What follows belongs to an exercise in optimizing a design on an open flow for small area; a production flow would make more cautious choices. Function was checked by simulation only, so behaviour that the tests miss may differ from the original. Not every run is shown, and edits may drop behaviour that the tests do not exercise. Treat power and IR drop as tool artefacts here; the default activity estimate runs too high for this design.

**Run 1: M2 wires**

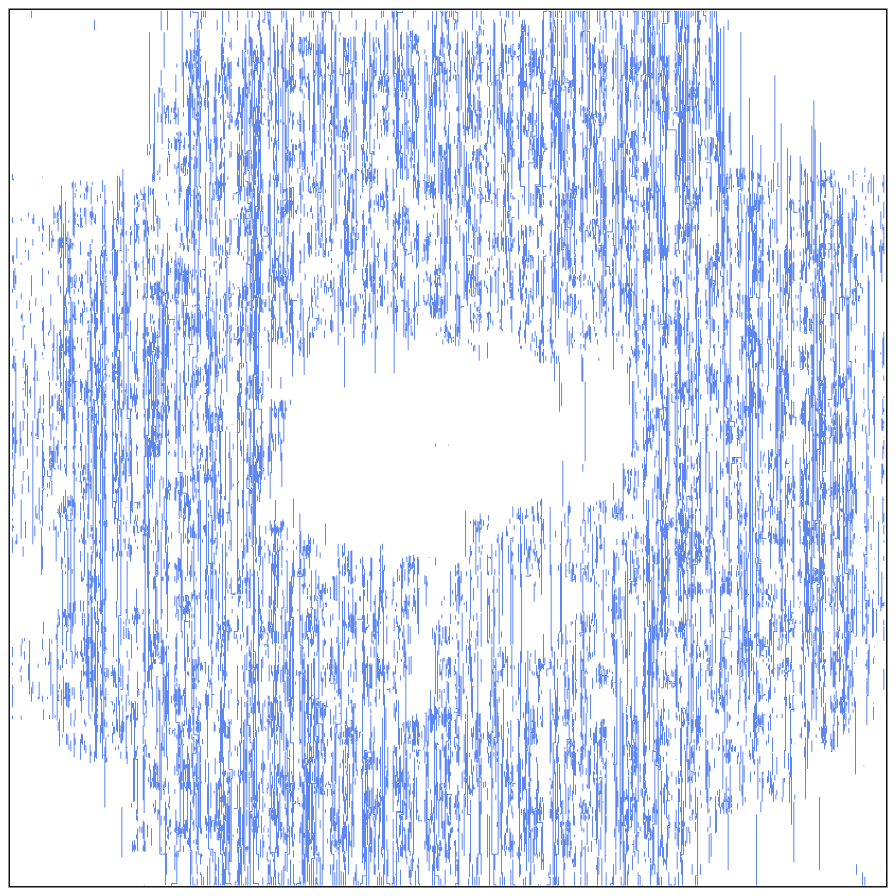
**Run 1: IR drop over the die**

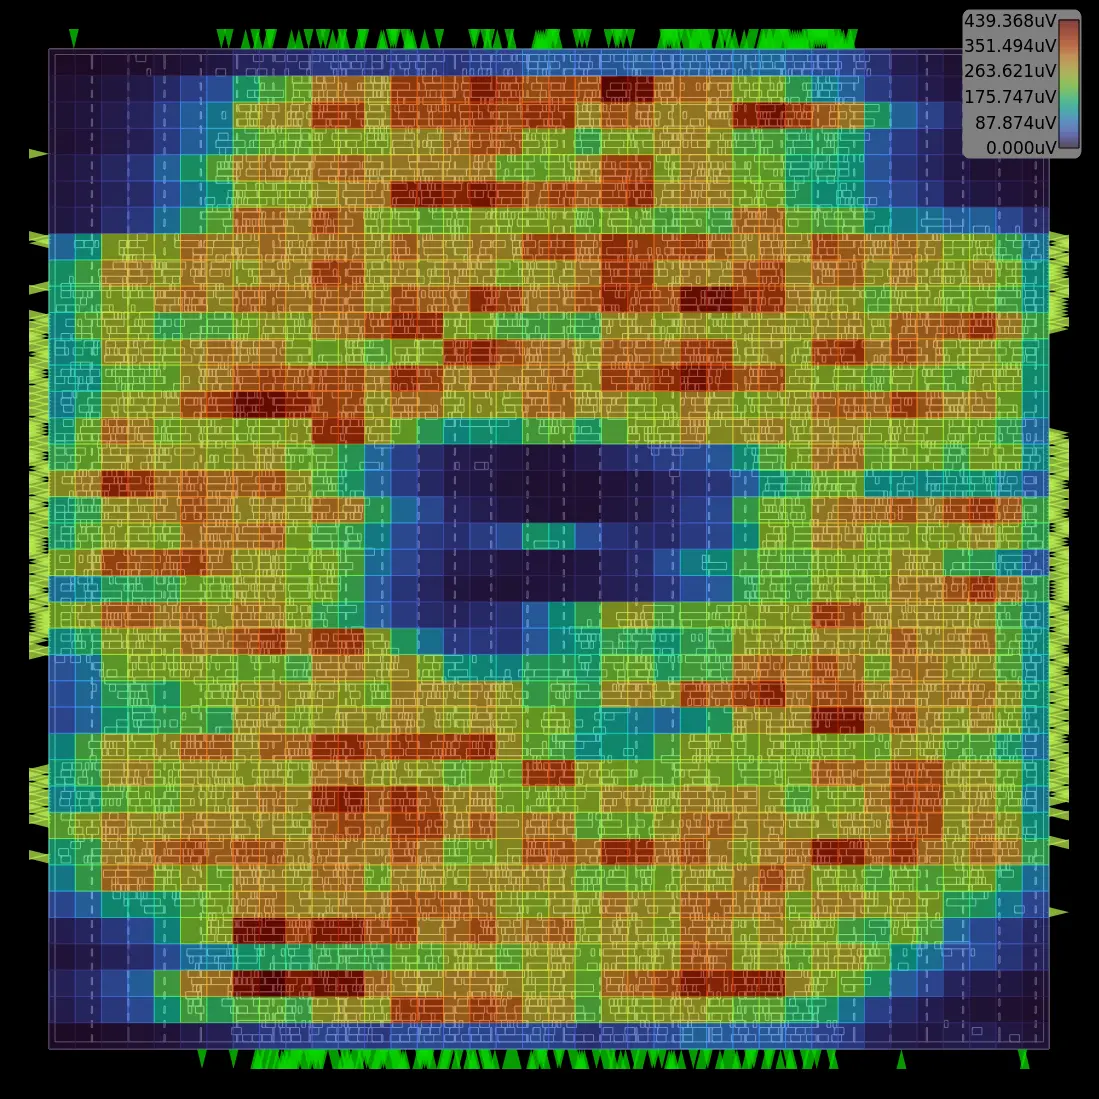
**Run 1: port wiring**

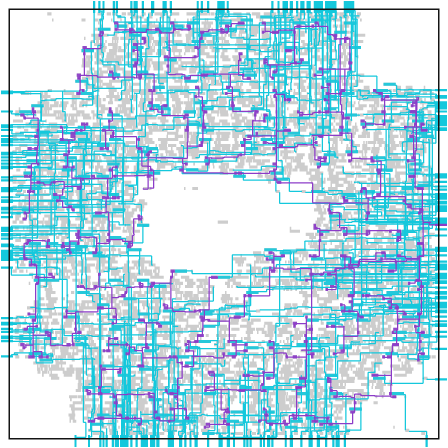
==> design.v <==
module life16(
    input clk,
    input load,
    input [255:0] data,
    output reg [255:0] q);
reg [3:0] sum;    
always @(posedge clk) begin
    if (load) begin q <= data; end
    else begin
        for (integer count = 0 ; count < 256 ; count++) begin
        if (count == 0) begin
            sum = q[1] + q[15] + q[16] + q[17] + q[31] + q[240] + q[241] +  q[255]; 
        end else if (count == 15) begin
            sum = q[14] + q[16] + q[0] + q[31] + q[240] + q[254] + q[30]  + q[255];
        end else if (count == 240) begin
            sum = q[0] + q[1] + q[15] + q[239] + q[241] + q[224] + q[225] + q[255];
        end else if (count == 255) begin
            sum = q[0] + q[14] +  q[15] + q[224] + q[238] + q[240] + q[239] + q[254];
        end else if (count > 0 && count < 15) begin
            sum = q[count -1] + q[count +1] + q[count +16] + q[count +15] + q[count +17] + q[count + 240] + q[count +239] + q[count +241];
        end else if (count % 16 == 0) begin 
            sum = q[count -1] + q[count +1] + q[count +15] + q[count +16] + q[count +17] + q[count -15] + q[count -16] + q[count +31];
        end else if (count % 16 == 15)  begin
            sum = q[count -1] + q[count +1] + q[count +15] + q[count -15]  + q[count +16] + q[count -16] + q[count -17]  + q[count -31];
        end else if (count > 240 && count < 255) begin
            sum = q[count -1] + q[count +1] + q[count - 15] + q[count - 16] + q[count - 17] + q[count - 240] + q[count - 241] + q[count - 239];
        end else begin
            sum = q[count -1] + q[count +1] + q[count -15] + q[count -16]  + q[count -17] + q[count +15] + q[count +16] + q[count +17];
        end
        if ((sum == 0 || sum == 1) || (sum >= 4)) begin
         	q[count] <= 0;
    	end else if (sum == 3) begin
         	q[count] <= 1;
    	end
    end
    end
end
endmodule
==> run.sh <==
#!/bin/bash
# synth_recipe.tcl (not shown) runs the flow's synth.tcl, then flattens the netlist and writes it again
# the make line also repeats each setting of config.mk as NAME=value (left out here)
make -C /OpenROAD-flow-scripts/flow DESIGN_CONFIG=/design/flow/config.mk WORK_HOME=/design/flow/orfs CLKGATE_MAP_FILE= SYNTH_SCRIPT=/design/flow/synth_recipe.tcl finish
==> config.mk <==
export PLATFORM = sky130hd
export DESIGN_NAME = life16
export DESIGN_NICKNAME = life16
export VERILOG_FILES = /design/flow/design.v
export SDC_FILE = /design/flow/constraint.sdc
export NUM_CORES = 4
export LEC_CHECK = 0
export CAP_MARGIN = 20
export CORE_MARGIN = 2
export CORE_UTILIZATION = 40
export SLEW_MARGIN = 20
==> constraint.sdc <==
create_clock -name core_clock -period 5.0 [get_ports {clk}]
set_input_delay 1.0000 -clock core_clock [delete_from_list [all_inputs] [get_ports {clk}]]
set_output_delay 1.0000 -clock core_clock [all_outputs]
set_load 0.01 [all_outputs]
==> out/results.tsv, run 1 <==
metric	value	unit
CTS tree	done	
clk slew on worst S/H paths	0.06	ns
sequential cell count	256	
ratio of cells with drive above 1 in the final layout	2.79	%
reg-to-reg endpoint	q[248]$_DFFE_PP_	
setup slack at placement	0.696	ns
top cell family by delay on the critical path	adder cells	
number of synthesized flops with an enable pin	256	
WP data required	5.38	ns
Worst path most repeated cell	fa_1	
Top class by area	multi-input combinational cells	
# H-tree levels	2	
hold path endpoint	q[2]$_DFFE_PP_	
Tapcells	1890	
Slew headroom	32.0	%
drt pass-1 iters	7	
Hold Startpoint	q[17]$_DFFE_PP_	
largest net degree at the start of global routing	100	
post-synthesis cell count	5687	
Final ANT Viol Nets	0	
synth top area cells	fa_1, ha_1, edfxtp_1, inv_1, mux2i_1	
crit-path cells	inv_1 > fa_1 > fa_1 > fa_1 > inv_1 > ha_1 > inv_1 > fa_1 > nor4b_1 > a21oi_1 > or3_1	
placed cell count	8161	
sequential area share after synthesis	13.6	%
die extent in y	380	um
Placed Area	64600	um2
status	no timing/DRC/antenna violations	
grt total ovfl	0	
adder-cell share of the synthesized area	53.2	%
Final min period	4.37	ns
vias in the first global route	43812	
final setup vio count	0	
buffering overhead	9.38	%
drt wl/cell	20.0	um
synthesized area	56600	um2
area grow syn2layout	16.3	%
crit start category	flip-flop	
first-pass GRT wire length	256	mm
sequential cell area share	11.7	%
Fin. Hold Viols	0	
Arrival @ worst endpoint	4.75	ns
dominant synthesized flop cell	edfxtp_1	
Notes on 'M2 wires' above:
share of all routed wire: 48%
main direction: vertical
final wirelength: 165 mm
met2 Use GR: 38.9%
total number of vias: 40768

Notes on 'IR drop over the die' above:

Notes on 'port wiring' above:
[cyan] `q` | direction: output | edge: 74 right, 68 bottom, 59 top, 55 left | end cells: 256 | buffers: 261 | wire: 31.0 mm
[purple] `load` | direction: input | edge: right | end cells: 512 | buffers: 11 | wire: 6590 um
PortBufs: 513
IO Count: 514

-- run 1: per-layer routing --
| layer | vias to the layer above | track usage (%) | share of wire (%) |
|---|---|---|---|
| met3 | 227 | 4.57 | 5.9 |
| met1 | 20721 | 29.9 | 42 |
| met4 | 6 | 7.77 | 3.8 |
| met2 | 925 | 38.9 | 48 |
| met5 | - | 0 | 0.022 |
| li1 | 18889 | - | - |
-- run 1: placed cells by master (no fill, tap or decap), drive strengths merged --
| cell | n |
|---|---|
| nor4b | 256 |
| nand2 | 256 |
| inv | 2047 |
| clkinv | 13 |
| nor2 | 6 |
| clkbuf | 56 |
| a22oi | 6 |
| mux2i | 256 |
| fa | 1023 |
| edfxtp | 256 |
| nor3b | 250 |
| clkdlybuf4s50 | 512 |
| bufinv | 2 |
| ha | 768 |
| buf | 129 |
| a21oi | 250 |
| or3 | 256 |
==> run 2: a larger rewrite; changed files in full <==
removed: run.sh
==> design.v <==
module life16(input clk, input load, input [255:0] data, output reg [255:0] q);
wire [255:0] t0, t1, nxt;
genvar r, c;
generate
  for (r = 0; r < 16; r = r + 1) begin : row
    for (c = 0; c < 16; c = c + 1) begin : col
      lf_fa tri3 (.a(q[r*16 + (c+15)%16]), .b(q[r*16 + c]), .c(q[r*16 + (c+1)%16]), .s(t0[r*16+c]), .co(t1[r*16+c]));
    end
  end
  for (r = 0; r < 16; r = r + 2) begin : pr
    for (c = 0; c < 16; c = c + 1) begin : col
      wire a0 = t0[r*16+c], a1 = t1[r*16+c], b0 = t0[(r+1)*16+c], b1 = t1[(r+1)*16+c];
      wire p0, k0, x1, d1, n1, nz0, o0, nk0, nr0, nr1, nr2, nr3;
      lf_ha h0 (.a(a0), .b(b0), .s(p0), .co(k0));
      lf_ha h1 (.a(a1), .b(b1), .s(x1), .co(d1));
      lf_nor2 g1 (.a(a1), .b(b1), .y(n1));
      lf_nor2 g2 (.a(a0), .b(b0), .y(nz0));
      lf_inv g3 (.a(nz0), .y(o0));
      lf_nand2 g4 (.a(a0), .b(b0), .y(nk0));
      lf_nand2 g5 (.a(n1), .b(nk0), .y(nr0));
      lf_a22oi g6 (.a1(n1), .a2(o0), .b1(x1), .b2(nz0), .y(nr1));
      lf_a22oi g7 (.a1(n1), .a2(k0), .b1(x1), .b2(nk0), .y(nr2));
      lf_a22oi g8 (.a1(x1), .a2(o0), .b1(d1), .b2(nz0), .y(nr3));
      lf_cell up (.clk(clk), .load(load), .d(data[r*16+c]), .s(q[r*16+c]), .p0(p0),
                  .t0(t0[((r+15)%16)*16+c]), .t1(t1[((r+15)%16)*16+c]),
                  .nr0(nr0), .nr1(nr1), .nr2(nr2), .nr3(nr3), .nx(nxt[r*16+c]));
      lf_cell dn (.clk(clk), .load(load), .d(data[(r+1)*16+c]), .s(q[(r+1)*16+c]), .p0(p0),
                  .t0(t0[((r+2)%16)*16+c]), .t1(t1[((r+2)%16)*16+c]),
                  .nr0(nr0), .nr1(nr1), .nr2(nr2), .nr3(nr3), .nx(nxt[(r+1)*16+c]));
    end
  end
endgenerate
always @(posedge clk) q <= nxt;
endmodule
module lf_cell(input clk, input load, input d, input s, input p0, input t0, input t1,
               input nr0, input nr1, input nr2, input nr3, output nx);
wire nf1, z, h;
lf_mux4 m (.a0(nr3), .a1(nr2), .a2(nr1), .a3(nr0), .s0(t0), .s1(t1), .y(nf1));
lf_xor2 x (.a(p0), .b(t0), .y(z));
lf_o21bai o (.a1(s), .a2(z), .b1n(load), .y(h));
lf_a2bb2o a (.a1n(nf1), .a2n(h), .b1(load), .b2(d), .x(nx));
endmodule
module lf_fa(input a, input b, input c, output s, output co); assign {co, s} = a + b + c; endmodule
module lf_ha(input a, input b, output s, output co); assign {co, s} = a + b; endmodule
module lf_inv(input a, output y); assign y = ~a; endmodule
module lf_nor2(input a, input b, output y); assign y = ~(a | b); endmodule
module lf_nand2(input a, input b, output y); assign y = ~(a & b); endmodule
module lf_xor2(input a, input b, output y); assign y = a ^ b; endmodule
module lf_a22oi(input a1, input a2, input b1, input b2, output y); assign y = ~((a1 & a2) | (b1 & b2)); endmodule
module lf_o21bai(input a1, input a2, input b1n, output y); assign y = ~((a1 | a2) & ~b1n); endmodule
module lf_a2bb2o(input a1n, input a2n, input b1, input b2, output x); assign x = (~a1n & ~a2n) | (b1 & b2); endmodule
module lf_mux4(input a0, input a1, input a2, input a3, input s0, input s1, output y);
assign y = s1 ? (s0 ? a3 : a2) : (s0 ? a1 : a0);
endmodule
==> flow/run.sh <==
#!/bin/bash
# Own layout flow, built on the standard ORFS flow (standard.sh):
#  1. the standard synthesis, unchanged;
#  2. every combinational cell of the synthesized netlist swapped for the smallest drive
#     strength of the same cell (downsize.sed; registers are left alone), since the clock
#     period leaves ample slack; the resizer fixes any slew or capacitance limit later;
#  3. the standard layout with minimum-size port buffers (every port still gets one) and a
#     clock tree of small buffers without dummy loads.
set -euo pipefail
R=orfs/results/sky130hd/life16/base
bash standard.sh synth > synth.log 2>&1
sed -i -f flow/downsize.sed $R/1_2_yosys.v
rm -f $R/1_synth.odb $R/1_synth.sdc
bash standard.sh synth > synth_odb.log 2>&1
bash standard.sh \
  "BUFFER_PORTS_ARGS=-buffer_cell sky130_fd_sc_hd__buf_1" \
  "CTS_ARGS=-sink_clustering_enable -repair_clock_nets -dont_use_dummy_load -buf_list {sky130_fd_sc_hd__clkbuf_4} -sink_clustering_size 8 -sink_clustering_max_diameter 50" \
  finish > layout.log 2>&1
==> flow/downsize.sed <==
s/\bsky130_fd_sc_hd__a2111o_2\b/sky130_fd_sc_hd__a2111o_1/g
s/\bsky130_fd_sc_hd__a2111o_4\b/sky130_fd_sc_hd__a2111o_1/g
s/\bsky130_fd_sc_hd__a2111oi_1\b/sky130_fd_sc_hd__a2111oi_0/g
s/\bsky130_fd_sc_hd__a2111oi_2\b/sky130_fd_sc_hd__a2111oi_0/g
s/\bsky130_fd_sc_hd__a2111oi_4\b/sky130_fd_sc_hd__a2111oi_0/g
s/\bsky130_fd_sc_hd__a211o_2\b/sky130_fd_sc_hd__a211o_1/g
s/\bsky130_fd_sc_hd__a211o_4\b/sky130_fd_sc_hd__a211o_1/g
s/\bsky130_fd_sc_hd__a211oi_2\b/sky130_fd_sc_hd__a211oi_1/g
s/\bsky130_fd_sc_hd__a211oi_4\b/sky130_fd_sc_hd__a211oi_1/g
s/\bsky130_fd_sc_hd__a21bo_4\b/sky130_fd_sc_hd__a21bo_1/g
s/\bsky130_fd_sc_hd__a21boi_2\b/sky130_fd_sc_hd__a21boi_0/g
s/\bsky130_fd_sc_hd__a21boi_4\b/sky130_fd_sc_hd__a21boi_0/g
s/\bsky130_fd_sc_hd__a21o_2\b/sky130_fd_sc_hd__a21o_1/g
s/\bsky130_fd_sc_hd__a21o_4\b/sky130_fd_sc_hd__a21o_1/g
s/\bsky130_fd_sc_hd__a21oi_2\b/sky130_fd_sc_hd__a21oi_1/g
s/\bsky130_fd_sc_hd__a21oi_4\b/sky130_fd_sc_hd__a21oi_1/g
s/\bsky130_fd_sc_hd__a221o_2\b/sky130_fd_sc_hd__a221o_1/g
s/\bsky130_fd_sc_hd__a221o_4\b/sky130_fd_sc_hd__a221o_1/g
s/\bsky130_fd_sc_hd__a221oi_2\b/sky130_fd_sc_hd__a221oi_1/g
s/\bsky130_fd_sc_hd__a221oi_4\b/sky130_fd_sc_hd__a221oi_1/g
s/\bsky130_fd_sc_hd__a22o_2\b/sky130_fd_sc_hd__a22o_1/g
s/\bsky130_fd_sc_hd__a22o_4\b/sky130_fd_sc_hd__a22o_1/g
s/\bsky130_fd_sc_hd__a22oi_2\b/sky130_fd_sc_hd__a22oi_1/g
s/\bsky130_fd_sc_hd__a22oi_4\b/sky130_fd_sc_hd__a22oi_1/g
s/\bsky130_fd_sc_hd__a2bb2o_2\b/sky130_fd_sc_hd__a2bb2o_1/g
s/\bsky130_fd_sc_hd__a2bb2o_4\b/sky130_fd_sc_hd__a2bb2o_1/g
s/\bsky130_fd_sc_hd__a2bb2oi_2\b/sky130_fd_sc_hd__a2bb2oi_1/g
s/\bsky130_fd_sc_hd__a2bb2oi_4\b/sky130_fd_sc_hd__a2bb2oi_1/g
s/\bsky130_fd_sc_hd__a311o_2\b/sky130_fd_sc_hd__a311o_1/g
s/\bsky130_fd_sc_hd__a311o_4\b/sky130_fd_sc_hd__a311o_1/g
s/\bsky130_fd_sc_hd__a311oi_2\b/sky130_fd_sc_hd__a311oi_1/g
s/\bsky130_fd_sc_hd__a311oi_4\b/sky130_fd_sc_hd__a311oi_1/g
s/\bsky130_fd_sc_hd__a31o_4\b/sky130_fd_sc_hd__a31o_1/g
s/\bsky130_fd_sc_hd__a31oi_2\b/sky130_fd_sc_hd__a31oi_1/g
s/\bsky130_fd_sc_hd__a31oi_4\b/sky130_fd_sc_hd__a31oi_1/g
s/\bsky130_fd_sc_hd__a32o_2\b/sky130_fd_sc_hd__a32o_1/g
s/\bsky130_fd_sc_hd__a32o_4\b/sky130_fd_sc_hd__a32o_1/g
s/\bsky130_fd_sc_hd__a32oi_2\b/sky130_fd_sc_hd__a32oi_1/g
s/\bsky130_fd_sc_hd__a32oi_4\b/sky130_fd_sc_hd__a32oi_1/g
s/\bsky130_fd_sc_hd__a41o_2\b/sky130_fd_sc_hd__a41o_1/g
s/\bsky130_fd_sc_hd__a41o_4\b/sky130_fd_sc_hd__a41o_1/g
s/\bsky130_fd_sc_hd__a41oi_2\b/sky130_fd_sc_hd__a41oi_1/g
s/\bsky130_fd_sc_hd__a41oi_4\b/sky130_fd_sc_hd__a41oi_1/g
s/\bsky130_fd_sc_hd__and2_2\b/sky130_fd_sc_hd__and2_0/g
s/\bsky130_fd_sc_hd__and2_4\b/sky130_fd_sc_hd__and2_0/g
s/\bsky130_fd_sc_hd__and2b_2\b/sky130_fd_sc_hd__and2b_1/g
s/\bsky130_fd_sc_hd__and2b_4\b/sky130_fd_sc_hd__and2b_1/g
s/\bsky130_fd_sc_hd__and3_2\b/sky130_fd_sc_hd__and3_1/g
s/\bsky130_fd_sc_hd__and3_4\b/sky130_fd_sc_hd__and3_1/g
s/\bsky130_fd_sc_hd__and3b_2\b/sky130_fd_sc_hd__and3b_1/g
s/\bsky130_fd_sc_hd__and3b_4\b/sky130_fd_sc_hd__and3b_1/g
s/\bsky130_fd_sc_hd__and4_2\b/sky130_fd_sc_hd__and4_1/g
s/\bsky130_fd_sc_hd__and4_4\b/sky130_fd_sc_hd__and4_1/g
s/\bsky130_fd_sc_hd__and4b_2\b/sky130_fd_sc_hd__and4b_1/g
s/\bsky130_fd_sc_hd__and4b_4\b/sky130_fd_sc_hd__and4b_1/g
s/\bsky130_fd_sc_hd__and4bb_4\b/sky130_fd_sc_hd__and4bb_1/g
s/\bsky130_fd_sc_hd__buf_2\b/sky130_fd_sc_hd__buf_1/g
s/\bsky130_fd_sc_hd__buf_4\b/sky130_fd_sc_hd__buf_1/g
s/\bsky130_fd_sc_hd__buf_6\b/sky130_fd_sc_hd__buf_1/g
s/\bsky130_fd_sc_hd__buf_8\b/sky130_fd_sc_hd__buf_1/g
s/\bsky130_fd_sc_hd__buf_12\b/sky130_fd_sc_hd__buf_1/g
s/\bsky130_fd_sc_hd__buf_16\b/sky130_fd_sc_hd__buf_1/g
s/\bsky130_fd_sc_hd__fa_2\b/sky130_fd_sc_hd__fa_1/g
s/\bsky130_fd_sc_hd__fa_4\b/sky130_fd_sc_hd__fa_1/g
s/\bsky130_fd_sc_hd__ha_2\b/sky130_fd_sc_hd__ha_1/g
s/\bsky130_fd_sc_hd__ha_4\b/sky130_fd_sc_hd__ha_1/g
s/\bsky130_fd_sc_hd__inv_4\b/sky130_fd_sc_hd__inv_1/g
s/\bsky130_fd_sc_hd__inv_6\b/sky130_fd_sc_hd__inv_1/g
s/\bsky130_fd_sc_hd__inv_8\b/sky130_fd_sc_hd__inv_1/g
s/\bsky130_fd_sc_hd__inv_12\b/sky130_fd_sc_hd__inv_1/g
s/\bsky130_fd_sc_hd__inv_16\b/sky130_fd_sc_hd__inv_1/g
s/\bsky130_fd_sc_hd__maj3_2\b/sky130_fd_sc_hd__maj3_1/g
s/\bsky130_fd_sc_hd__maj3_4\b/sky130_fd_sc_hd__maj3_1/g
s/\bsky130_fd_sc_hd__mux2_4\b/sky130_fd_sc_hd__mux2_1/g
s/\bsky130_fd_sc_hd__mux2_8\b/sky130_fd_sc_hd__mux2_1/g
s/\bsky130_fd_sc_hd__mux2i_2\b/sky130_fd_sc_hd__mux2i_1/g
s/\bsky130_fd_sc_hd__mux2i_4\b/sky130_fd_sc_hd__mux2i_1/g
s/\bsky130_fd_sc_hd__mux4_4\b/sky130_fd_sc_hd__mux4_2/g
s/\bsky130_fd_sc_hd__mux4_1\b/sky130_fd_sc_hd__mux4_2/g
s/\bsky130_fd_sc_hd__nand2_2\b/sky130_fd_sc_hd__nand2_1/g
s/\bsky130_fd_sc_hd__nand2_4\b/sky130_fd_sc_hd__nand2_1/g
s/\bsky130_fd_sc_hd__nand2_8\b/sky130_fd_sc_hd__nand2_1/g
s/\bsky130_fd_sc_hd__nand2b_2\b/sky130_fd_sc_hd__nand2b_1/g
s/\bsky130_fd_sc_hd__nand2b_4\b/sky130_fd_sc_hd__nand2b_1/g
s/\bsky130_fd_sc_hd__nand3_2\b/sky130_fd_sc_hd__nand3_1/g
s/\bsky130_fd_sc_hd__nand3_4\b/sky130_fd_sc_hd__nand3_1/g
s/\bsky130_fd_sc_hd__nand3b_2\b/sky130_fd_sc_hd__nand3b_1/g
s/\bsky130_fd_sc_hd__nand3b_4\b/sky130_fd_sc_hd__nand3b_1/g
s/\bsky130_fd_sc_hd__nand4_2\b/sky130_fd_sc_hd__nand4_1/g
s/\bsky130_fd_sc_hd__nand4_4\b/sky130_fd_sc_hd__nand4_1/g
s/\bsky130_fd_sc_hd__nand4b_2\b/sky130_fd_sc_hd__nand4b_1/g
s/\bsky130_fd_sc_hd__nand4b_4\b/sky130_fd_sc_hd__nand4b_1/g
s/\bsky130_fd_sc_hd__nand4bb_2\b/sky130_fd_sc_hd__nand4bb_1/g
s/\bsky130_fd_sc_hd__nand4bb_4\b/sky130_fd_sc_hd__nand4bb_1/g
s/\bsky130_fd_sc_hd__nor2_2\b/sky130_fd_sc_hd__nor2_1/g
s/\bsky130_fd_sc_hd__nor2_4\b/sky130_fd_sc_hd__nor2_1/g
s/\bsky130_fd_sc_hd__nor2_8\b/sky130_fd_sc_hd__nor2_1/g
s/\bsky130_fd_sc_hd__nor2b_2\b/sky130_fd_sc_hd__nor2b_1/g
s/\bsky130_fd_sc_hd__nor2b_4\b/sky130_fd_sc_hd__nor2b_1/g
s/\bsky130_fd_sc_hd__nor3_2\b/sky130_fd_sc_hd__nor3_1/g
s/\bsky130_fd_sc_hd__nor3_4\b/sky130_fd_sc_hd__nor3_1/g
s/\bsky130_fd_sc_hd__nor3b_2\b/sky130_fd_sc_hd__nor3b_1/g
s/\bsky130_fd_sc_hd__nor3b_4\b/sky130_fd_sc_hd__nor3b_1/g
s/\bsky130_fd_sc_hd__nor4_2\b/sky130_fd_sc_hd__nor4_1/g
s/\bsky130_fd_sc_hd__nor4_4\b/sky130_fd_sc_hd__nor4_1/g
s/\bsky130_fd_sc_hd__nor4b_2\b/sky130_fd_sc_hd__nor4b_1/g
s/\bsky130_fd_sc_hd__nor4b_4\b/sky130_fd_sc_hd__nor4b_1/g
s/\bsky130_fd_sc_hd__nor4bb_2\b/sky130_fd_sc_hd__nor4bb_1/g
s/\bsky130_fd_sc_hd__nor4bb_4\b/sky130_fd_sc_hd__nor4bb_1/g
s/\bsky130_fd_sc_hd__o2111a_2\b/sky130_fd_sc_hd__o2111a_1/g
s/\bsky130_fd_sc_hd__o2111a_4\b/sky130_fd_sc_hd__o2111a_1/g
s/\bsky130_fd_sc_hd__o2111ai_2\b/sky130_fd_sc_hd__o2111ai_1/g
s/\bsky130_fd_sc_hd__o2111ai_4\b/sky130_fd_sc_hd__o2111ai_1/g
s/\bsky130_fd_sc_hd__o211a_4\b/sky130_fd_sc_hd__o211a_1/g
s/\bsky130_fd_sc_hd__o211ai_2\b/sky130_fd_sc_hd__o211ai_1/g
s/\bsky130_fd_sc_hd__o211ai_4\b/sky130_fd_sc_hd__o211ai_1/g
s/\bsky130_fd_sc_hd__o21a_2\b/sky130_fd_sc_hd__o21a_1/g
s/\bsky130_fd_sc_hd__o21a_4\b/sky130_fd_sc_hd__o21a_1/g
s/\bsky130_fd_sc_hd__o21ai_2\b/sky130_fd_sc_hd__o21ai_0/g
s/\bsky130_fd_sc_hd__o21ai_4\b/sky130_fd_sc_hd__o21ai_0/g
s/\bsky130_fd_sc_hd__o21ba_4\b/sky130_fd_sc_hd__o21ba_1/g
s/\bsky130_fd_sc_hd__o21bai_2\b/sky130_fd_sc_hd__o21bai_1/g
s/\bsky130_fd_sc_hd__o21bai_4\b/sky130_fd_sc_hd__o21bai_1/g
s/\bsky130_fd_sc_hd__o221a_4\b/sky130_fd_sc_hd__o221a_1/g
s/\bsky130_fd_sc_hd__o221ai_2\b/sky130_fd_sc_hd__o221ai_1/g
s/\bsky130_fd_sc_hd__o221ai_4\b/sky130_fd_sc_hd__o221ai_1/g
s/\bsky130_fd_sc_hd__o22a_2\b/sky130_fd_sc_hd__o22a_1/g
s/\bsky130_fd_sc_hd__o22a_4\b/sky130_fd_sc_hd__o22a_1/g
s/\bsky130_fd_sc_hd__o22ai_2\b/sky130_fd_sc_hd__o22ai_1/g
s/\bsky130_fd_sc_hd__o22ai_4\b/sky130_fd_sc_hd__o22ai_1/g
s/\bsky130_fd_sc_hd__o2bb2a_2\b/sky130_fd_sc_hd__o2bb2a_1/g
s/\bsky130_fd_sc_hd__o2bb2a_4\b/sky130_fd_sc_hd__o2bb2a_1/g
s/\bsky130_fd_sc_hd__o2bb2ai_2\b/sky130_fd_sc_hd__o2bb2ai_1/g
s/\bsky130_fd_sc_hd__o2bb2ai_4\b/sky130_fd_sc_hd__o2bb2ai_1/g
s/\bsky130_fd_sc_hd__o311a_2\b/sky130_fd_sc_hd__o311a_1/g
s/\bsky130_fd_sc_hd__o311a_4\b/sky130_fd_sc_hd__o311a_1/g
s/\bsky130_fd_sc_hd__o311ai_2\b/sky130_fd_sc_hd__o311ai_0/g
s/\bsky130_fd_sc_hd__o311ai_4\b/sky130_fd_sc_hd__o311ai_0/g
s/\bsky130_fd_sc_hd__o31a_2\b/sky130_fd_sc_hd__o31a_1/g
s/\bsky130_fd_sc_hd__o31a_4\b/sky130_fd_sc_hd__o31a_1/g
s/\bsky130_fd_sc_hd__o31ai_2\b/sky130_fd_sc_hd__o31ai_1/g
s/\bsky130_fd_sc_hd__o31ai_4\b/sky130_fd_sc_hd__o31ai_1/g
s/\bsky130_fd_sc_hd__o32a_2\b/sky130_fd_sc_hd__o32a_1/g
s/\bsky130_fd_sc_hd__o32a_4\b/sky130_fd_sc_hd__o32a_1/g
s/\bsky130_fd_sc_hd__o32ai_2\b/sky130_fd_sc_hd__o32ai_1/g
s/\bsky130_fd_sc_hd__o32ai_4\b/sky130_fd_sc_hd__o32ai_1/g
s/\bsky130_fd_sc_hd__o41a_2\b/sky130_fd_sc_hd__o41a_1/g
s/\bsky130_fd_sc_hd__o41a_4\b/sky130_fd_sc_hd__o41a_1/g
s/\bsky130_fd_sc_hd__o41ai_2\b/sky130_fd_sc_hd__o41ai_1/g
s/\bsky130_fd_sc_hd__o41ai_4\b/sky130_fd_sc_hd__o41ai_1/g
s/\bsky130_fd_sc_hd__or2_4\b/sky130_fd_sc_hd__or2_0/g
s/\bsky130_fd_sc_hd__or2b_2\b/sky130_fd_sc_hd__or2b_1/g
s/\bsky130_fd_sc_hd__or2b_4\b/sky130_fd_sc_hd__or2b_1/g
s/\bsky130_fd_sc_hd__or3_2\b/sky130_fd_sc_hd__or3_1/g
s/\bsky130_fd_sc_hd__or3_4\b/sky130_fd_sc_hd__or3_1/g
s/\bsky130_fd_sc_hd__or3b_4\b/sky130_fd_sc_hd__or3b_1/g
s/\bsky130_fd_sc_hd__or4_2\b/sky130_fd_sc_hd__or4_1/g
s/\bsky130_fd_sc_hd__or4_4\b/sky130_fd_sc_hd__or4_1/g
s/\bsky130_fd_sc_hd__or4b_4\b/sky130_fd_sc_hd__or4b_1/g
s/\bsky130_fd_sc_hd__or4bb_2\b/sky130_fd_sc_hd__or4bb_1/g
s/\bsky130_fd_sc_hd__or4bb_4\b/sky130_fd_sc_hd__or4bb_1/g
s/\bsky130_fd_sc_hd__sdlclkp_2\b/sky130_fd_sc_hd__sdlclkp_1/g
s/\bsky130_fd_sc_hd__sdlclkp_4\b/sky130_fd_sc_hd__sdlclkp_1/g
s/\bsky130_fd_sc_hd__xnor2_2\b/sky130_fd_sc_hd__xnor2_1/g
s/\bsky130_fd_sc_hd__xnor2_4\b/sky130_fd_sc_hd__xnor2_1/g
s/\bsky130_fd_sc_hd__xnor3_2\b/sky130_fd_sc_hd__xnor3_1/g
s/\bsky130_fd_sc_hd__xnor3_4\b/sky130_fd_sc_hd__xnor3_1/g
s/\bsky130_fd_sc_hd__xor2_2\b/sky130_fd_sc_hd__xor2_1/g
s/\bsky130_fd_sc_hd__xor2_4\b/sky130_fd_sc_hd__xor2_1/g
s/\bsky130_fd_sc_hd__xor3_2\b/sky130_fd_sc_hd__xor3_1/g
s/\bsky130_fd_sc_hd__xor3_4\b/sky130_fd_sc_hd__xor3_1/g
==> standard.sh <==
#!/bin/bash
# synth_recipe.tcl (not shown) runs the flow's synth.tcl, then flattens the netlist and writes it again
# the make line also repeats each setting of config.mk as NAME=value (left out here)
make -C /OpenROAD-flow-scripts/flow DESIGN_CONFIG=/design/flow/config.mk WORK_HOME=/design/flow/orfs CLKGATE_MAP_FILE= SYNTH_SCRIPT=/design/flow/synth_recipe.tcl "${@:-finish}"
==> config.mk <==
export PLATFORM = sky130hd
export DESIGN_NAME = life16
export DESIGN_NICKNAME = life16
export VERILOG_FILES = /design/flow/design.v
export SDC_FILE = /design/flow/constraint.sdc
export NUM_CORES = 4
export LEC_CHECK = 0
export CAP_MARGIN = 20
export CORE_MARGIN = 2
export CORE_UTILIZATION = 40
export SLEW_MARGIN = 20
export SYNTH_HIERARCHICAL = 1
==> run 2 against run 1 <==
  * Cell count decreased by 46%
  * Via count decreased by 34%
  * Register-to-register slack better by 2.0 ns
  * Critical path type is now reg -> out
  * Critical endpoint is now q[54]
==> out/results.tsv, run 2 <==
metric	value	unit	change
GRT met3 Usage	4.24	%	-0.33 points
most common cell after layout, fill and taps aside	buf_1		
drt wl/cell	23.2	um	+16%
synthesized area	30900	um2	-45%
Fin. Hold Viols	0		unchanged
PortBufs	513		unchanged
drt pass-1 iters	6		-1
ratio of cells with drive above 1 in the final layout	9.49	%	+6.7 points
placed cell count	4367		-46%
IO Count	514		unchanged
top cell family by delay on the critical path	flip-flops		
top routing layer used	met5		
crit-path cells	buf_1		
Final min period	2.75	ns	-1.62 ns
vias in the first global route	25991		-41%
post-synthesis cell count	2816		-50%
met3 WL	7.33	mm	-25%
status	no timing/DRC/antenna violations		
met2 WL	49.6	mm	-37%
CTS tree	done		
largest net degree at the start of global routing	164		+64%
Final ANT Viol Nets	0		unchanged
==> run 2: changes by cell type in the layout (fill, tap and decap cells not counted), moves of 378 or more <==
cell             before  now
inv_1              2047  128
fa_1               1023  256
buf_1                 0  512
clkdlybuf4s50_1     512    0
ha_1                768  256
a22oi_1               6  384
==> run 2: path summary, 6_finish.rpt <==
kind,from,to,slack [ns],cells after the start
max reg2reg,q[3]$_DFF_P_,q[2]$_DFF_P_,2.65,5
min reg2reg,q[51]$_DFF_P_,q[51]$_DFF_P_,0.67,2
min,data[195],q[195]$_DFF_P_,0.30,2
max,q[54]$_DFF_P_,q[54],2.25,1
==> run 2: final cells by class <==
class | instances | area, um2 | share of cell area [%]
antenna | 11 | 27.5 | 0.0794
clock buffer | 57 | 428 | 1.23
multi-input combinational | 2432 | 25300 | 73.0
tap | 1030 | 1290 | 3.72
sequential | 256 | 5120 | 14.8
timing repair buffer | 521 | 2030 | 5.84
inverter | 128 | 480 | 1.39
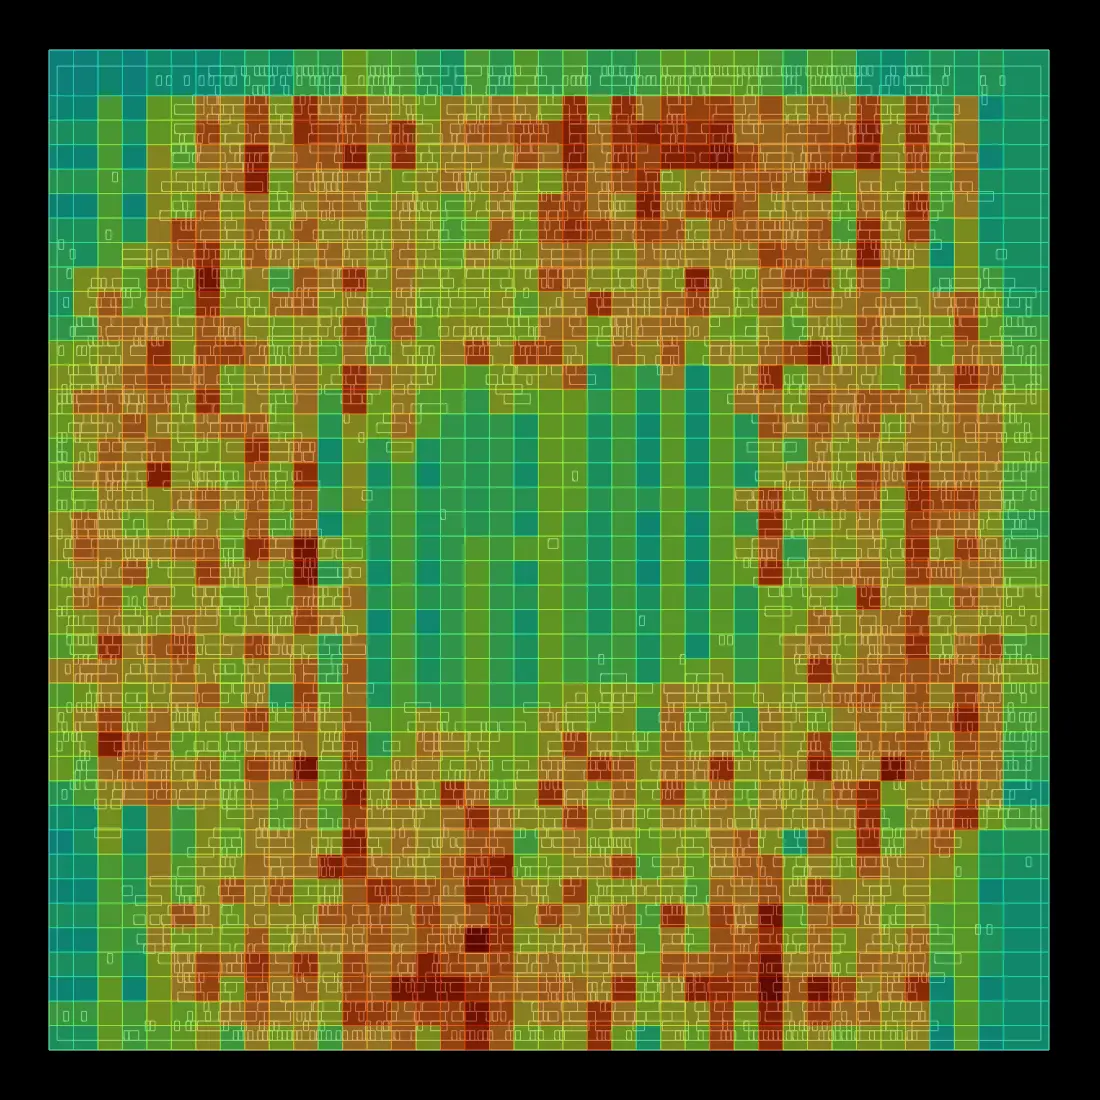
**Above:** run 2 (routing congestion).
M1 GR Usage: 33.8%
Most Crowded Layer GR: met2
Total GRT Usage: 25.6%

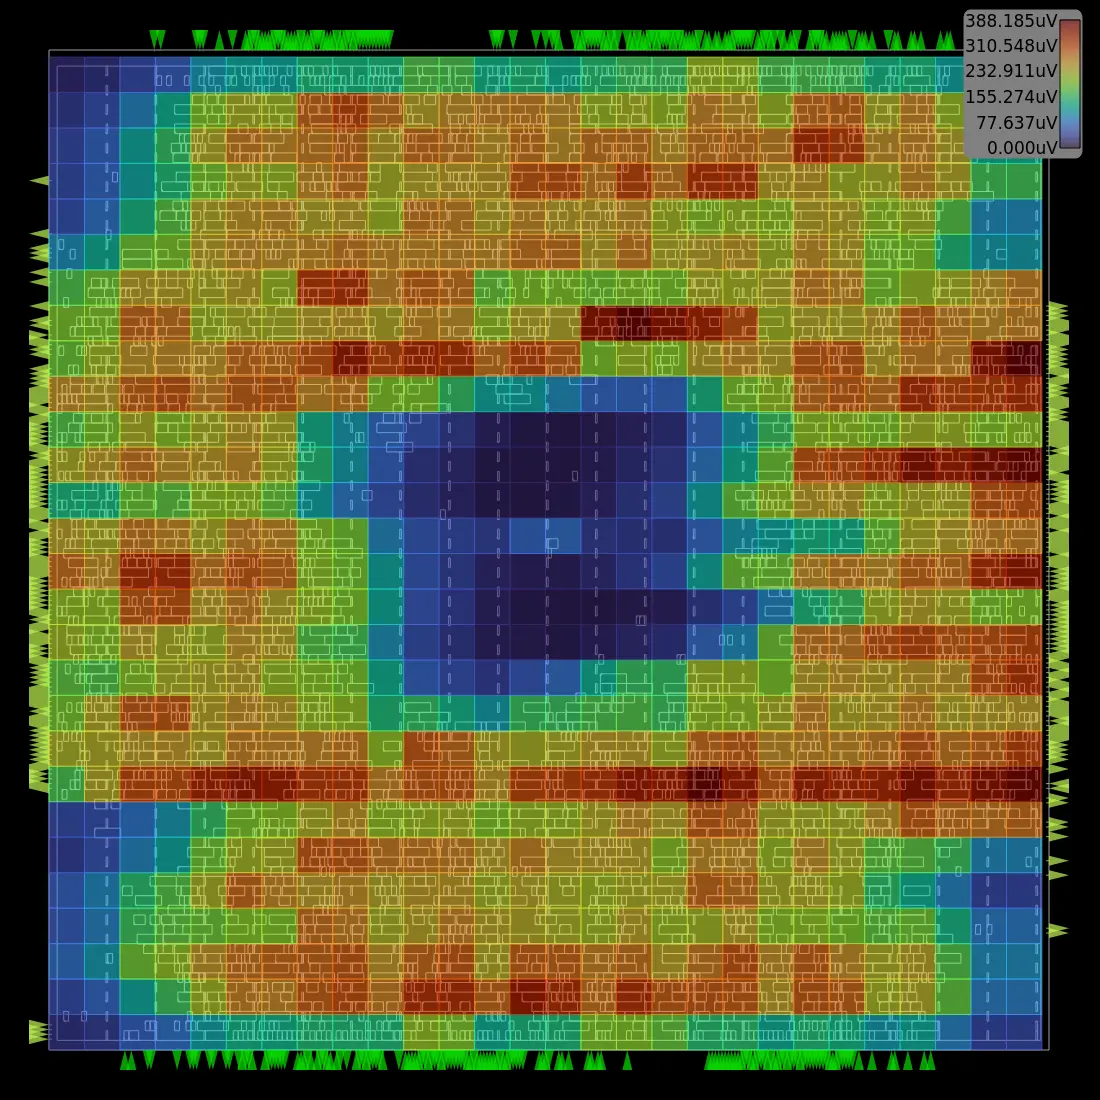
**Above:** run 2 (IR drop over the die).

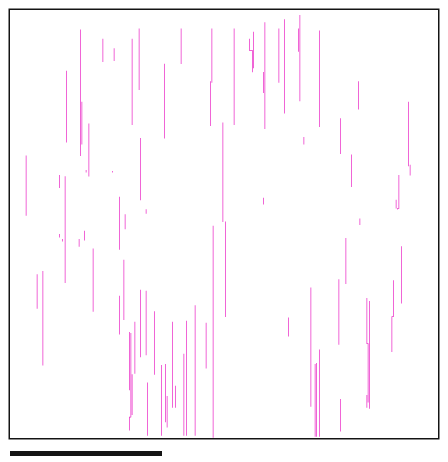
**Above:** run 2 (metal 4).
The bar under the picture is 100 um long.
longest straight run: 139 um
main direction: vertical
nets with wire on the layer: 60
wire length on this layer: 3020 um
share of all routed wire: 2.9%
total number of vias: 27056
final wirelength: 103 mm

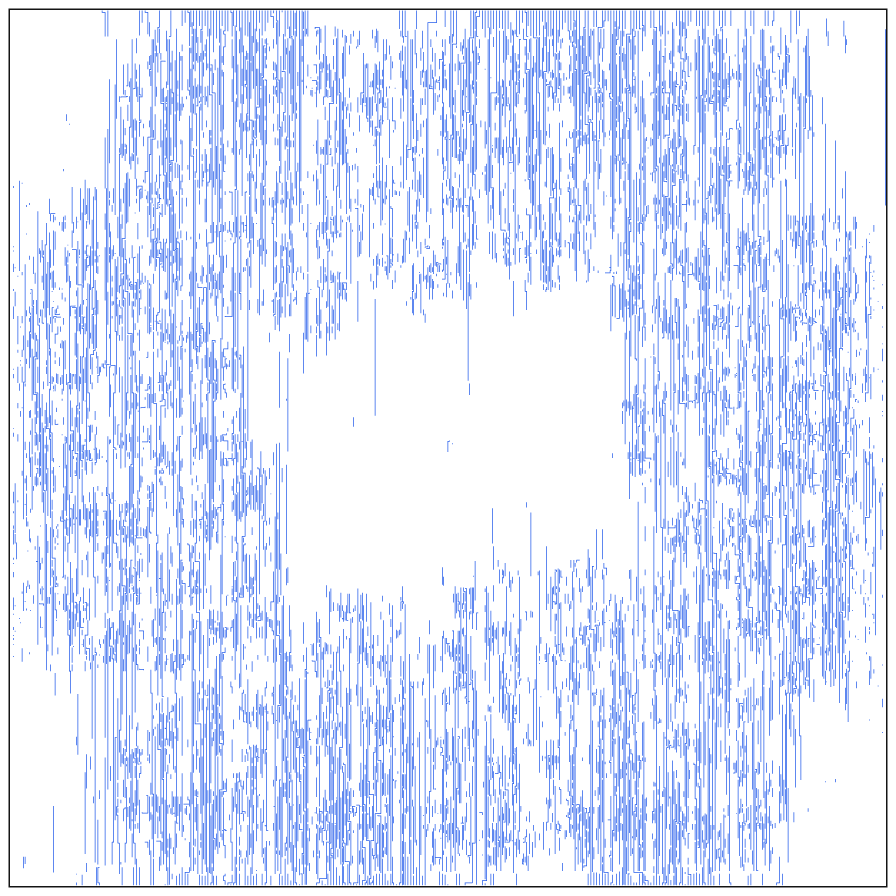
**Above:** run 2 (M2 wires).
main direction: vertical
share of all routed wire: 48%
longest straight run: 115 um
nets with wire on the layer: 3799
met2 Use GR: 43.1%

==> run 3, diff against run 2 <==
--- a/design.v
+++ b/design.v
@@ -10,17 +10,20 @@
   for (r = 0; r < 16; r = r + 2) begin : pr
     for (c = 0; c < 16; c = c + 1) begin : col
       wire a0 = t0[r*16+c], a1 = t1[r*16+c], b0 = t0[(r+1)*16+c], b1 = t1[(r+1)*16+c];
-      wire p0, k0, x1, d1, n1, nz0, o0, nk0, nr0, nr1, nr2, nr3;
-      lf_ha h0 (.a(a0), .b(b0), .s(p0), .co(k0));
-      lf_ha h1 (.a(a1), .b(b1), .s(x1), .co(d1));
-      lf_nor2 g1 (.a(a1), .b(b1), .y(n1));
-      lf_nor2 g2 (.a(a0), .b(b0), .y(nz0));
-      lf_inv g3 (.a(nz0), .y(o0));
-      lf_nand2 g4 (.a(a0), .b(b0), .y(nk0));
+      wire p0, k0, x1, d1, nd1, n1, nz0, o0, nk0, nr0, nr1, nr2, nr3;
+      lf_nor2 g0 (.a(a0), .b(b0), .y(nz0));
+      lf_inv g1 (.a(nz0), .y(o0));
+      lf_nand2 g2 (.a(a0), .b(b0), .y(nk0));
+      lf_inv g3 (.a(nk0), .y(k0));
+      lf_nor2 g4 (.a(nz0), .b(k0), .y(p0));
+      lf_nor2 g10 (.a(a1), .b(b1), .y(n1));
+      lf_nand2 g11 (.a(a1), .b(b1), .y(nd1));
+      lf_inv g12 (.a(nd1), .y(d1));
+      lf_nor2 g13 (.a(n1), .b(d1), .y(x1));
       lf_nand2 g5 (.a(n1), .b(nk0), .y(nr0));
-      lf_a22oi g6 (.a1(n1), .a2(o0), .b1(x1), .b2(nz0), .y(nr1));
-      lf_a22oi g7 (.a1(n1), .a2(k0), .b1(x1), .b2(nk0), .y(nr2));
-      lf_a22oi g8 (.a1(x1), .a2(o0), .b1(d1), .b2(nz0), .y(nr3));
+      lf_o22ai g6 (.a1(n1), .a2(nz0), .b1(x1), .b2(o0), .y(nr1));
+      lf_o22ai g7 (.a1(n1), .a2(nk0), .b1(x1), .b2(k0), .y(nr2));
+      lf_o22ai g8 (.a1(x1), .a2(nz0), .b1(d1), .b2(o0), .y(nr3));
       lf_cell up (.clk(clk), .load(load), .d(data[r*16+c]), .s(q[r*16+c]), .p0(p0),
                   .t0(t0[((r+15)%16)*16+c]), .t1(t1[((r+15)%16)*16+c]),
                   .nr0(nr0), .nr1(nr1), .nr2(nr2), .nr3(nr3), .nx(nxt[r*16+c]));
@@ -34,11 +37,12 @@
 endmodule
 module lf_cell(input clk, input load, input d, input s, input p0, input t0, input t1,
                input nr0, input nr1, input nr2, input nr3, output nx);
-wire nf1, z, h;
+wire nf1, z, nsz, nld;
 lf_mux4 m (.a0(nr3), .a1(nr2), .a2(nr1), .a3(nr0), .s0(t0), .s1(t1), .y(nf1));
 lf_xor2 x (.a(p0), .b(t0), .y(z));
-lf_o21bai o (.a1(s), .a2(z), .b1n(load), .y(h));
-lf_a2bb2o a (.a1n(nf1), .a2n(h), .b1(load), .b2(d), .x(nx));
+lf_nor2 n (.a(s), .b(z), .y(nsz));
+lf_nand2 l (.a(load), .b(d), .y(nld));
+lf_o31ai o (.a1(load), .a2(nsz), .a3(nf1), .b1(nld), .y(nx));
 endmodule
 module lf_fa(input a, input b, input c, output s, output co); assign {co, s} = a + b + c; endmodule
 module lf_ha(input a, input b, output s, output co); assign {co, s} = a + b; endmodule
@@ -47,6 +51,8 @@
 module lf_nand2(input a, input b, output y); assign y = ~(a & b); endmodule
 module lf_xor2(input a, input b, output y); assign y = a ^ b; endmodule
 module lf_a22oi(input a1, input a2, input b1, input b2, output y); assign y = ~((a1 & a2) | (b1 & b2)); endmodule
+module lf_o22ai(input a1, input a2, input b1, input b2, output y); assign y = ~((a1 | a2) & (b1 | b2)); endmodule
+module lf_o31ai(input a1, input a2, input a3, input b1, output y); assign y = ~((a1 | a2 | a3) & b1); endmodule
 module lf_o21bai(input a1, input a2, input b1n, output y); assign y = ~((a1 | a2) & ~b1n); endmodule
 module lf_a2bb2o(input a1n, input a2n, input b1, input b2, output x); assign x = (~a1n & ~a2n) | (b1 & b2); endmodule
 module lf_mux4(input a0, input a1, input a2, input a3, input s0, input s1, output y);
--- a/config.mk
+++ b/config.mk
@@ -7,6 +7,6 @@
 export LEC_CHECK = 0
 export CAP_MARGIN = 20
 export CORE_MARGIN = 2
-export CORE_UTILIZATION = 40
+export CORE_UTILIZATION = 60
 export SLEW_MARGIN = 20
 export SYNTH_HIERARCHICAL = 1
==> run 3 against run 2 <==
  * Still clean on timing, DRC and antenna
  * Cell count is 4.9% higher
  * Sequential cell count unchanged
  * Critical path depth stayed put
  * Non-clock buffer count shrank 2
  * Clock-buffer cell count down 9
  * Critical path type unchanged
  * Critical endpoint is now q[234]
==> out/results.tsv, run 3 <==
metric	value	unit	change
status	no timing/DRC/antenna violations		
PortBufs	513		unchanged
post-synthesis cell count	3456		+23%
RSZ-0062 raised after global routing	false		
top cell family by delay on the critical path	flip-flops		
vias in the first global route	29508		+14%
hold_buf cts	0		
most common cell after layout, fill and taps aside	nor2_1		
drt pass-1 iters	6		unchanged
largest net degree at the start of global routing	176		+7.3%
Final ANT Viol Nets	0		unchanged
Post-CTS Setup Bufs	0		
synthesized area	29300	um2	-5.2%
ratio of cells with drive above 1 in the final layout	7.73	%	-1.8 points
placed cell count	4590		+5.1%
IO Count	514		unchanged
Final min period	2.74	ns	-0.0112 ns
CP bufs+invs	1		
Fin. Hold Viols	0		unchanged
syn_nets	3970		
crit-path cells	buf_1		
Pins Over Slew Limit	0		
slowest cell delay on critical path	0.59	ns	
maximum clock insertion buffer count	3		
CP max FO	5		
setup slack at placement	2.40	ns	
CTS tree	done		
-- run 3: area by class of cell --
class	instances	area [um2]
Antenna cell	14	35.0
Multi-Input combinational cell	2816	22700
Clock buffer	48	360
Timing Repair Buffer	519	2010
Fill cell	3970	15500
Sequential cell	256	5120
Tap cell	615	769
Inverter	384	1440
-- run 3: path summary, 6_finish.rpt --
| check | from | end | slack [ns] | cells after the start |
|---|---|---|---|---|
| max | q[234]$_DFF_P_ | q[234] | 2.26 | 1 |
| min | data[164] | q[164]$_DFF_P_ | 0.32 | 3 |
| max reg2reg | q[114]$_DFF_P_ | q[113]$_DFF_P_ | 2.49 | 5 |
| min reg2reg | q[94]$_DFF_P_ | q[94]$_DFF_P_ | 0.63 | 2 |
-- run 3: per-layer routing --
layer	track usage (%)	part of all wire, %	vias up
li1	-	-	13409
met1	50.9	36	14520
met2	65.0	46	1967
met3	9.04	12	390
met4	22.3	5.9	12
met5	0	0.084	-
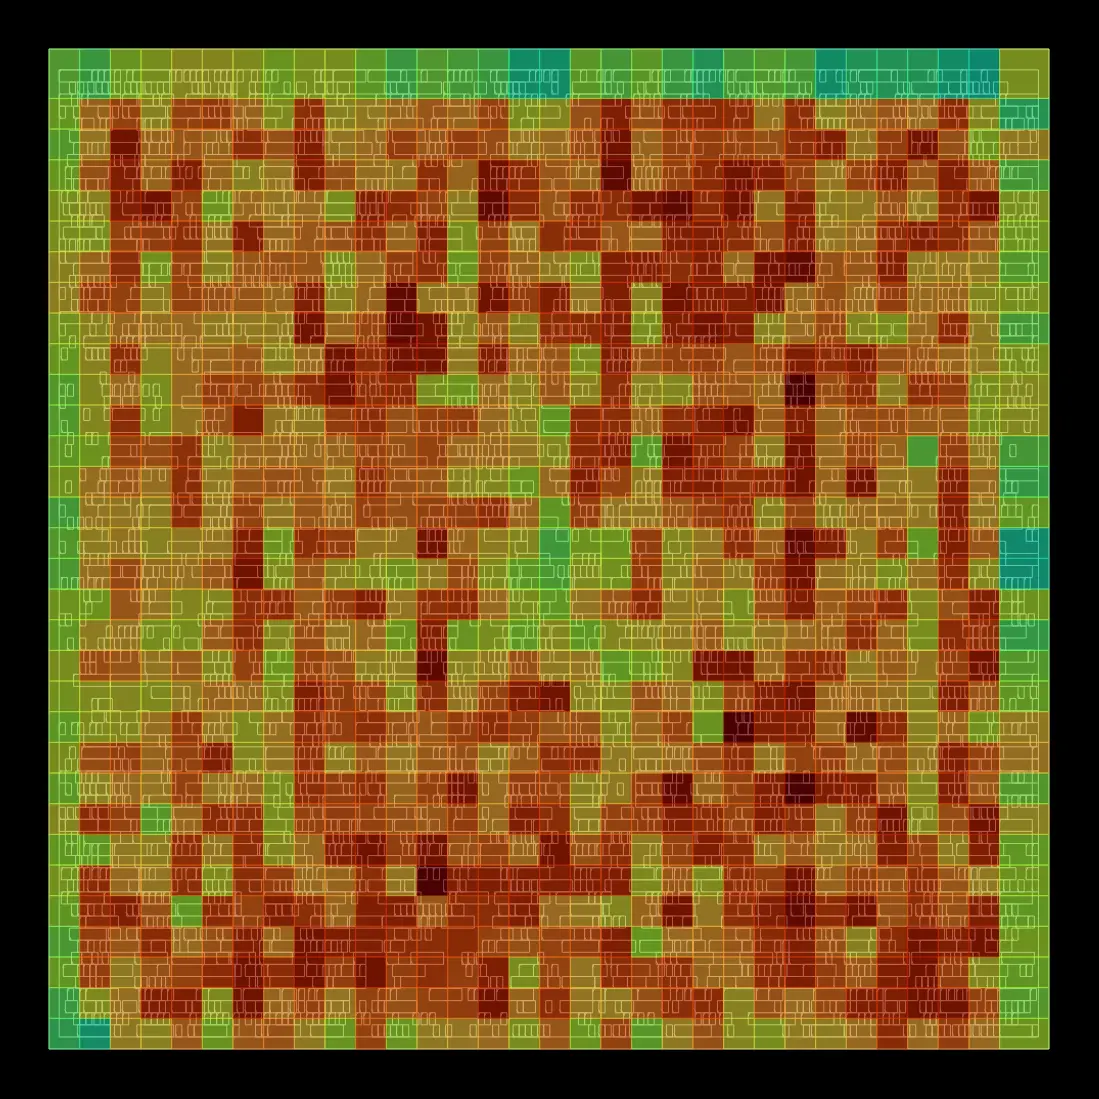
**Above:** run 3 (routing congestion).
GRT met3 Usage: 9.04%
met2 Use GR: 65.0%
drt wl/cell: 22.4 um
Total GRT Usage: 40.4%
Finished Core Util: 67.8%

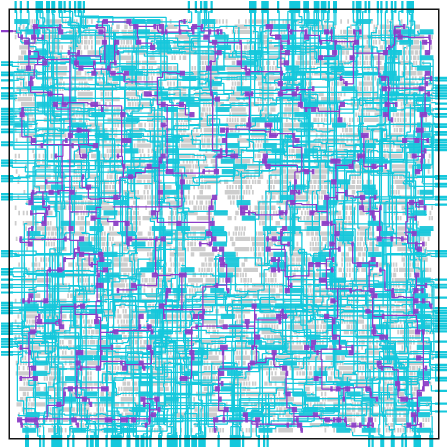
**Above:** run 3 (port wiring).
[purple] `load` | direction: input | edge: left | end cells: 512 | buffers: 7 | wire: 4150 um
[cyan] `q` | direction: output | edge: 76 bottom, 68 top, 57 right, 55 left | end cells: 256 | buffers: 256 | wire: 34.5 mm

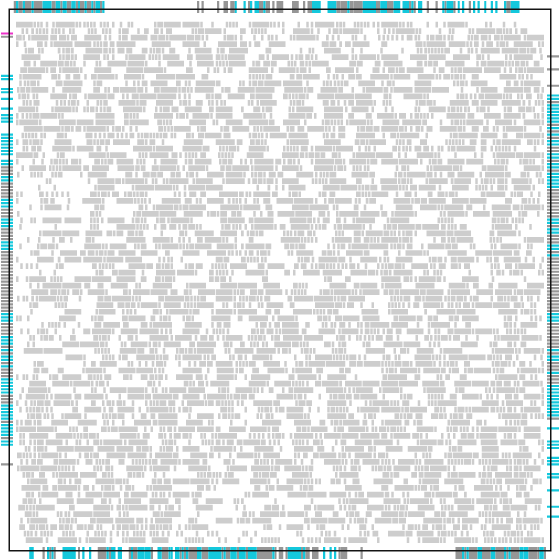
**Above:** run 3 (pin placement).
Pins as bars across the die edge, other pins in grey.
[cyan] `q` | pins: 256 | direction: output | edge: 76 bottom, 68 top, 57 right, 55 left
[magenta] `clk` | pins: 1 | direction: input | edge: left
die extent in y: 225 um
Die Span X: 225 um

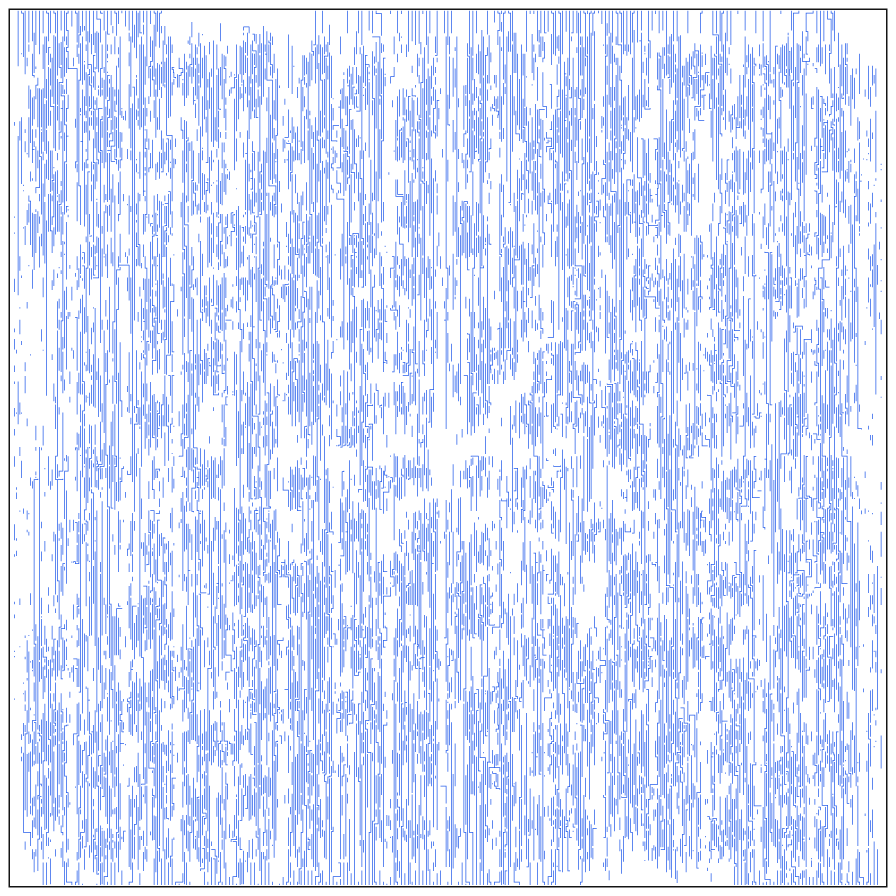
**Above:** run 3 (M2 wires).
share of all routed wire: 46%
wire length on this layer: 48.3 mm
total number of vias: 30298
final wirelength: 104 mm

==> run 4, diff against run 3 <==
--- a/config.mk
+++ b/config.mk
@@ -7,6 +7,6 @@
 export LEC_CHECK = 0
 export CAP_MARGIN = 20
 export CORE_MARGIN = 2
-export CORE_UTILIZATION = 60
+export CORE_UTILIZATION = 40
 export SLEW_MARGIN = 20
 export SYNTH_HIERARCHICAL = 1
==> run 4 against run 3 <==
  * Still clean
  * Non-clock buffer count decreased by 1
  * Worst hold slack got worse by 0.021 ns
  * Global-route usage decreased by 14 points
  * Clock-buffer cell count increased by 12
  * Die area increased by 49%
  * Design area increased by 1.6%
  * Critical path type unchanged
==> out/results.tsv, run 4 <==
metric	value	unit	change
Fmax	365	MHz	
top cell family by delay on the critical path	flip-flops		
maximum clock insertion buffer count	3		unchanged
CP max FO	5		unchanged
IO Count	514		unchanged
most common cell after layout, fill and taps aside	nor2_1		
initial antenna violation count	10		
Fin. Hold Viols	0		unchanged
Pins Over Slew Limit	0		unchanged
status	no timing/DRC/antenna violations		
initial DRC count	2232		
r2r setup slk	2.53	ns	+0.04 ns
synthesized area	29300	um2	unchanged
total die area	75500	um2	
vias in the first global route	26567		-10%
setup slack at placement	2.39	ns	-0.00380 ns
Post-CTS Setup Bufs	0		unchanged
CTS tree	done		
ratio of cells with drive above 1 in the final layout	7.98	%	+0.25 points
hold_buf cts	0		unchanged
crit-path cells	buf_1		
slowest cell delay on critical path	0.66	ns	+0.07 ns
Final min period	2.74	ns	+0.00211 ns
PortBufs	513		unchanged
# fillers	7251		+83%
Slowest cell on crit path	dfxtp_1		
RSZ-0062 raised after global routing	false		
syn_nets	3970		unchanged
setup_tns	0	ns	
CP bufs+invs	1		unchanged
WP data required	4.00	ns	
# clock sinks	256		
multi-input logic area	22700	um2	unchanged
Total GRT Usage	26.2	%	-14 points
placed cell count	4933		+7.5%
FF/Latch Area	5120	um2	unchanged
largest net degree at the start of global routing	123		-30%
Final ANT Viol Nets	0		unchanged
-- run 4: cell count changes in the layout (fill, tap and decap cells not counted), sizes merged --
cell    change
diode       -9
buf         -1
clkbuf     +12
-- run 4: tightest hold or removal path: stages --
cell     delay [ns]
buf_1          0.07
nand2_1        0.04
o31ai_1        0.05
-- run 4: area by class of cell --
cell class	count	area share, %
well taps	959	3.64
repair buffers	518	6.15
flip-flops and latches	256	15.5
diodes	5	0.0379
multi-input cells	2816	68.9
clock buffers	60	1.36
inverters	384	4.37
-- run 4: path summary, 6_finish.rpt --
check / start / end / depth (start not counted)
setup / recovery: q[210]$_DFF_P_ / q[210] / 1
hold reg to reg: q[101]$_DFF_P_ / q[101]$_DFF_P_ / 2
setup reg to reg: q[210]$_DFF_P_ / q[195]$_DFF_P_ / 5
hold / removal: data[113] / q[113]$_DFF_P_ / 3
-- run 4: layer usage --
layer	part of all wire [%]	routed length, um	vias to the layer above	global-route usage (%)
met1	41	41200	13623	34.0
met4	4.9	4910	10	12.0
met5	0.068	68	-	0
li1	-	-	13434	-
met3	8.0	8000	258	5.04
met2	46	46400	1174	42.3
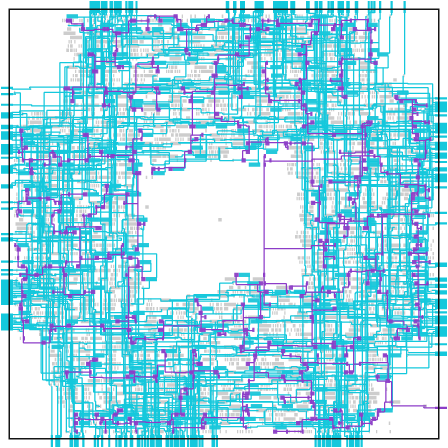
**Above:** run 4 (port wiring).
[purple] `load` | direction: input | edge: right | end cells: 512 | buffers: 6 | wire: 4620 um
[cyan] `q` | direction: output | edge: 76 bottom, 72 top, 56 right, 52 left | end cells: 256 | buffers: 256 | wire: 39.4 mm

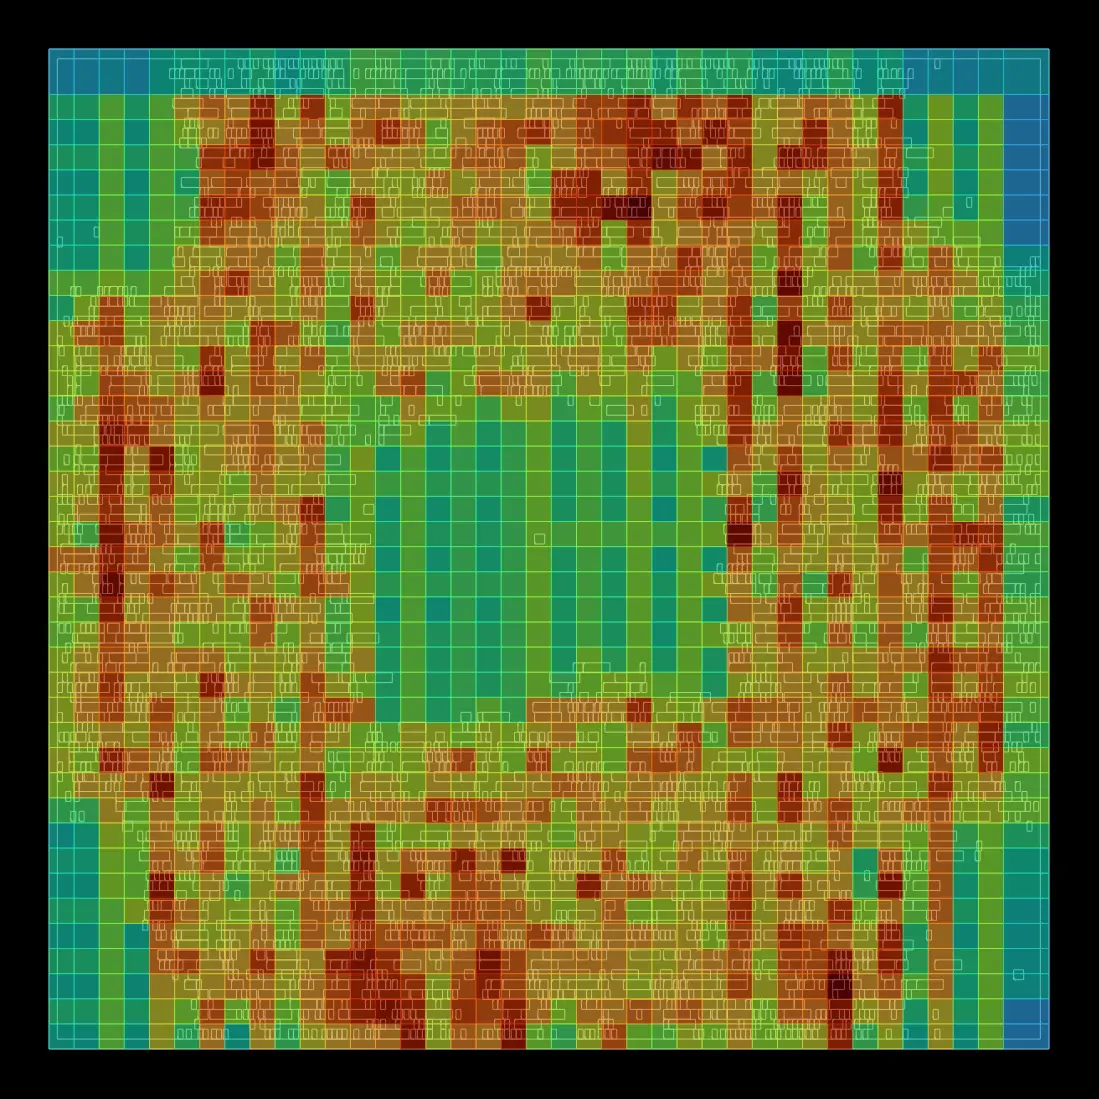
**Above:** run 4 (routing congestion).
drt wl/cell: 20.1 um
met2 Use GR: 42.3%
M1 GR Usage: 34.0%
Finished Core Util: 45.4%
GRT met3 Usage: 5.04%

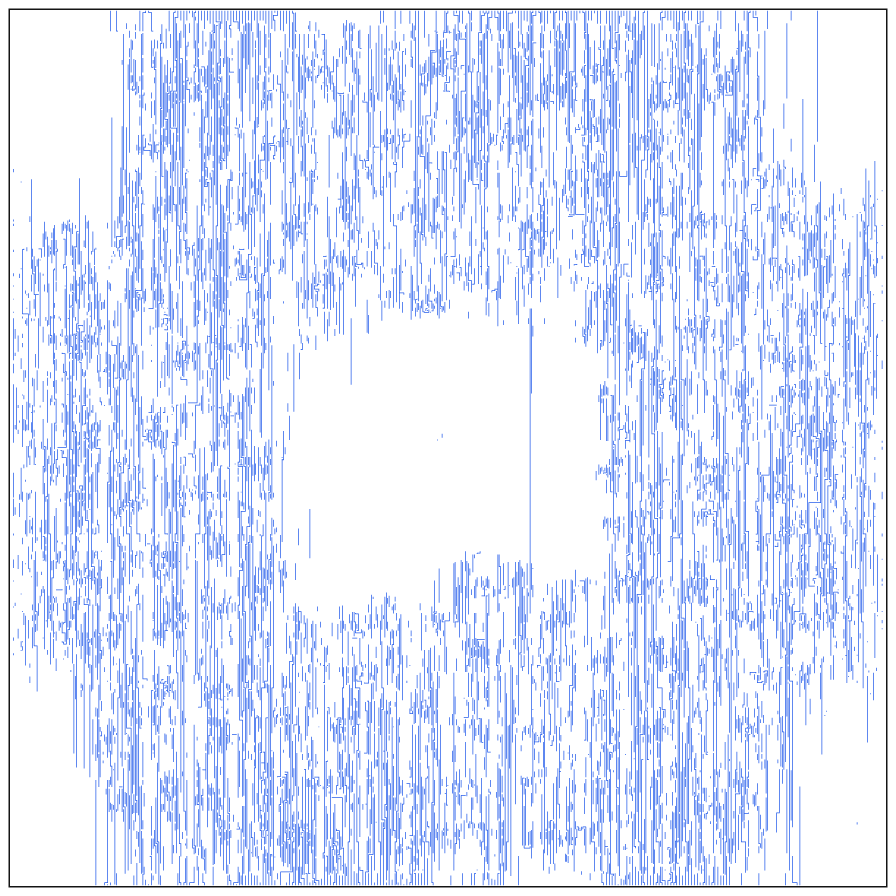
**Above:** run 4 (M2 wires).
nets with wire on the layer: 3988
wire length on this layer: 46.4 mm
share of all routed wire: 46%
main direction: vertical
final wirelength: 101 mm
total number of vias: 28499

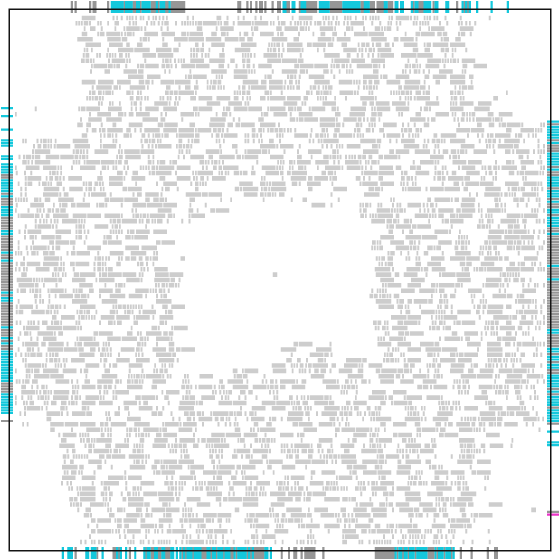
**Above:** run 4 (pin placement).
Pins as bars across the die edge, other pins in grey.
[magenta] `clk` | pins: 1 | direction: input | edge: right
[cyan] `q` | pins: 256 | direction: output | edge: 76 bottom, 72 top, 56 right, 52 left
Die Span X: 275 um
die extent in y: 275 um

==> run 5, diff against run 4 <==
--- a/flow/run.sh
+++ b/flow/run.sh
@@ -14,5 +14,5 @@
 bash standard.sh synth > synth_odb.log 2>&1
 bash standard.sh \
   "BUFFER_PORTS_ARGS=-buffer_cell sky130_fd_sc_hd__buf_1" \
-  "CTS_ARGS=-sink_clustering_enable -repair_clock_nets -dont_use_dummy_load -buf_list {sky130_fd_sc_hd__clkbuf_4} -sink_clustering_size 8 -sink_clustering_max_diameter 50" \
+  "CTS_ARGS=-sink_clustering_enable -repair_clock_nets -dont_use_dummy_load -buf_list {sky130_fd_sc_hd__clkbuf_8} -sink_clustering_size 16 -sink_clustering_max_diameter 80" \
   finish > layout.log 2>&1
==> run 5 against run 4 <==
  * Routed wire length fell by 0.54%
  * Cell count fell by 0.58%
  * Synthesized area did not move
  * Clock skew fell by 0.023 ns
  * Clock-buffer cell count fell by 29
  * Critical path depth did not move
  * Die area did not move
  * Non-clock buffer count did not move
  * Register-to-register slack improved by 0.03 ns
  * Highest routed layer unchanged
==> out/results.tsv, run 5 <==
metric	value	unit	change
status	no timing/DRC/antenna violations		
reg-to-reg endpoint	q[193]$_DFF_P_		
top cell family by delay on the critical path	flip-flops		
setup_tns	0	ns	unchanged
Die Span X	275	um	unchanged
Final min period	2.56	ns	-0.178 ns
die extent in y	275	um	unchanged
Worst R2R Start	q[210]$_DFF_P_		
Slowest cell on crit path	dfxtp_1		
PortBufs	513		unchanged
CTS tree	done		
crit-path cells	buf_1		
ratio of cells with drive above 1 in the final layout	7.32	%	-0.67 points
hold path endpoint	q[80]$_DFF_P_		
top routing layer used	met5		
hold_buf cts	0		unchanged
vias in the first global route	26345		-0.84%
Pins Over Slew Limit	0		unchanged
WP data required	4.00	ns	about the same
met2 WL	46.7	mm	+0.67%
largest net degree at the start of global routing	123		unchanged
setup slack at placement	2.39	ns	unchanged
synthesized area	29300	um2	unchanged
RSZ-0062 raised after global routing	false		
Final ANT Viol Nets	0		unchanged
IO Count	514		unchanged
initial DRC count	2236		+0.18%
maximum clock insertion buffer count	3		unchanged
reg2reg path depth	5		unchanged
total die area	75500	um2	unchanged
Post-CTS Setup Bufs	0		unchanged
most common cell after layout, fill and taps aside	nor2_1		
drt wl/cell	20.1	um	about the same
Crit. path cell count	1		unchanged
-- run 5: worst min-delay path, stage by stage --
cell and delay, ns:
buf_1 0.06, nand2_1 0.04, o31ai_1 0.05
-- run 5: how the worst max path moves through the flow --
stage	start	end	slack, ns
CTS	q[90]$_DFF_P_	q[90]	2.37
finish	q[58]$_DFF_P_	q[58]	2.44
global placement	load	q[10]$_DFF_P_	2.43
detailed placement	load	q[73]$_DFF_P_	2.39
floorplan	q[17]$_DFF_P_	q[0]$_DFF_P_	2.96
global route	q[90]$_DFF_P_	q[90]	2.37
-- run 5: area by class of cell --
type | instances | area (um2) | share of cell area (%)
sequential | 256 | 5120 | 15.5
tap | 959 | 1200 | 3.64
clock buffer | 31 | 427 | 1.29
multi-input combinational | 2816 | 22700 | 69.0
timing repair buffer | 518 | 2030 | 6.15
antenna | 5 | 12.5 | 0.0379
inverter | 384 | 1440 | 4.37
-- run 5: per-layer routing --
layer,vias up,track usage [%]
met2,1171,42.9
met5,-,0
met4,8,9.91
li1,13379,-
met3,213,3.68
met1,13558,34.4
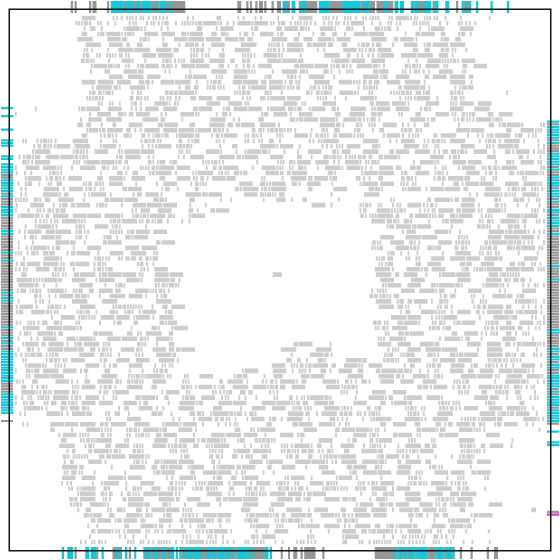
**Above:** run 5 (pin placement).
Pins as bars across the die edge, other pins in grey.
[cyan] `q` | pins: 256 | direction: output | edge: 76 bottom, 72 top, 56 right, 52 left
[magenta] `clk` | pins: 1 | direction: input | edge: right

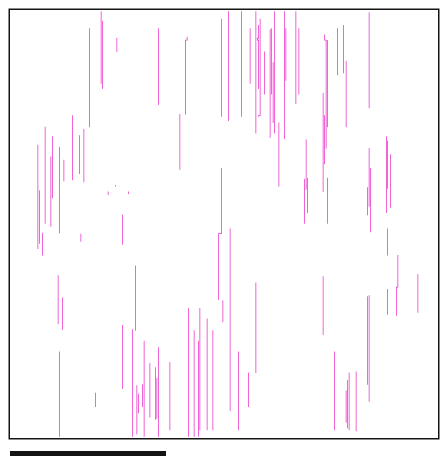
**Above:** run 5 (metal 4).
The bar under the picture is 100 um long.
wire length on this layer: 4180 um
main direction: vertical
share of all routed wire: 4.2%
longest straight run: 117 um
nets with wire on the layer: 82
total number of vias: 28329
final wirelength: 100 mm

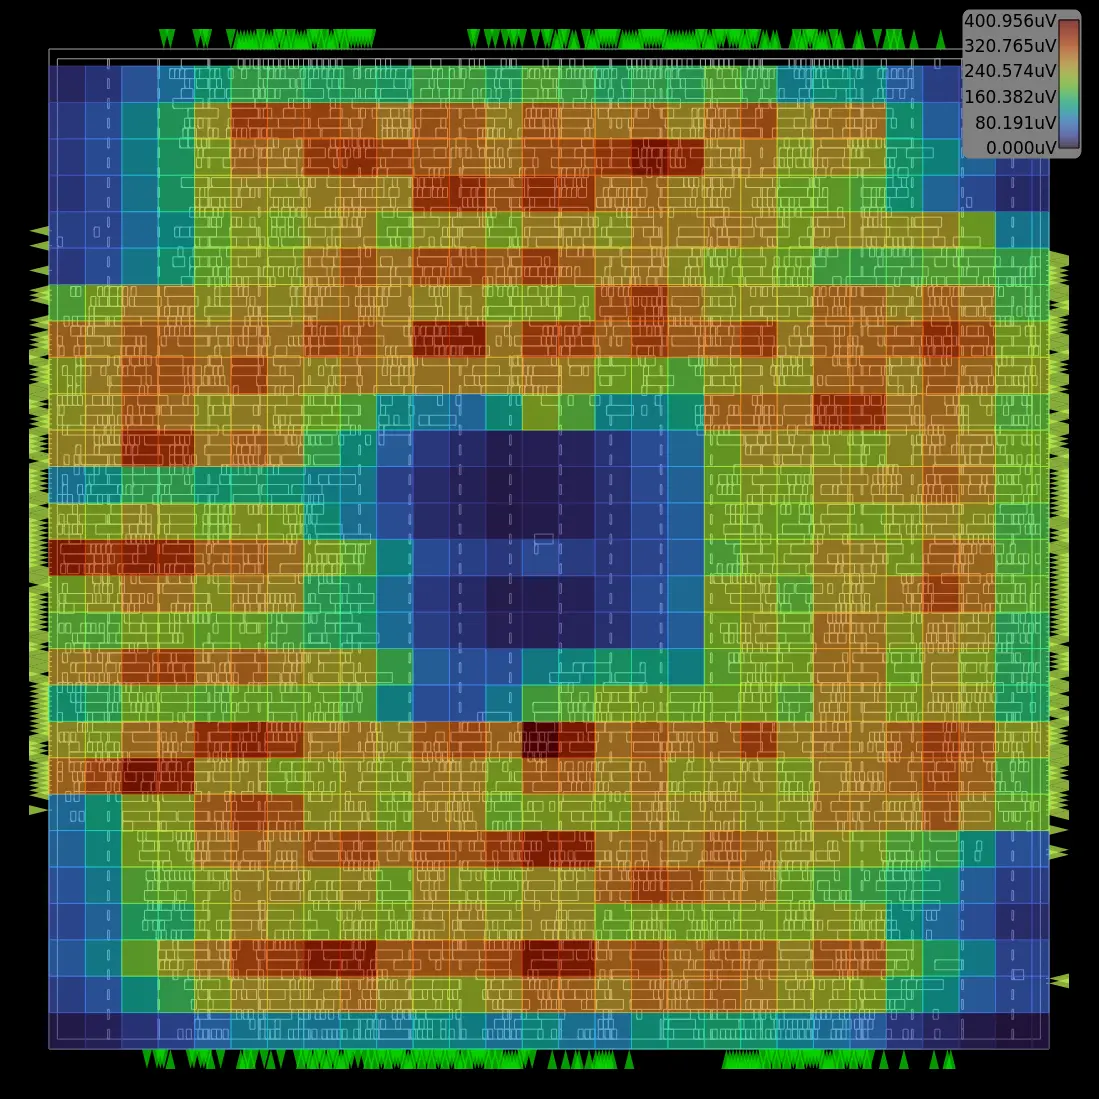
**Above:** run 5 (IR drop over the die).

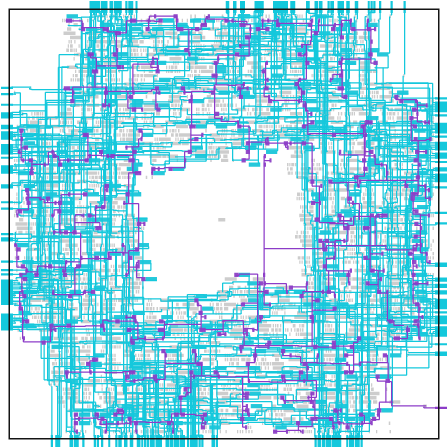
**Above:** run 5 (port wiring).
[cyan] `q` | direction: output | edge: 76 bottom, 72 top, 56 right, 52 left | end cells: 256 | buffers: 256 | wire: 39.1 mm
[purple] `load` | direction: input | edge: right | end cells: 512 | buffers: 6 | wire: 4630 um

==> run 6, diff against run 5 <==
--- a/config.mk
+++ b/config.mk
@@ -7,6 +7,6 @@
 export LEC_CHECK = 0
 export CAP_MARGIN = 20
 export CORE_MARGIN = 2
-export CORE_UTILIZATION = 40
+export CORE_UTILIZATION = 50
 export SLEW_MARGIN = 20
 export SYNTH_HIERARCHICAL = 1
==> run 6 against run 5 <==
  * Die area shrank 20%
  * First-iteration DRC count grew 19%
  * Clock-buffer cell count grew 3
  * Sequential share of layout area grew 0.086 points
  * Non-clock buffer count grew 1
  * Sequential cell count is the same
  * Setup slack gained 0.075 ns
  * Critical path depth is the same
  * Utilization grew 11 points
  * Critical endpoint is now q[5]
  * Highest routed layer unchanged
==> out/results.tsv, run 6 <==
metric	value	unit	change
Die Span X	246	um	-10%
vias in the first global route	28688		+8.9%
met2 WL	50.4	mm	+7.9%
CTS tree	done		
PortBufs	513		unchanged
initial DRC count	2652		+19%
crit-path cells	buf_1		
top cell family by delay on the critical path	flip-flops		
Final min period	2.49	ns	-0.0747 ns
Slowest cell on crit path	dfxtp_1		
top routing layer used	met5		
setup_tns	0	ns	unchanged
synthesized area	29300	um2	unchanged
maximum clock insertion buffer count	3		unchanged
Most Crowded Layer GR	met2		
Pins Over Slew Limit	0		unchanged
largest net degree at the start of global routing	104		-15%
status	no timing/DRC/antenna violations		
WP data required	4.00	ns	about the same
hold_buf cts	0		unchanged
setup slack at placement	2.47	ns	+0.0811 ns
ratio of cells with drive above 1 in the final layout	7.41	%	+0.092 points
run 6: cell types whose count changed in the layout (fill, tap and decap cells not counted):
cell | previous run | this run
buf_4 | 0 | 1
diode_2 | 5 | 10
clkbuf_8 | 31 | 34
run 6: worst paths after layout:
path,start,endpoint,slack (ns),depth (start not counted)
setup / recovery,q[5]$_DFF_P_,q[5],2.51,1
hold / removal,data[48],q[48]$_DFF_P_,0.55,3
setup reg to reg,q[148]$_DFF_P_,q[149]$_DFF_P_,2.52,5
hold reg to reg,q[78]$_DFF_P_,q[78]$_DFF_P_,0.62,2
run 6: stage by stage:
| step | std cells |
|---|---|
| global route | 4779 |
| global placement | 4740 |
| CTS | 4774 |
| detailed placement | 4740 |
| floorplan | 3456 |
| finish | 4784 |
run 6: area by class of cell:
class                      count  area, um2
tap                          765        957
inverter                     384       1440
fill                        5280      25000
clock buffer                  34        468
timing repair buffer         519       2040
multi-input combinational   2816      22700
antenna                       10       25.0
sequential                   256       5120
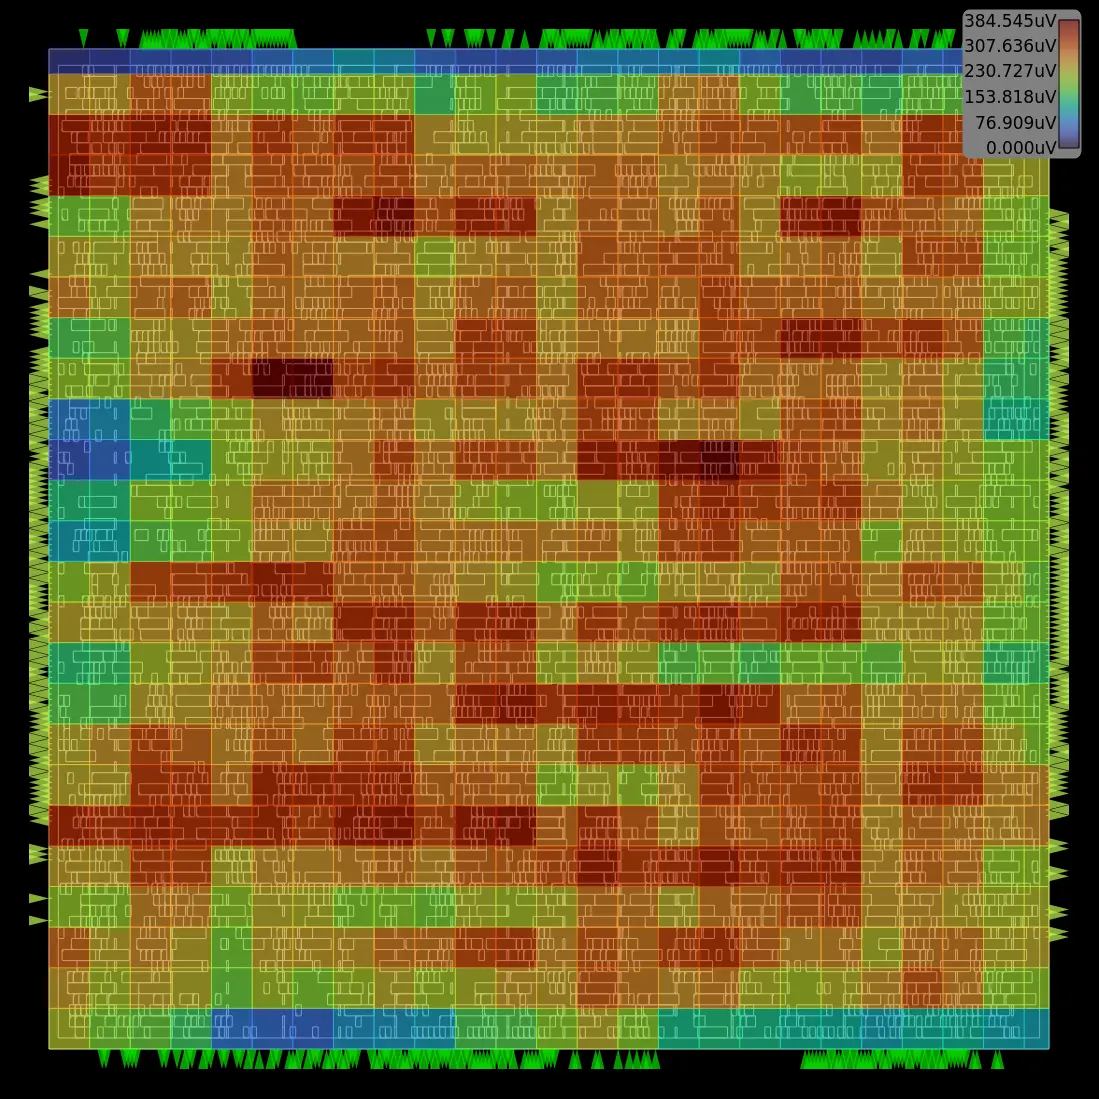
**Above:** run 6 (IR drop over the die).

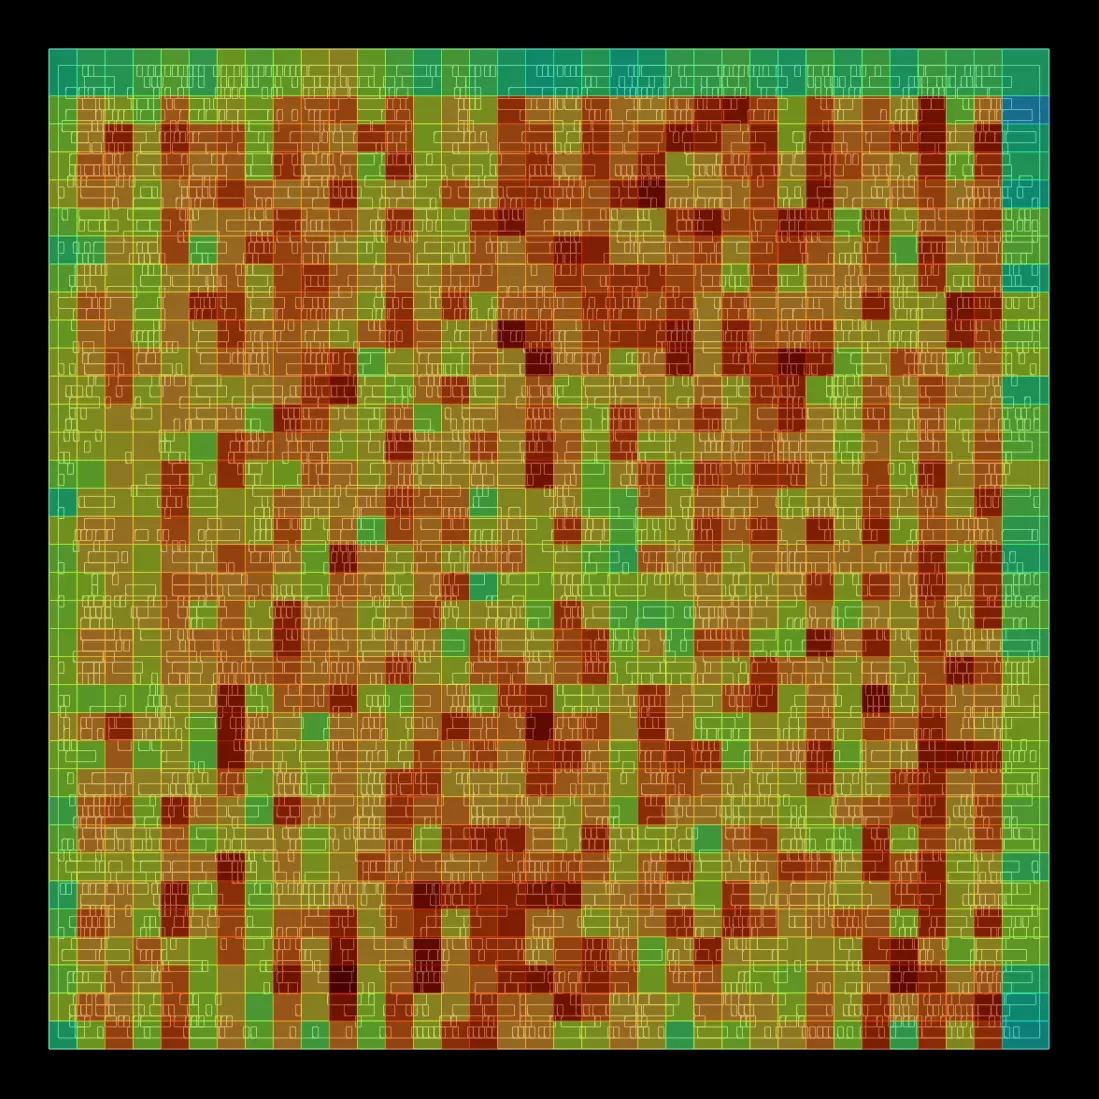
**Above:** run 6 (routing congestion).
met2 Use GR: 57.1%
GRT met3 Usage: 8.76%
drt wl/cell: 22.5 um

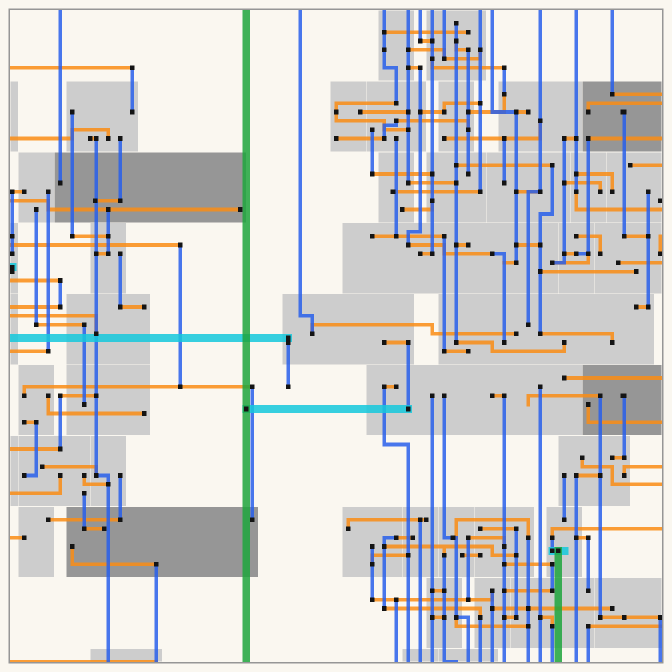
**Above:** run 6 (a small window of the routed layout).
Window x 111 to 136, y 111 to 136 um. Cells in grey, sequential cells in the stronger grey; small squares are vias.
[blue] M2
[green] M4
[cyan] M3
[orange] M1
netlist names of flops here include: `q` (2)
most frequent: nor2_1 (9), xor2_1 (6)
sequential cells in the window: 2
cells with their middle in the window: 38

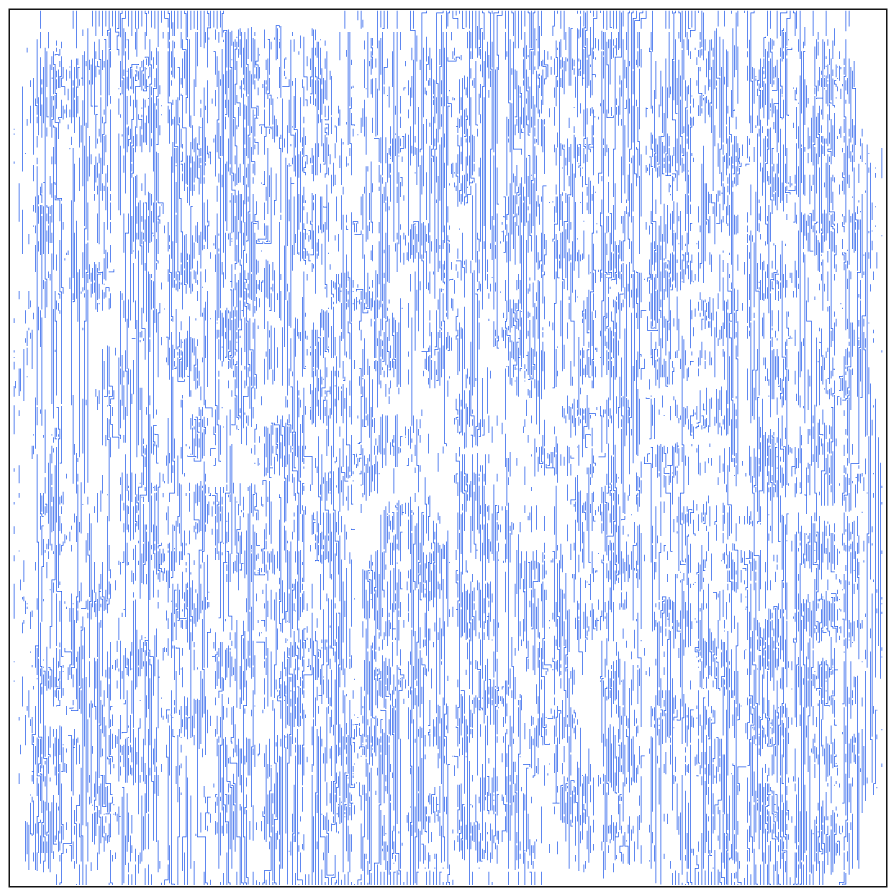
**Above:** run 6 (M2 wires).
main direction: vertical
nets with wire on the layer: 4048
wire length on this layer: 50.4 mm
total number of vias: 29378
final wirelength: 108 mm

==> run 7, diff against run 6 <==
==> design.v (replaced) <==
module life16(
    input clk,
    input load,
    input [255:0] data,
    output reg [255:0] q);
wire [255:0] t0, t1, nxt;
genvar r, c;
generate
  for (r = 0; r < 16; r = r + 1) begin : row
    for (c = 0; c < 16; c = c + 1) begin : col
      lf_fa tri3 (.a(q[r*16 + (c+15)%16]), .b(q[r*16 + c]), .c(q[r*16 + (c+1)%16]),
                  .s(t0[r*16 + c]), .co(t1[r*16 + c]));
    end
  end
  for (r = 0; r < 16; r = r + 2) begin : pr
    for (c = 0; c < 16; c = c + 1) begin : col
      wire a0 = t0[r*16 + c], a1 = t1[r*16 + c];
      wire b0 = t0[(r+1)*16 + c], b1 = t1[(r+1)*16 + c];
      wire nz0, o0, nk0, k0, p0, n1, nd1, d1, x1, nr0, nr1, nr2, nr3;
      lf_nor2  g0 (.a(a0), .b(b0), .y(nz0));
      lf_inv   g1 (.a(nz0), .y(o0));
      lf_nand2 g2 (.a(a0), .b(b0), .y(nk0));
      lf_inv   g3 (.a(nk0), .y(k0));
      lf_nor2  g4 (.a(nz0), .b(k0), .y(p0));
      lf_nor2  g5 (.a(a1), .b(b1), .y(n1));
      lf_nand2 g6 (.a(a1), .b(b1), .y(nd1));
      lf_inv   g7 (.a(nd1), .y(d1));
      lf_nor2  g8 (.a(n1), .b(d1), .y(x1));
      lf_nand2 g9  (.a(n1), .b(nk0), .y(nr0));                         
      lf_o22ai g10 (.a1(n1), .a2(nz0), .b1(x1), .b2(o0), .y(nr1));     
      lf_o22ai g11 (.a1(n1), .a2(nk0), .b1(x1), .b2(k0), .y(nr2));     
      lf_o22ai g12 (.a1(x1), .a2(nz0), .b1(d1), .b2(o0), .y(nr3));     
      lf_cell up (.load(load), .d(data[r*16 + c]), .s(q[r*16 + c]), .p0(p0),
                  .t0(t0[((r+15)%16)*16 + c]), .t1(t1[((r+15)%16)*16 + c]),
                  .nr0(nr0), .nr1(nr1), .nr2(nr2), .nr3(nr3), .nx(nxt[r*16 + c]));
      lf_cell dn (.load(load), .d(data[(r+1)*16 + c]), .s(q[(r+1)*16 + c]), .p0(p0),
                  .t0(t0[((r+2)%16)*16 + c]), .t1(t1[((r+2)%16)*16 + c]),
                  .nr0(nr0), .nr1(nr1), .nr2(nr2), .nr3(nr3), .nx(nxt[(r+1)*16 + c]));
    end
  end
endgenerate
always @(posedge clk) q <= nxt;
endmodule
module lf_cell(input load, input d, input s, input p0, input t0, input t1,
               input nr0, input nr1, input nr2, input nr3, output nx);
wire nf1, z, nsz, nld;
lf_mux4  m (.a0(nr3), .a1(nr2), .a2(nr1), .a3(nr0), .s0(t0), .s1(t1), .y(nf1));  
lf_xor2  x (.a(p0), .b(t0), .y(z));                                             
lf_nor2  n (.a(s), .b(z), .y(nsz));
lf_nand2 l (.a(load), .b(d), .y(nld));
lf_o31ai o (.a1(load), .a2(nsz), .a3(nf1), .b1(nld), .y(nx));
endmodule
module lf_fa(input a, input b, input c, output s, output co); assign {co, s} = a + b + c; endmodule
module lf_inv(input a, output y); assign y = ~a; endmodule
module lf_nor2(input a, input b, output y); assign y = ~(a | b); endmodule
module lf_nand2(input a, input b, output y); assign y = ~(a & b); endmodule
module lf_xor2(input a, input b, output y); assign y = a ^ b; endmodule
module lf_o22ai(input a1, input a2, input b1, input b2, output y); assign y = ~((a1 | a2) & (b1 | b2)); endmodule
module lf_o31ai(input a1, input a2, input a3, input b1, output y); assign y = ~((a1 | a2 | a3) & b1); endmodule
module lf_mux4(input a0, input a1, input a2, input a3, input s0, input s1, output y);
assign y = s1 ? (s0 ? a3 : a2) : (s0 ? a1 : a0);
endmodule
--- a/flow/run.sh
+++ b/flow/run.sh
@@ -14,5 +14,5 @@
 bash standard.sh synth > synth_odb.log 2>&1
 bash standard.sh \
   "BUFFER_PORTS_ARGS=-buffer_cell sky130_fd_sc_hd__buf_1" \
-  "CTS_ARGS=-sink_clustering_enable -repair_clock_nets -dont_use_dummy_load -buf_list {sky130_fd_sc_hd__clkbuf_8} -sink_clustering_size 16 -sink_clustering_max_diameter 80" \
+  "CTS_ARGS=-sink_clustering_enable -repair_clock_nets -dont_use_dummy_load -buf_list {sky130_fd_sc_hd__clkbuf_4} -sink_clustering_size 8 -sink_clustering_max_diameter 50" \
   finish > layout.log 2>&1
--- a/config.mk
+++ b/config.mk
@@ -7,6 +7,6 @@
 export LEC_CHECK = 0
 export CAP_MARGIN = 20
 export CORE_MARGIN = 2
-export CORE_UTILIZATION = 50
+export CORE_UTILIZATION = 40
 export SLEW_MARGIN = 20
 export SYNTH_HIERARCHICAL = 1
==> run 7 against run 6 <==
  * Clock-buffer cell count is 24 higher
  * Highest routed layer unchanged
  * Critical endpoint is now q[21]
  * Still clean on timing, DRC and antenna
  * Global-route usage fell by 8.9 points
  * First-iteration DRC count shrank 13%
==> out/results.tsv, run 7 <==
metric	value	unit	change
placed cell count	4935		+4.1%
top routing layer used	met5		
Non-Filler Instances	4996		+4.4%
top cell family by delay on the critical path	flip-flops		
vias in the first global route	26384		-8.0%
# fillers	7209		+37%
Slowest cell on crit path	dfxtp_1		
WP data required	4.00	ns	about the same
setup slack at placement	2.46	ns	-0.0157 ns
initial DRC count	2303		-13%
Final min period	2.77	ns	+0.280 ns
setup_tns	0	ns	unchanged
Pins Over Slew Limit	0		unchanged
Die Span X	275	um	+12%
status	no timing/DRC/antenna violations		
maximum clock insertion buffer count	3		unchanged
met2 WL	47.2	mm	-6.2%
ratio of cells with drive above 1 in the final layout	7.98	%	+0.57 points
die extent in y	275	um	
synthesized area	29300	um2	unchanged
drt wl/cell	20.1	um	-11%
Worst-Margin Slew	0.798	ns	
crit-path cells	buf_1		
drt pass-1 iters	6		
CTS tree	done		
-- run 7: path summary, 6_finish.rpt --
path              slack, ns  depth (start not counted)      startpoint             end
setup / recovery       2.23                          1   q[21]$_DFF_P_           q[21]
hold / removal         0.31                          3        data[12]   q[12]$_DFF_P_
setup reg to reg       2.55                          5  q[106]$_DFF_P_  q[105]$_DFF_P_
hold reg to reg        0.65                          2  q[141]$_DFF_P_  q[141]$_DFF_P_
-- run 7: layout make-up --
| cell class | count | area, um2 | area share, % |
|---|---|---|---|
| Multi-Input combinational cell | 2816 | 22700 | 69.0 |
| Clock buffer | 58 | 435 | 1.32 |
| Tap cell | 959 | 1200 | 3.64 |
| Antenna cell | 3 | 7.51 | 0.0228 |
| Sequential cell | 256 | 5120 | 15.5 |
| Inverter | 384 | 1440 | 4.37 |
| Timing Repair Buffer | 520 | 2030 | 6.16 |
-- run 7: per-layer routing --
layer	vias to the layer above	global-route usage, %
met2	1216	42.9
met3	236	3.83
li1	13431	-
met1	13651	34.5
met4	6	10.4
met5	-	0
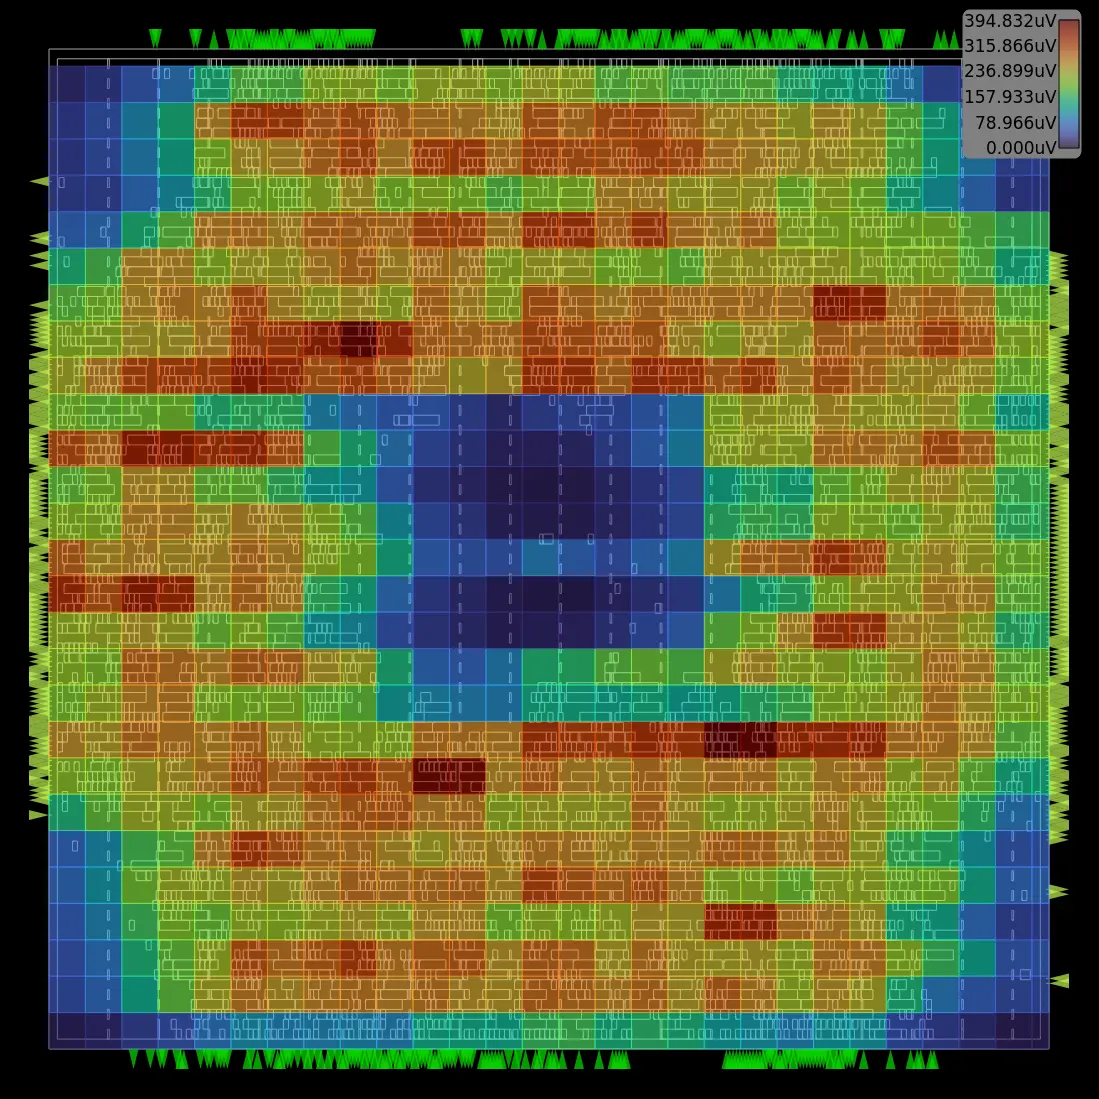
**Above:** run 7 (IR drop over the die).

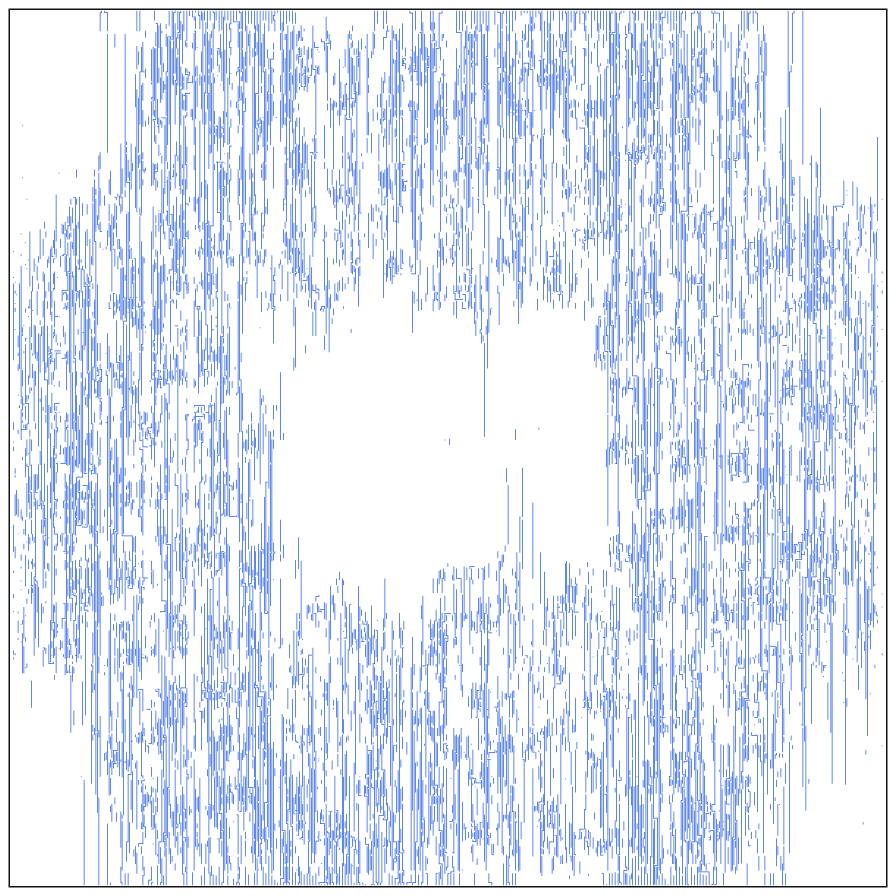
**Above:** run 7 (M2 wires).
wire length on this layer: 47.2 mm
nets with wire on the layer: 3990
total number of vias: 28540
final wirelength: 101 mm
met2 Use GR: 42.9%

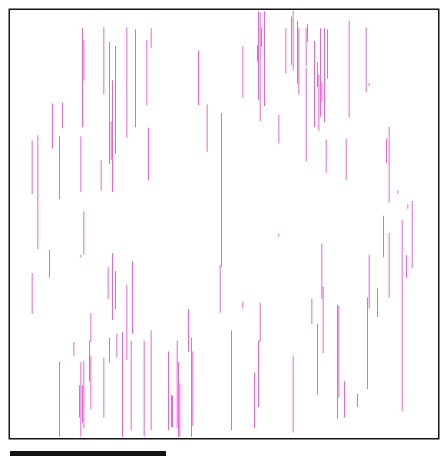
**Above:** run 7 (metal 4).
The bar under the picture is 100 um long.
main direction: vertical
wire length on this layer: 4140 um
share of all routed wire: 4.1%
longest straight run: 122 um

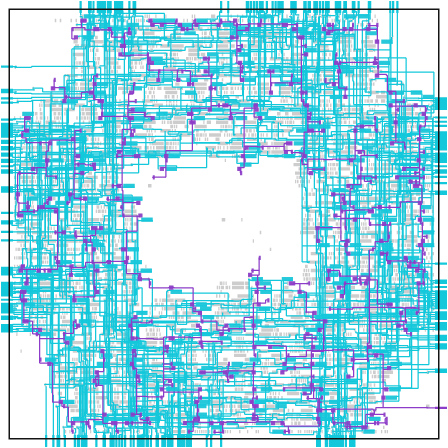
**Above:** run 7 (port wiring).
[purple] `load` | direction: input | edge: right | end cells: 512 | buffers: 8 | wire: 4510 um
[cyan] `q` | direction: output | edge: 73 bottom, 69 top, 59 right, 55 left | end cells: 256 | buffers: 256 | wire: 39.7 mm

==> run 8, diff against run 7 <==
--- a/design.v
+++ b/design.v
@@ -16,15 +16,14 @@
     for (c = 0; c < 16; c = c + 1) begin : col
       wire a0 = t0[r*16 + c], a1 = t1[r*16 + c];
       wire b0 = t0[(r+1)*16 + c], b1 = t1[(r+1)*16 + c];
-      wire nz0, o0, nk0, k0, p0, n1, nd1, d1, x1, nr0, nr1, nr2, nr3;
+      wire nz0, o0, nk0, k0, p0, n1, d1, x1, nr0, nr1, nr2, nr3;
       lf_nor2  g0 (.a(a0), .b(b0), .y(nz0));
       lf_inv   g1 (.a(nz0), .y(o0));
       lf_nand2 g2 (.a(a0), .b(b0), .y(nk0));
       lf_inv   g3 (.a(nk0), .y(k0));
       lf_nor2  g4 (.a(nz0), .b(k0), .y(p0));
       lf_nor2  g5 (.a(a1), .b(b1), .y(n1));
-      lf_nand2 g6 (.a(a1), .b(b1), .y(nd1));
-      lf_inv   g7 (.a(nd1), .y(d1));
+      lf_and2  g6 (.a(a1), .b(b1), .y(d1));
       lf_nor2  g8 (.a(n1), .b(d1), .y(x1));
       lf_nand2 g9  (.a(n1), .b(nk0), .y(nr0));                         
       lf_o22ai g10 (.a1(n1), .a2(nz0), .b1(x1), .b2(o0), .y(nr1));     
@@ -53,6 +52,7 @@
 module lf_fa(input a, input b, input c, output s, output co); assign {co, s} = a + b + c; endmodule
 module lf_inv(input a, output y); assign y = ~a; endmodule
 module lf_nor2(input a, input b, output y); assign y = ~(a | b); endmodule
+module lf_and2(input a, input b, output y); assign y = a & b; endmodule
 module lf_nand2(input a, input b, output y); assign y = ~(a & b); endmodule
 module lf_xor2(input a, input b, output y); assign y = a ^ b; endmodule
 module lf_o22ai(input a1, input a2, input b1, input b2, output y); assign y = ~((a1 | a2) & (b1 | b2)); endmodule
--- a/config.mk
+++ b/config.mk
@@ -7,6 +7,6 @@
 export LEC_CHECK = 0
 export CAP_MARGIN = 20
 export CORE_MARGIN = 2
-export CORE_UTILIZATION = 40
+export CORE_UTILIZATION = 50
 export SLEW_MARGIN = 20
 export SYNTH_HIERARCHICAL = 1
==> run 8 against run 7 <==
  * Still clean
  * Via count up 2.6%
  * Fmax is 0.12% lower
  * Non-clock buffer count increased by 5
  * Design area is 1.1% lower
  * Die area down 20%
  * First-iteration DRC count is 1.3% higher
  * Worst hold slack about the same
  * Critical endpoint is now q[132]
  * Largest cell class unchanged
  * Highest routed layer unchanged
==> out/results.tsv, run 8 <==
metric	value	unit	change
biggest regs	q: 256 flops		
crit-path cells	buf_1		
drt wl/cell	22.5	um	+12%
vias in the first global route	28981		+9.8%
r2r setup slk	2.45	ns	-0.10 ns
M1 GR Usage	44.7	%	+10 points
met2 Use GR	55.7	%	+13 points
most frequent cells in the layout	nor2_1, nand2_1, buf_1		
maximum clock insertion buffer count	3		unchanged
Most Crowded Layer GR	met2		
Slowest cell on crit path	dfxtp_1		
GRT met3 Usage	6.84	%	+3.0 points
WP data required	4.00	ns	about the same
synthesized area	29100	um2	-0.55%
top cell family by delay on the critical path	flip-flops		
setup_tns	0	ns	unchanged
Final Net Count	4424		
final wirelength	106	mm	+5.1%
initial DRC count	2332		+1.3%
# clock sinks	256		
vias per inst	6.25		
ratio of cells with drive above 1 in the final layout	8.29	%	+0.31 points
placed cell count	4618		-6.4%
total number of vias	29285		+2.6%
Worst-Margin Slew	0.835	ns	+0.0368 ns
status	no timing/DRC/antenna violations		
setup slack at placement	2.48	ns	+0.0189 ns
Non-Filler Instances	4683		-6.3%
drt pass-1 iters	8		+2
Final min period	2.77	ns	+0.00338 ns
-- run 8: worst paths after layout --
check | endpoint | depth (start not counted) | from
worst max register to register | q[195]$_DFF_P_ | 5 | q[212]$_DFF_P_
worst min register to register | q[101]$_DFF_P_ | 2 | q[101]$_DFF_P_
worst max-delay path | q[132] | 1 | q[132]$_DFF_P_
worst min-delay path | q[183]$_DFF_P_ | 3 | data[183]
-- run 8: per-layer routing --
layer  vias to the layer above  routed length, um
met1                     14327              41400
met4                         6               5510
met2                      1426              49100
met5                         -                 40
li1                      13228                  -
met3                       298               9520
-- run 8: area by class of cell --
| class | instances | area [um2] |
|---|---|---|
| fillers | 5395 | 25100 |
| multi-input cells | 2816 | 23100 |
| clock buffers | 55 | 413 |
| repair buffers | 525 | 2070 |
| well taps | 765 | 957 |
| inverters | 256 | 961 |
| flip-flops and latches | 256 | 5120 |
| diodes | 10 | 25.0 |
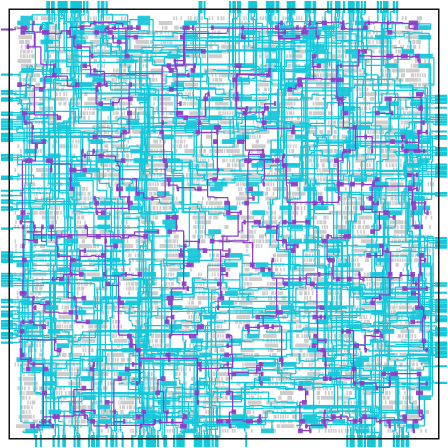
**Above:** run 8 (port wiring).
[purple] `load` | direction: input | edge: left | end cells: 512 | buffers: 13 | wire: 4530 um
[cyan] `q` | direction: output | edge: 75 top, 73 bottom, 55 right, 53 left | end cells: 256 | buffers: 256 | wire: 36.2 mm

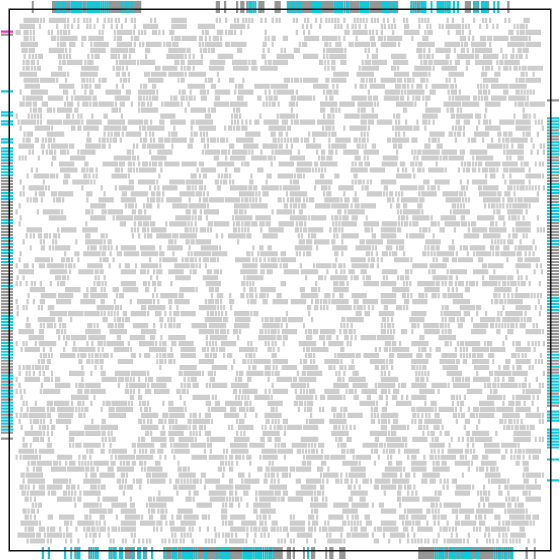
**Above:** run 8 (pin placement).
Pins as bars across the die edge, other pins in grey.
[cyan] `q` | pins: 256 | direction: output | edge: 75 top, 73 bottom, 55 right, 53 left
[magenta] `clk` | pins: 1 | direction: input | edge: left
Die Span X: 245 um
die extent in y: 245 um

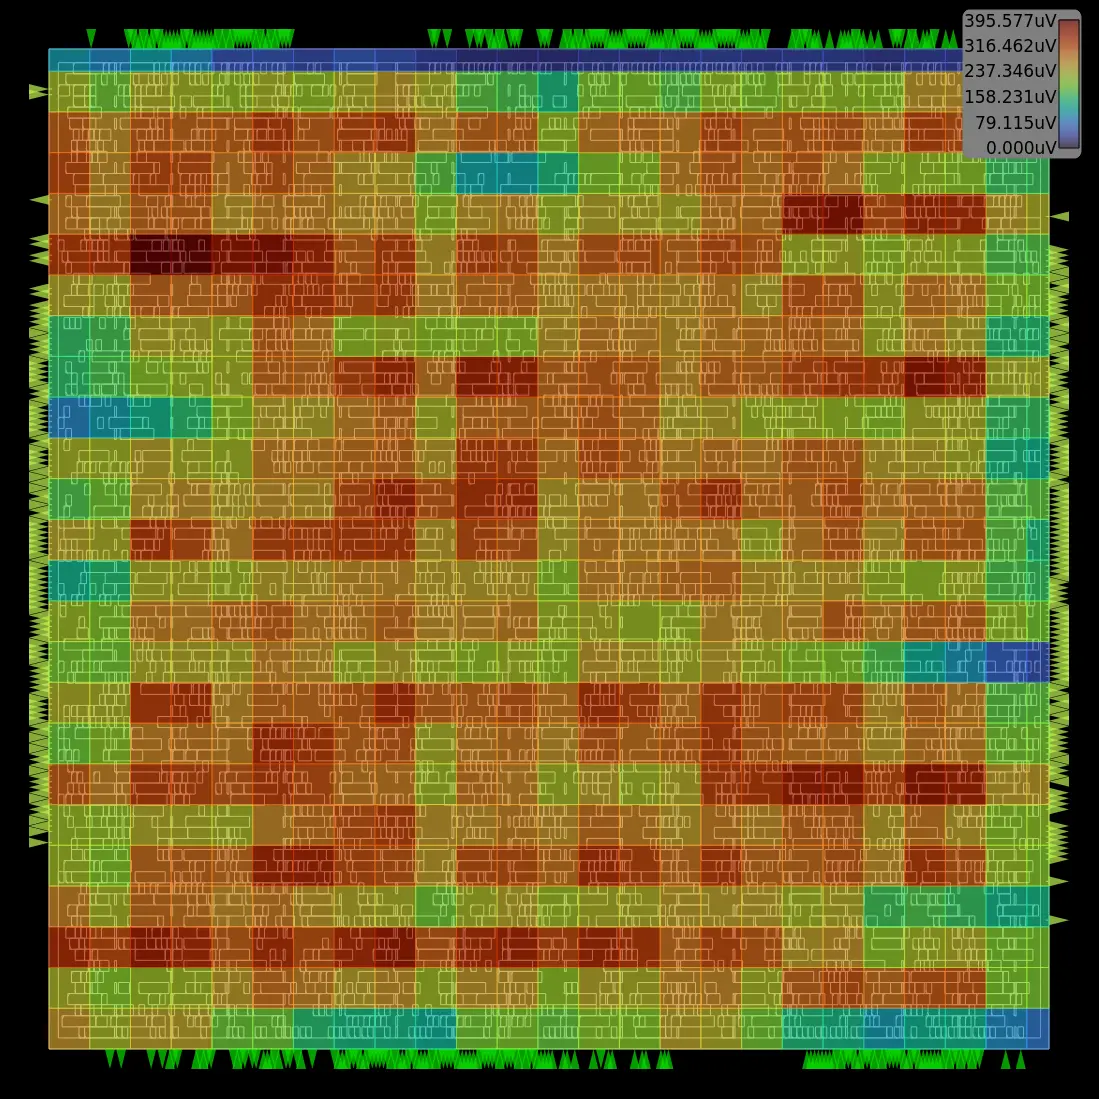
**Above:** run 8 (IR drop over the die).

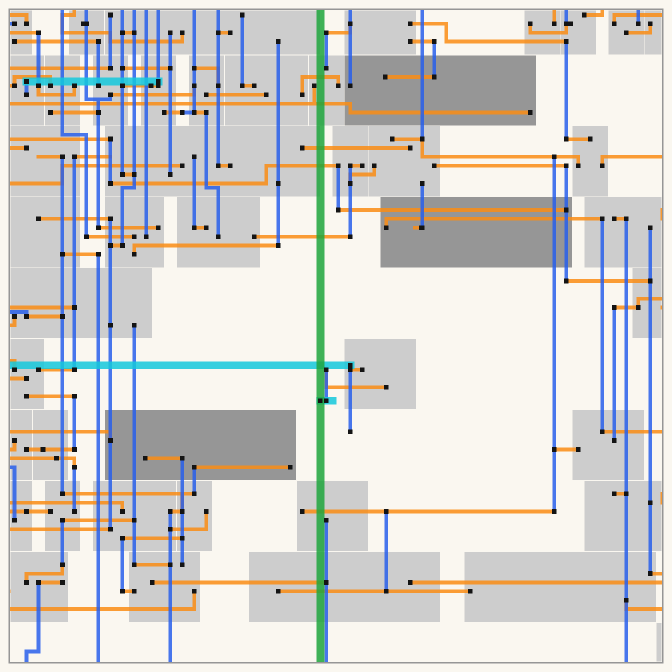
**Above:** run 8 (a small window of the routed layout).
Window x 110 to 135, y 110 to 135 um. Cells in grey, sequential cells in the stronger grey; small squares are vias.
[cyan] M3
[orange] M1
[blue] M2
[green] M4
cells with their middle in the window: 37
sequential cells in the window: 3
most frequent: nor2_1 (9), nand2_1 (5)
netlist names of flops here include: `q` (3)


## Gallery

Pin placement.
Pins as bars across the die edge, other pins in grey.
image #1
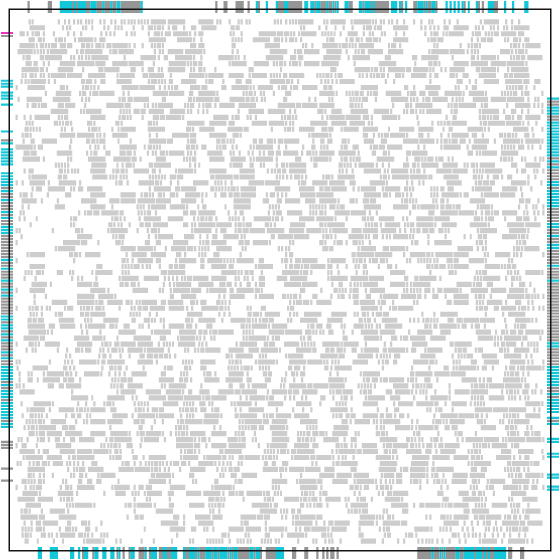
image #2
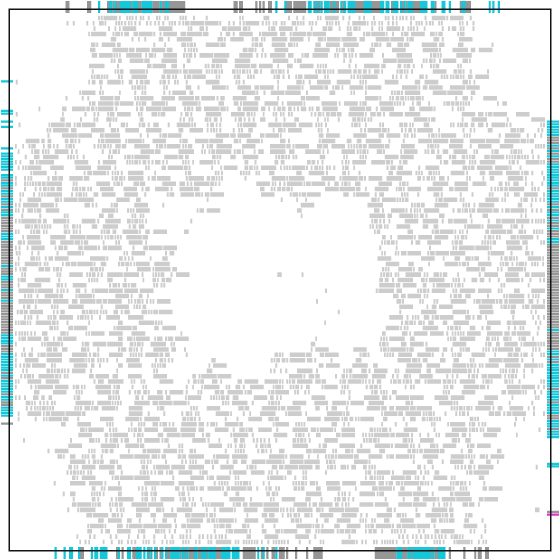
image #3
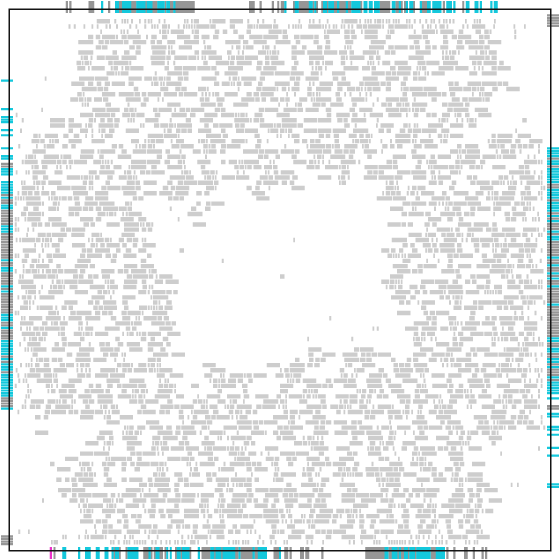
image #4
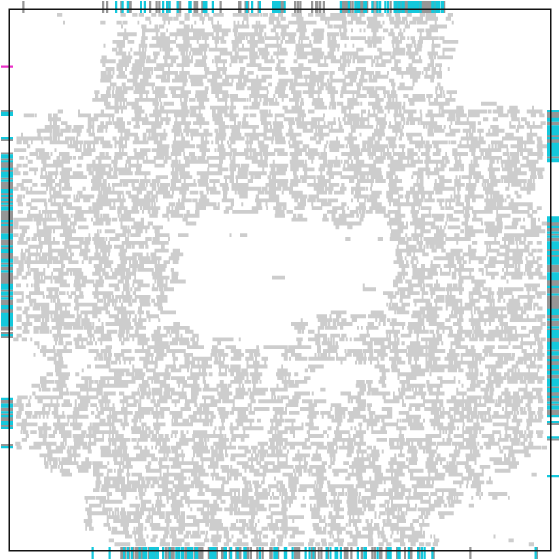
| from | picture |
|---|---|
| run 2 | image #3 |
| run 1 | image #4 |
| run 7 | image #2 |
| run 6 | image #1 |

Key to image #1:
[cyan] `q` | pins: 256 | direction: output | edge: 75 bottom, 66 top, 58 right, 57 left
[magenta] `clk` | pins: 1 | direction: input | edge: left


==> gallery <==
Routing congestion.
picture 1
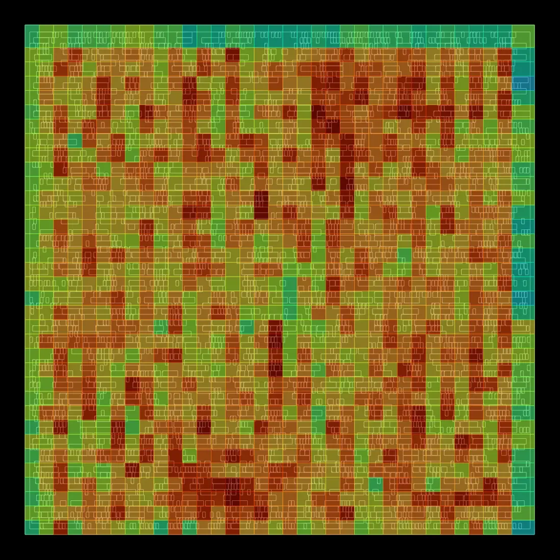
picture 2
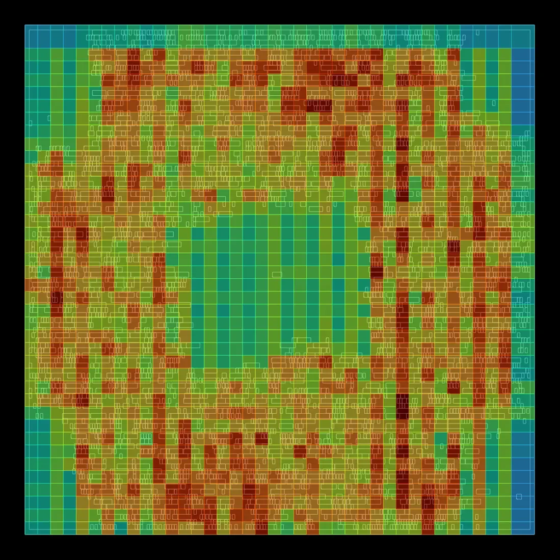
picture 3
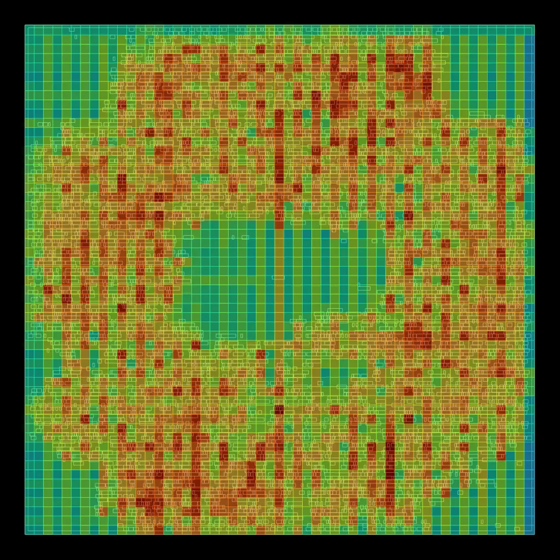
- highest utilization: picture 1
- highest track usage: picture 1
run 5 -> picture 2
run 8 -> picture 1
run 1 -> picture 3

[re-timing with driven ports]
How much do the figures lean on ideal ports? The routed layouts below were timed once more, with nothing changed but the port constraints. Step 1 sets driving cells, clkbuf_16 on the clock port and buf_2 on the other inputs (assumed; they add their load-dependent delay and slew). Step 2 adds t to the input delays and takes it off the output delays; t is the mean of the earliest and latest rising clock arrival at the registers after step 1. Input paths then give back, and output paths get back, about the clock's delay inside the block. Slacks: ideal ports / drivers / drivers and shift; pairs: ideal ports / drivers.
run | shift t [ns] | setup WS [ns] | worst setup path at the end | latest minus earliest clock arrival (ns)
run 1 | 0.696 | 0.628 / 0.628 / 0.628 | register to register | 0.016 / 0.016
run 2 | 0.903 | 2.251 / 2.197 / 2.321 | input to register | 0.100 / 0.099
run 3 | 0.889 | 2.262 / 2.203 / 2.316 | input to register | 0.070 / 0.070
run 4 | 0.915 | 2.260 / 2.198 / 2.322 | input to register | 0.076 / 0.076
run 5 | 0.732 | 2.438 / 2.373 / 2.317 | input to register | 0.064 / 0.064
run 6 | 0.658 | 2.513 / 2.448 / 2.426 | input to register | 0.060 / 0.060
run 7 | 0.897 | 2.232 / 2.170 / 2.423 | input to register | 0.088 / 0.088
run 8 | 0.884 | 2.229 / 2.168 / 2.447 | register to register | 0.120 / 0.120
After both steps setup and hold are still met in every run listed. The setup slack of run 5, which loses most, moves by -0.065 ns with the drivers and by -0.121 ns with both steps.
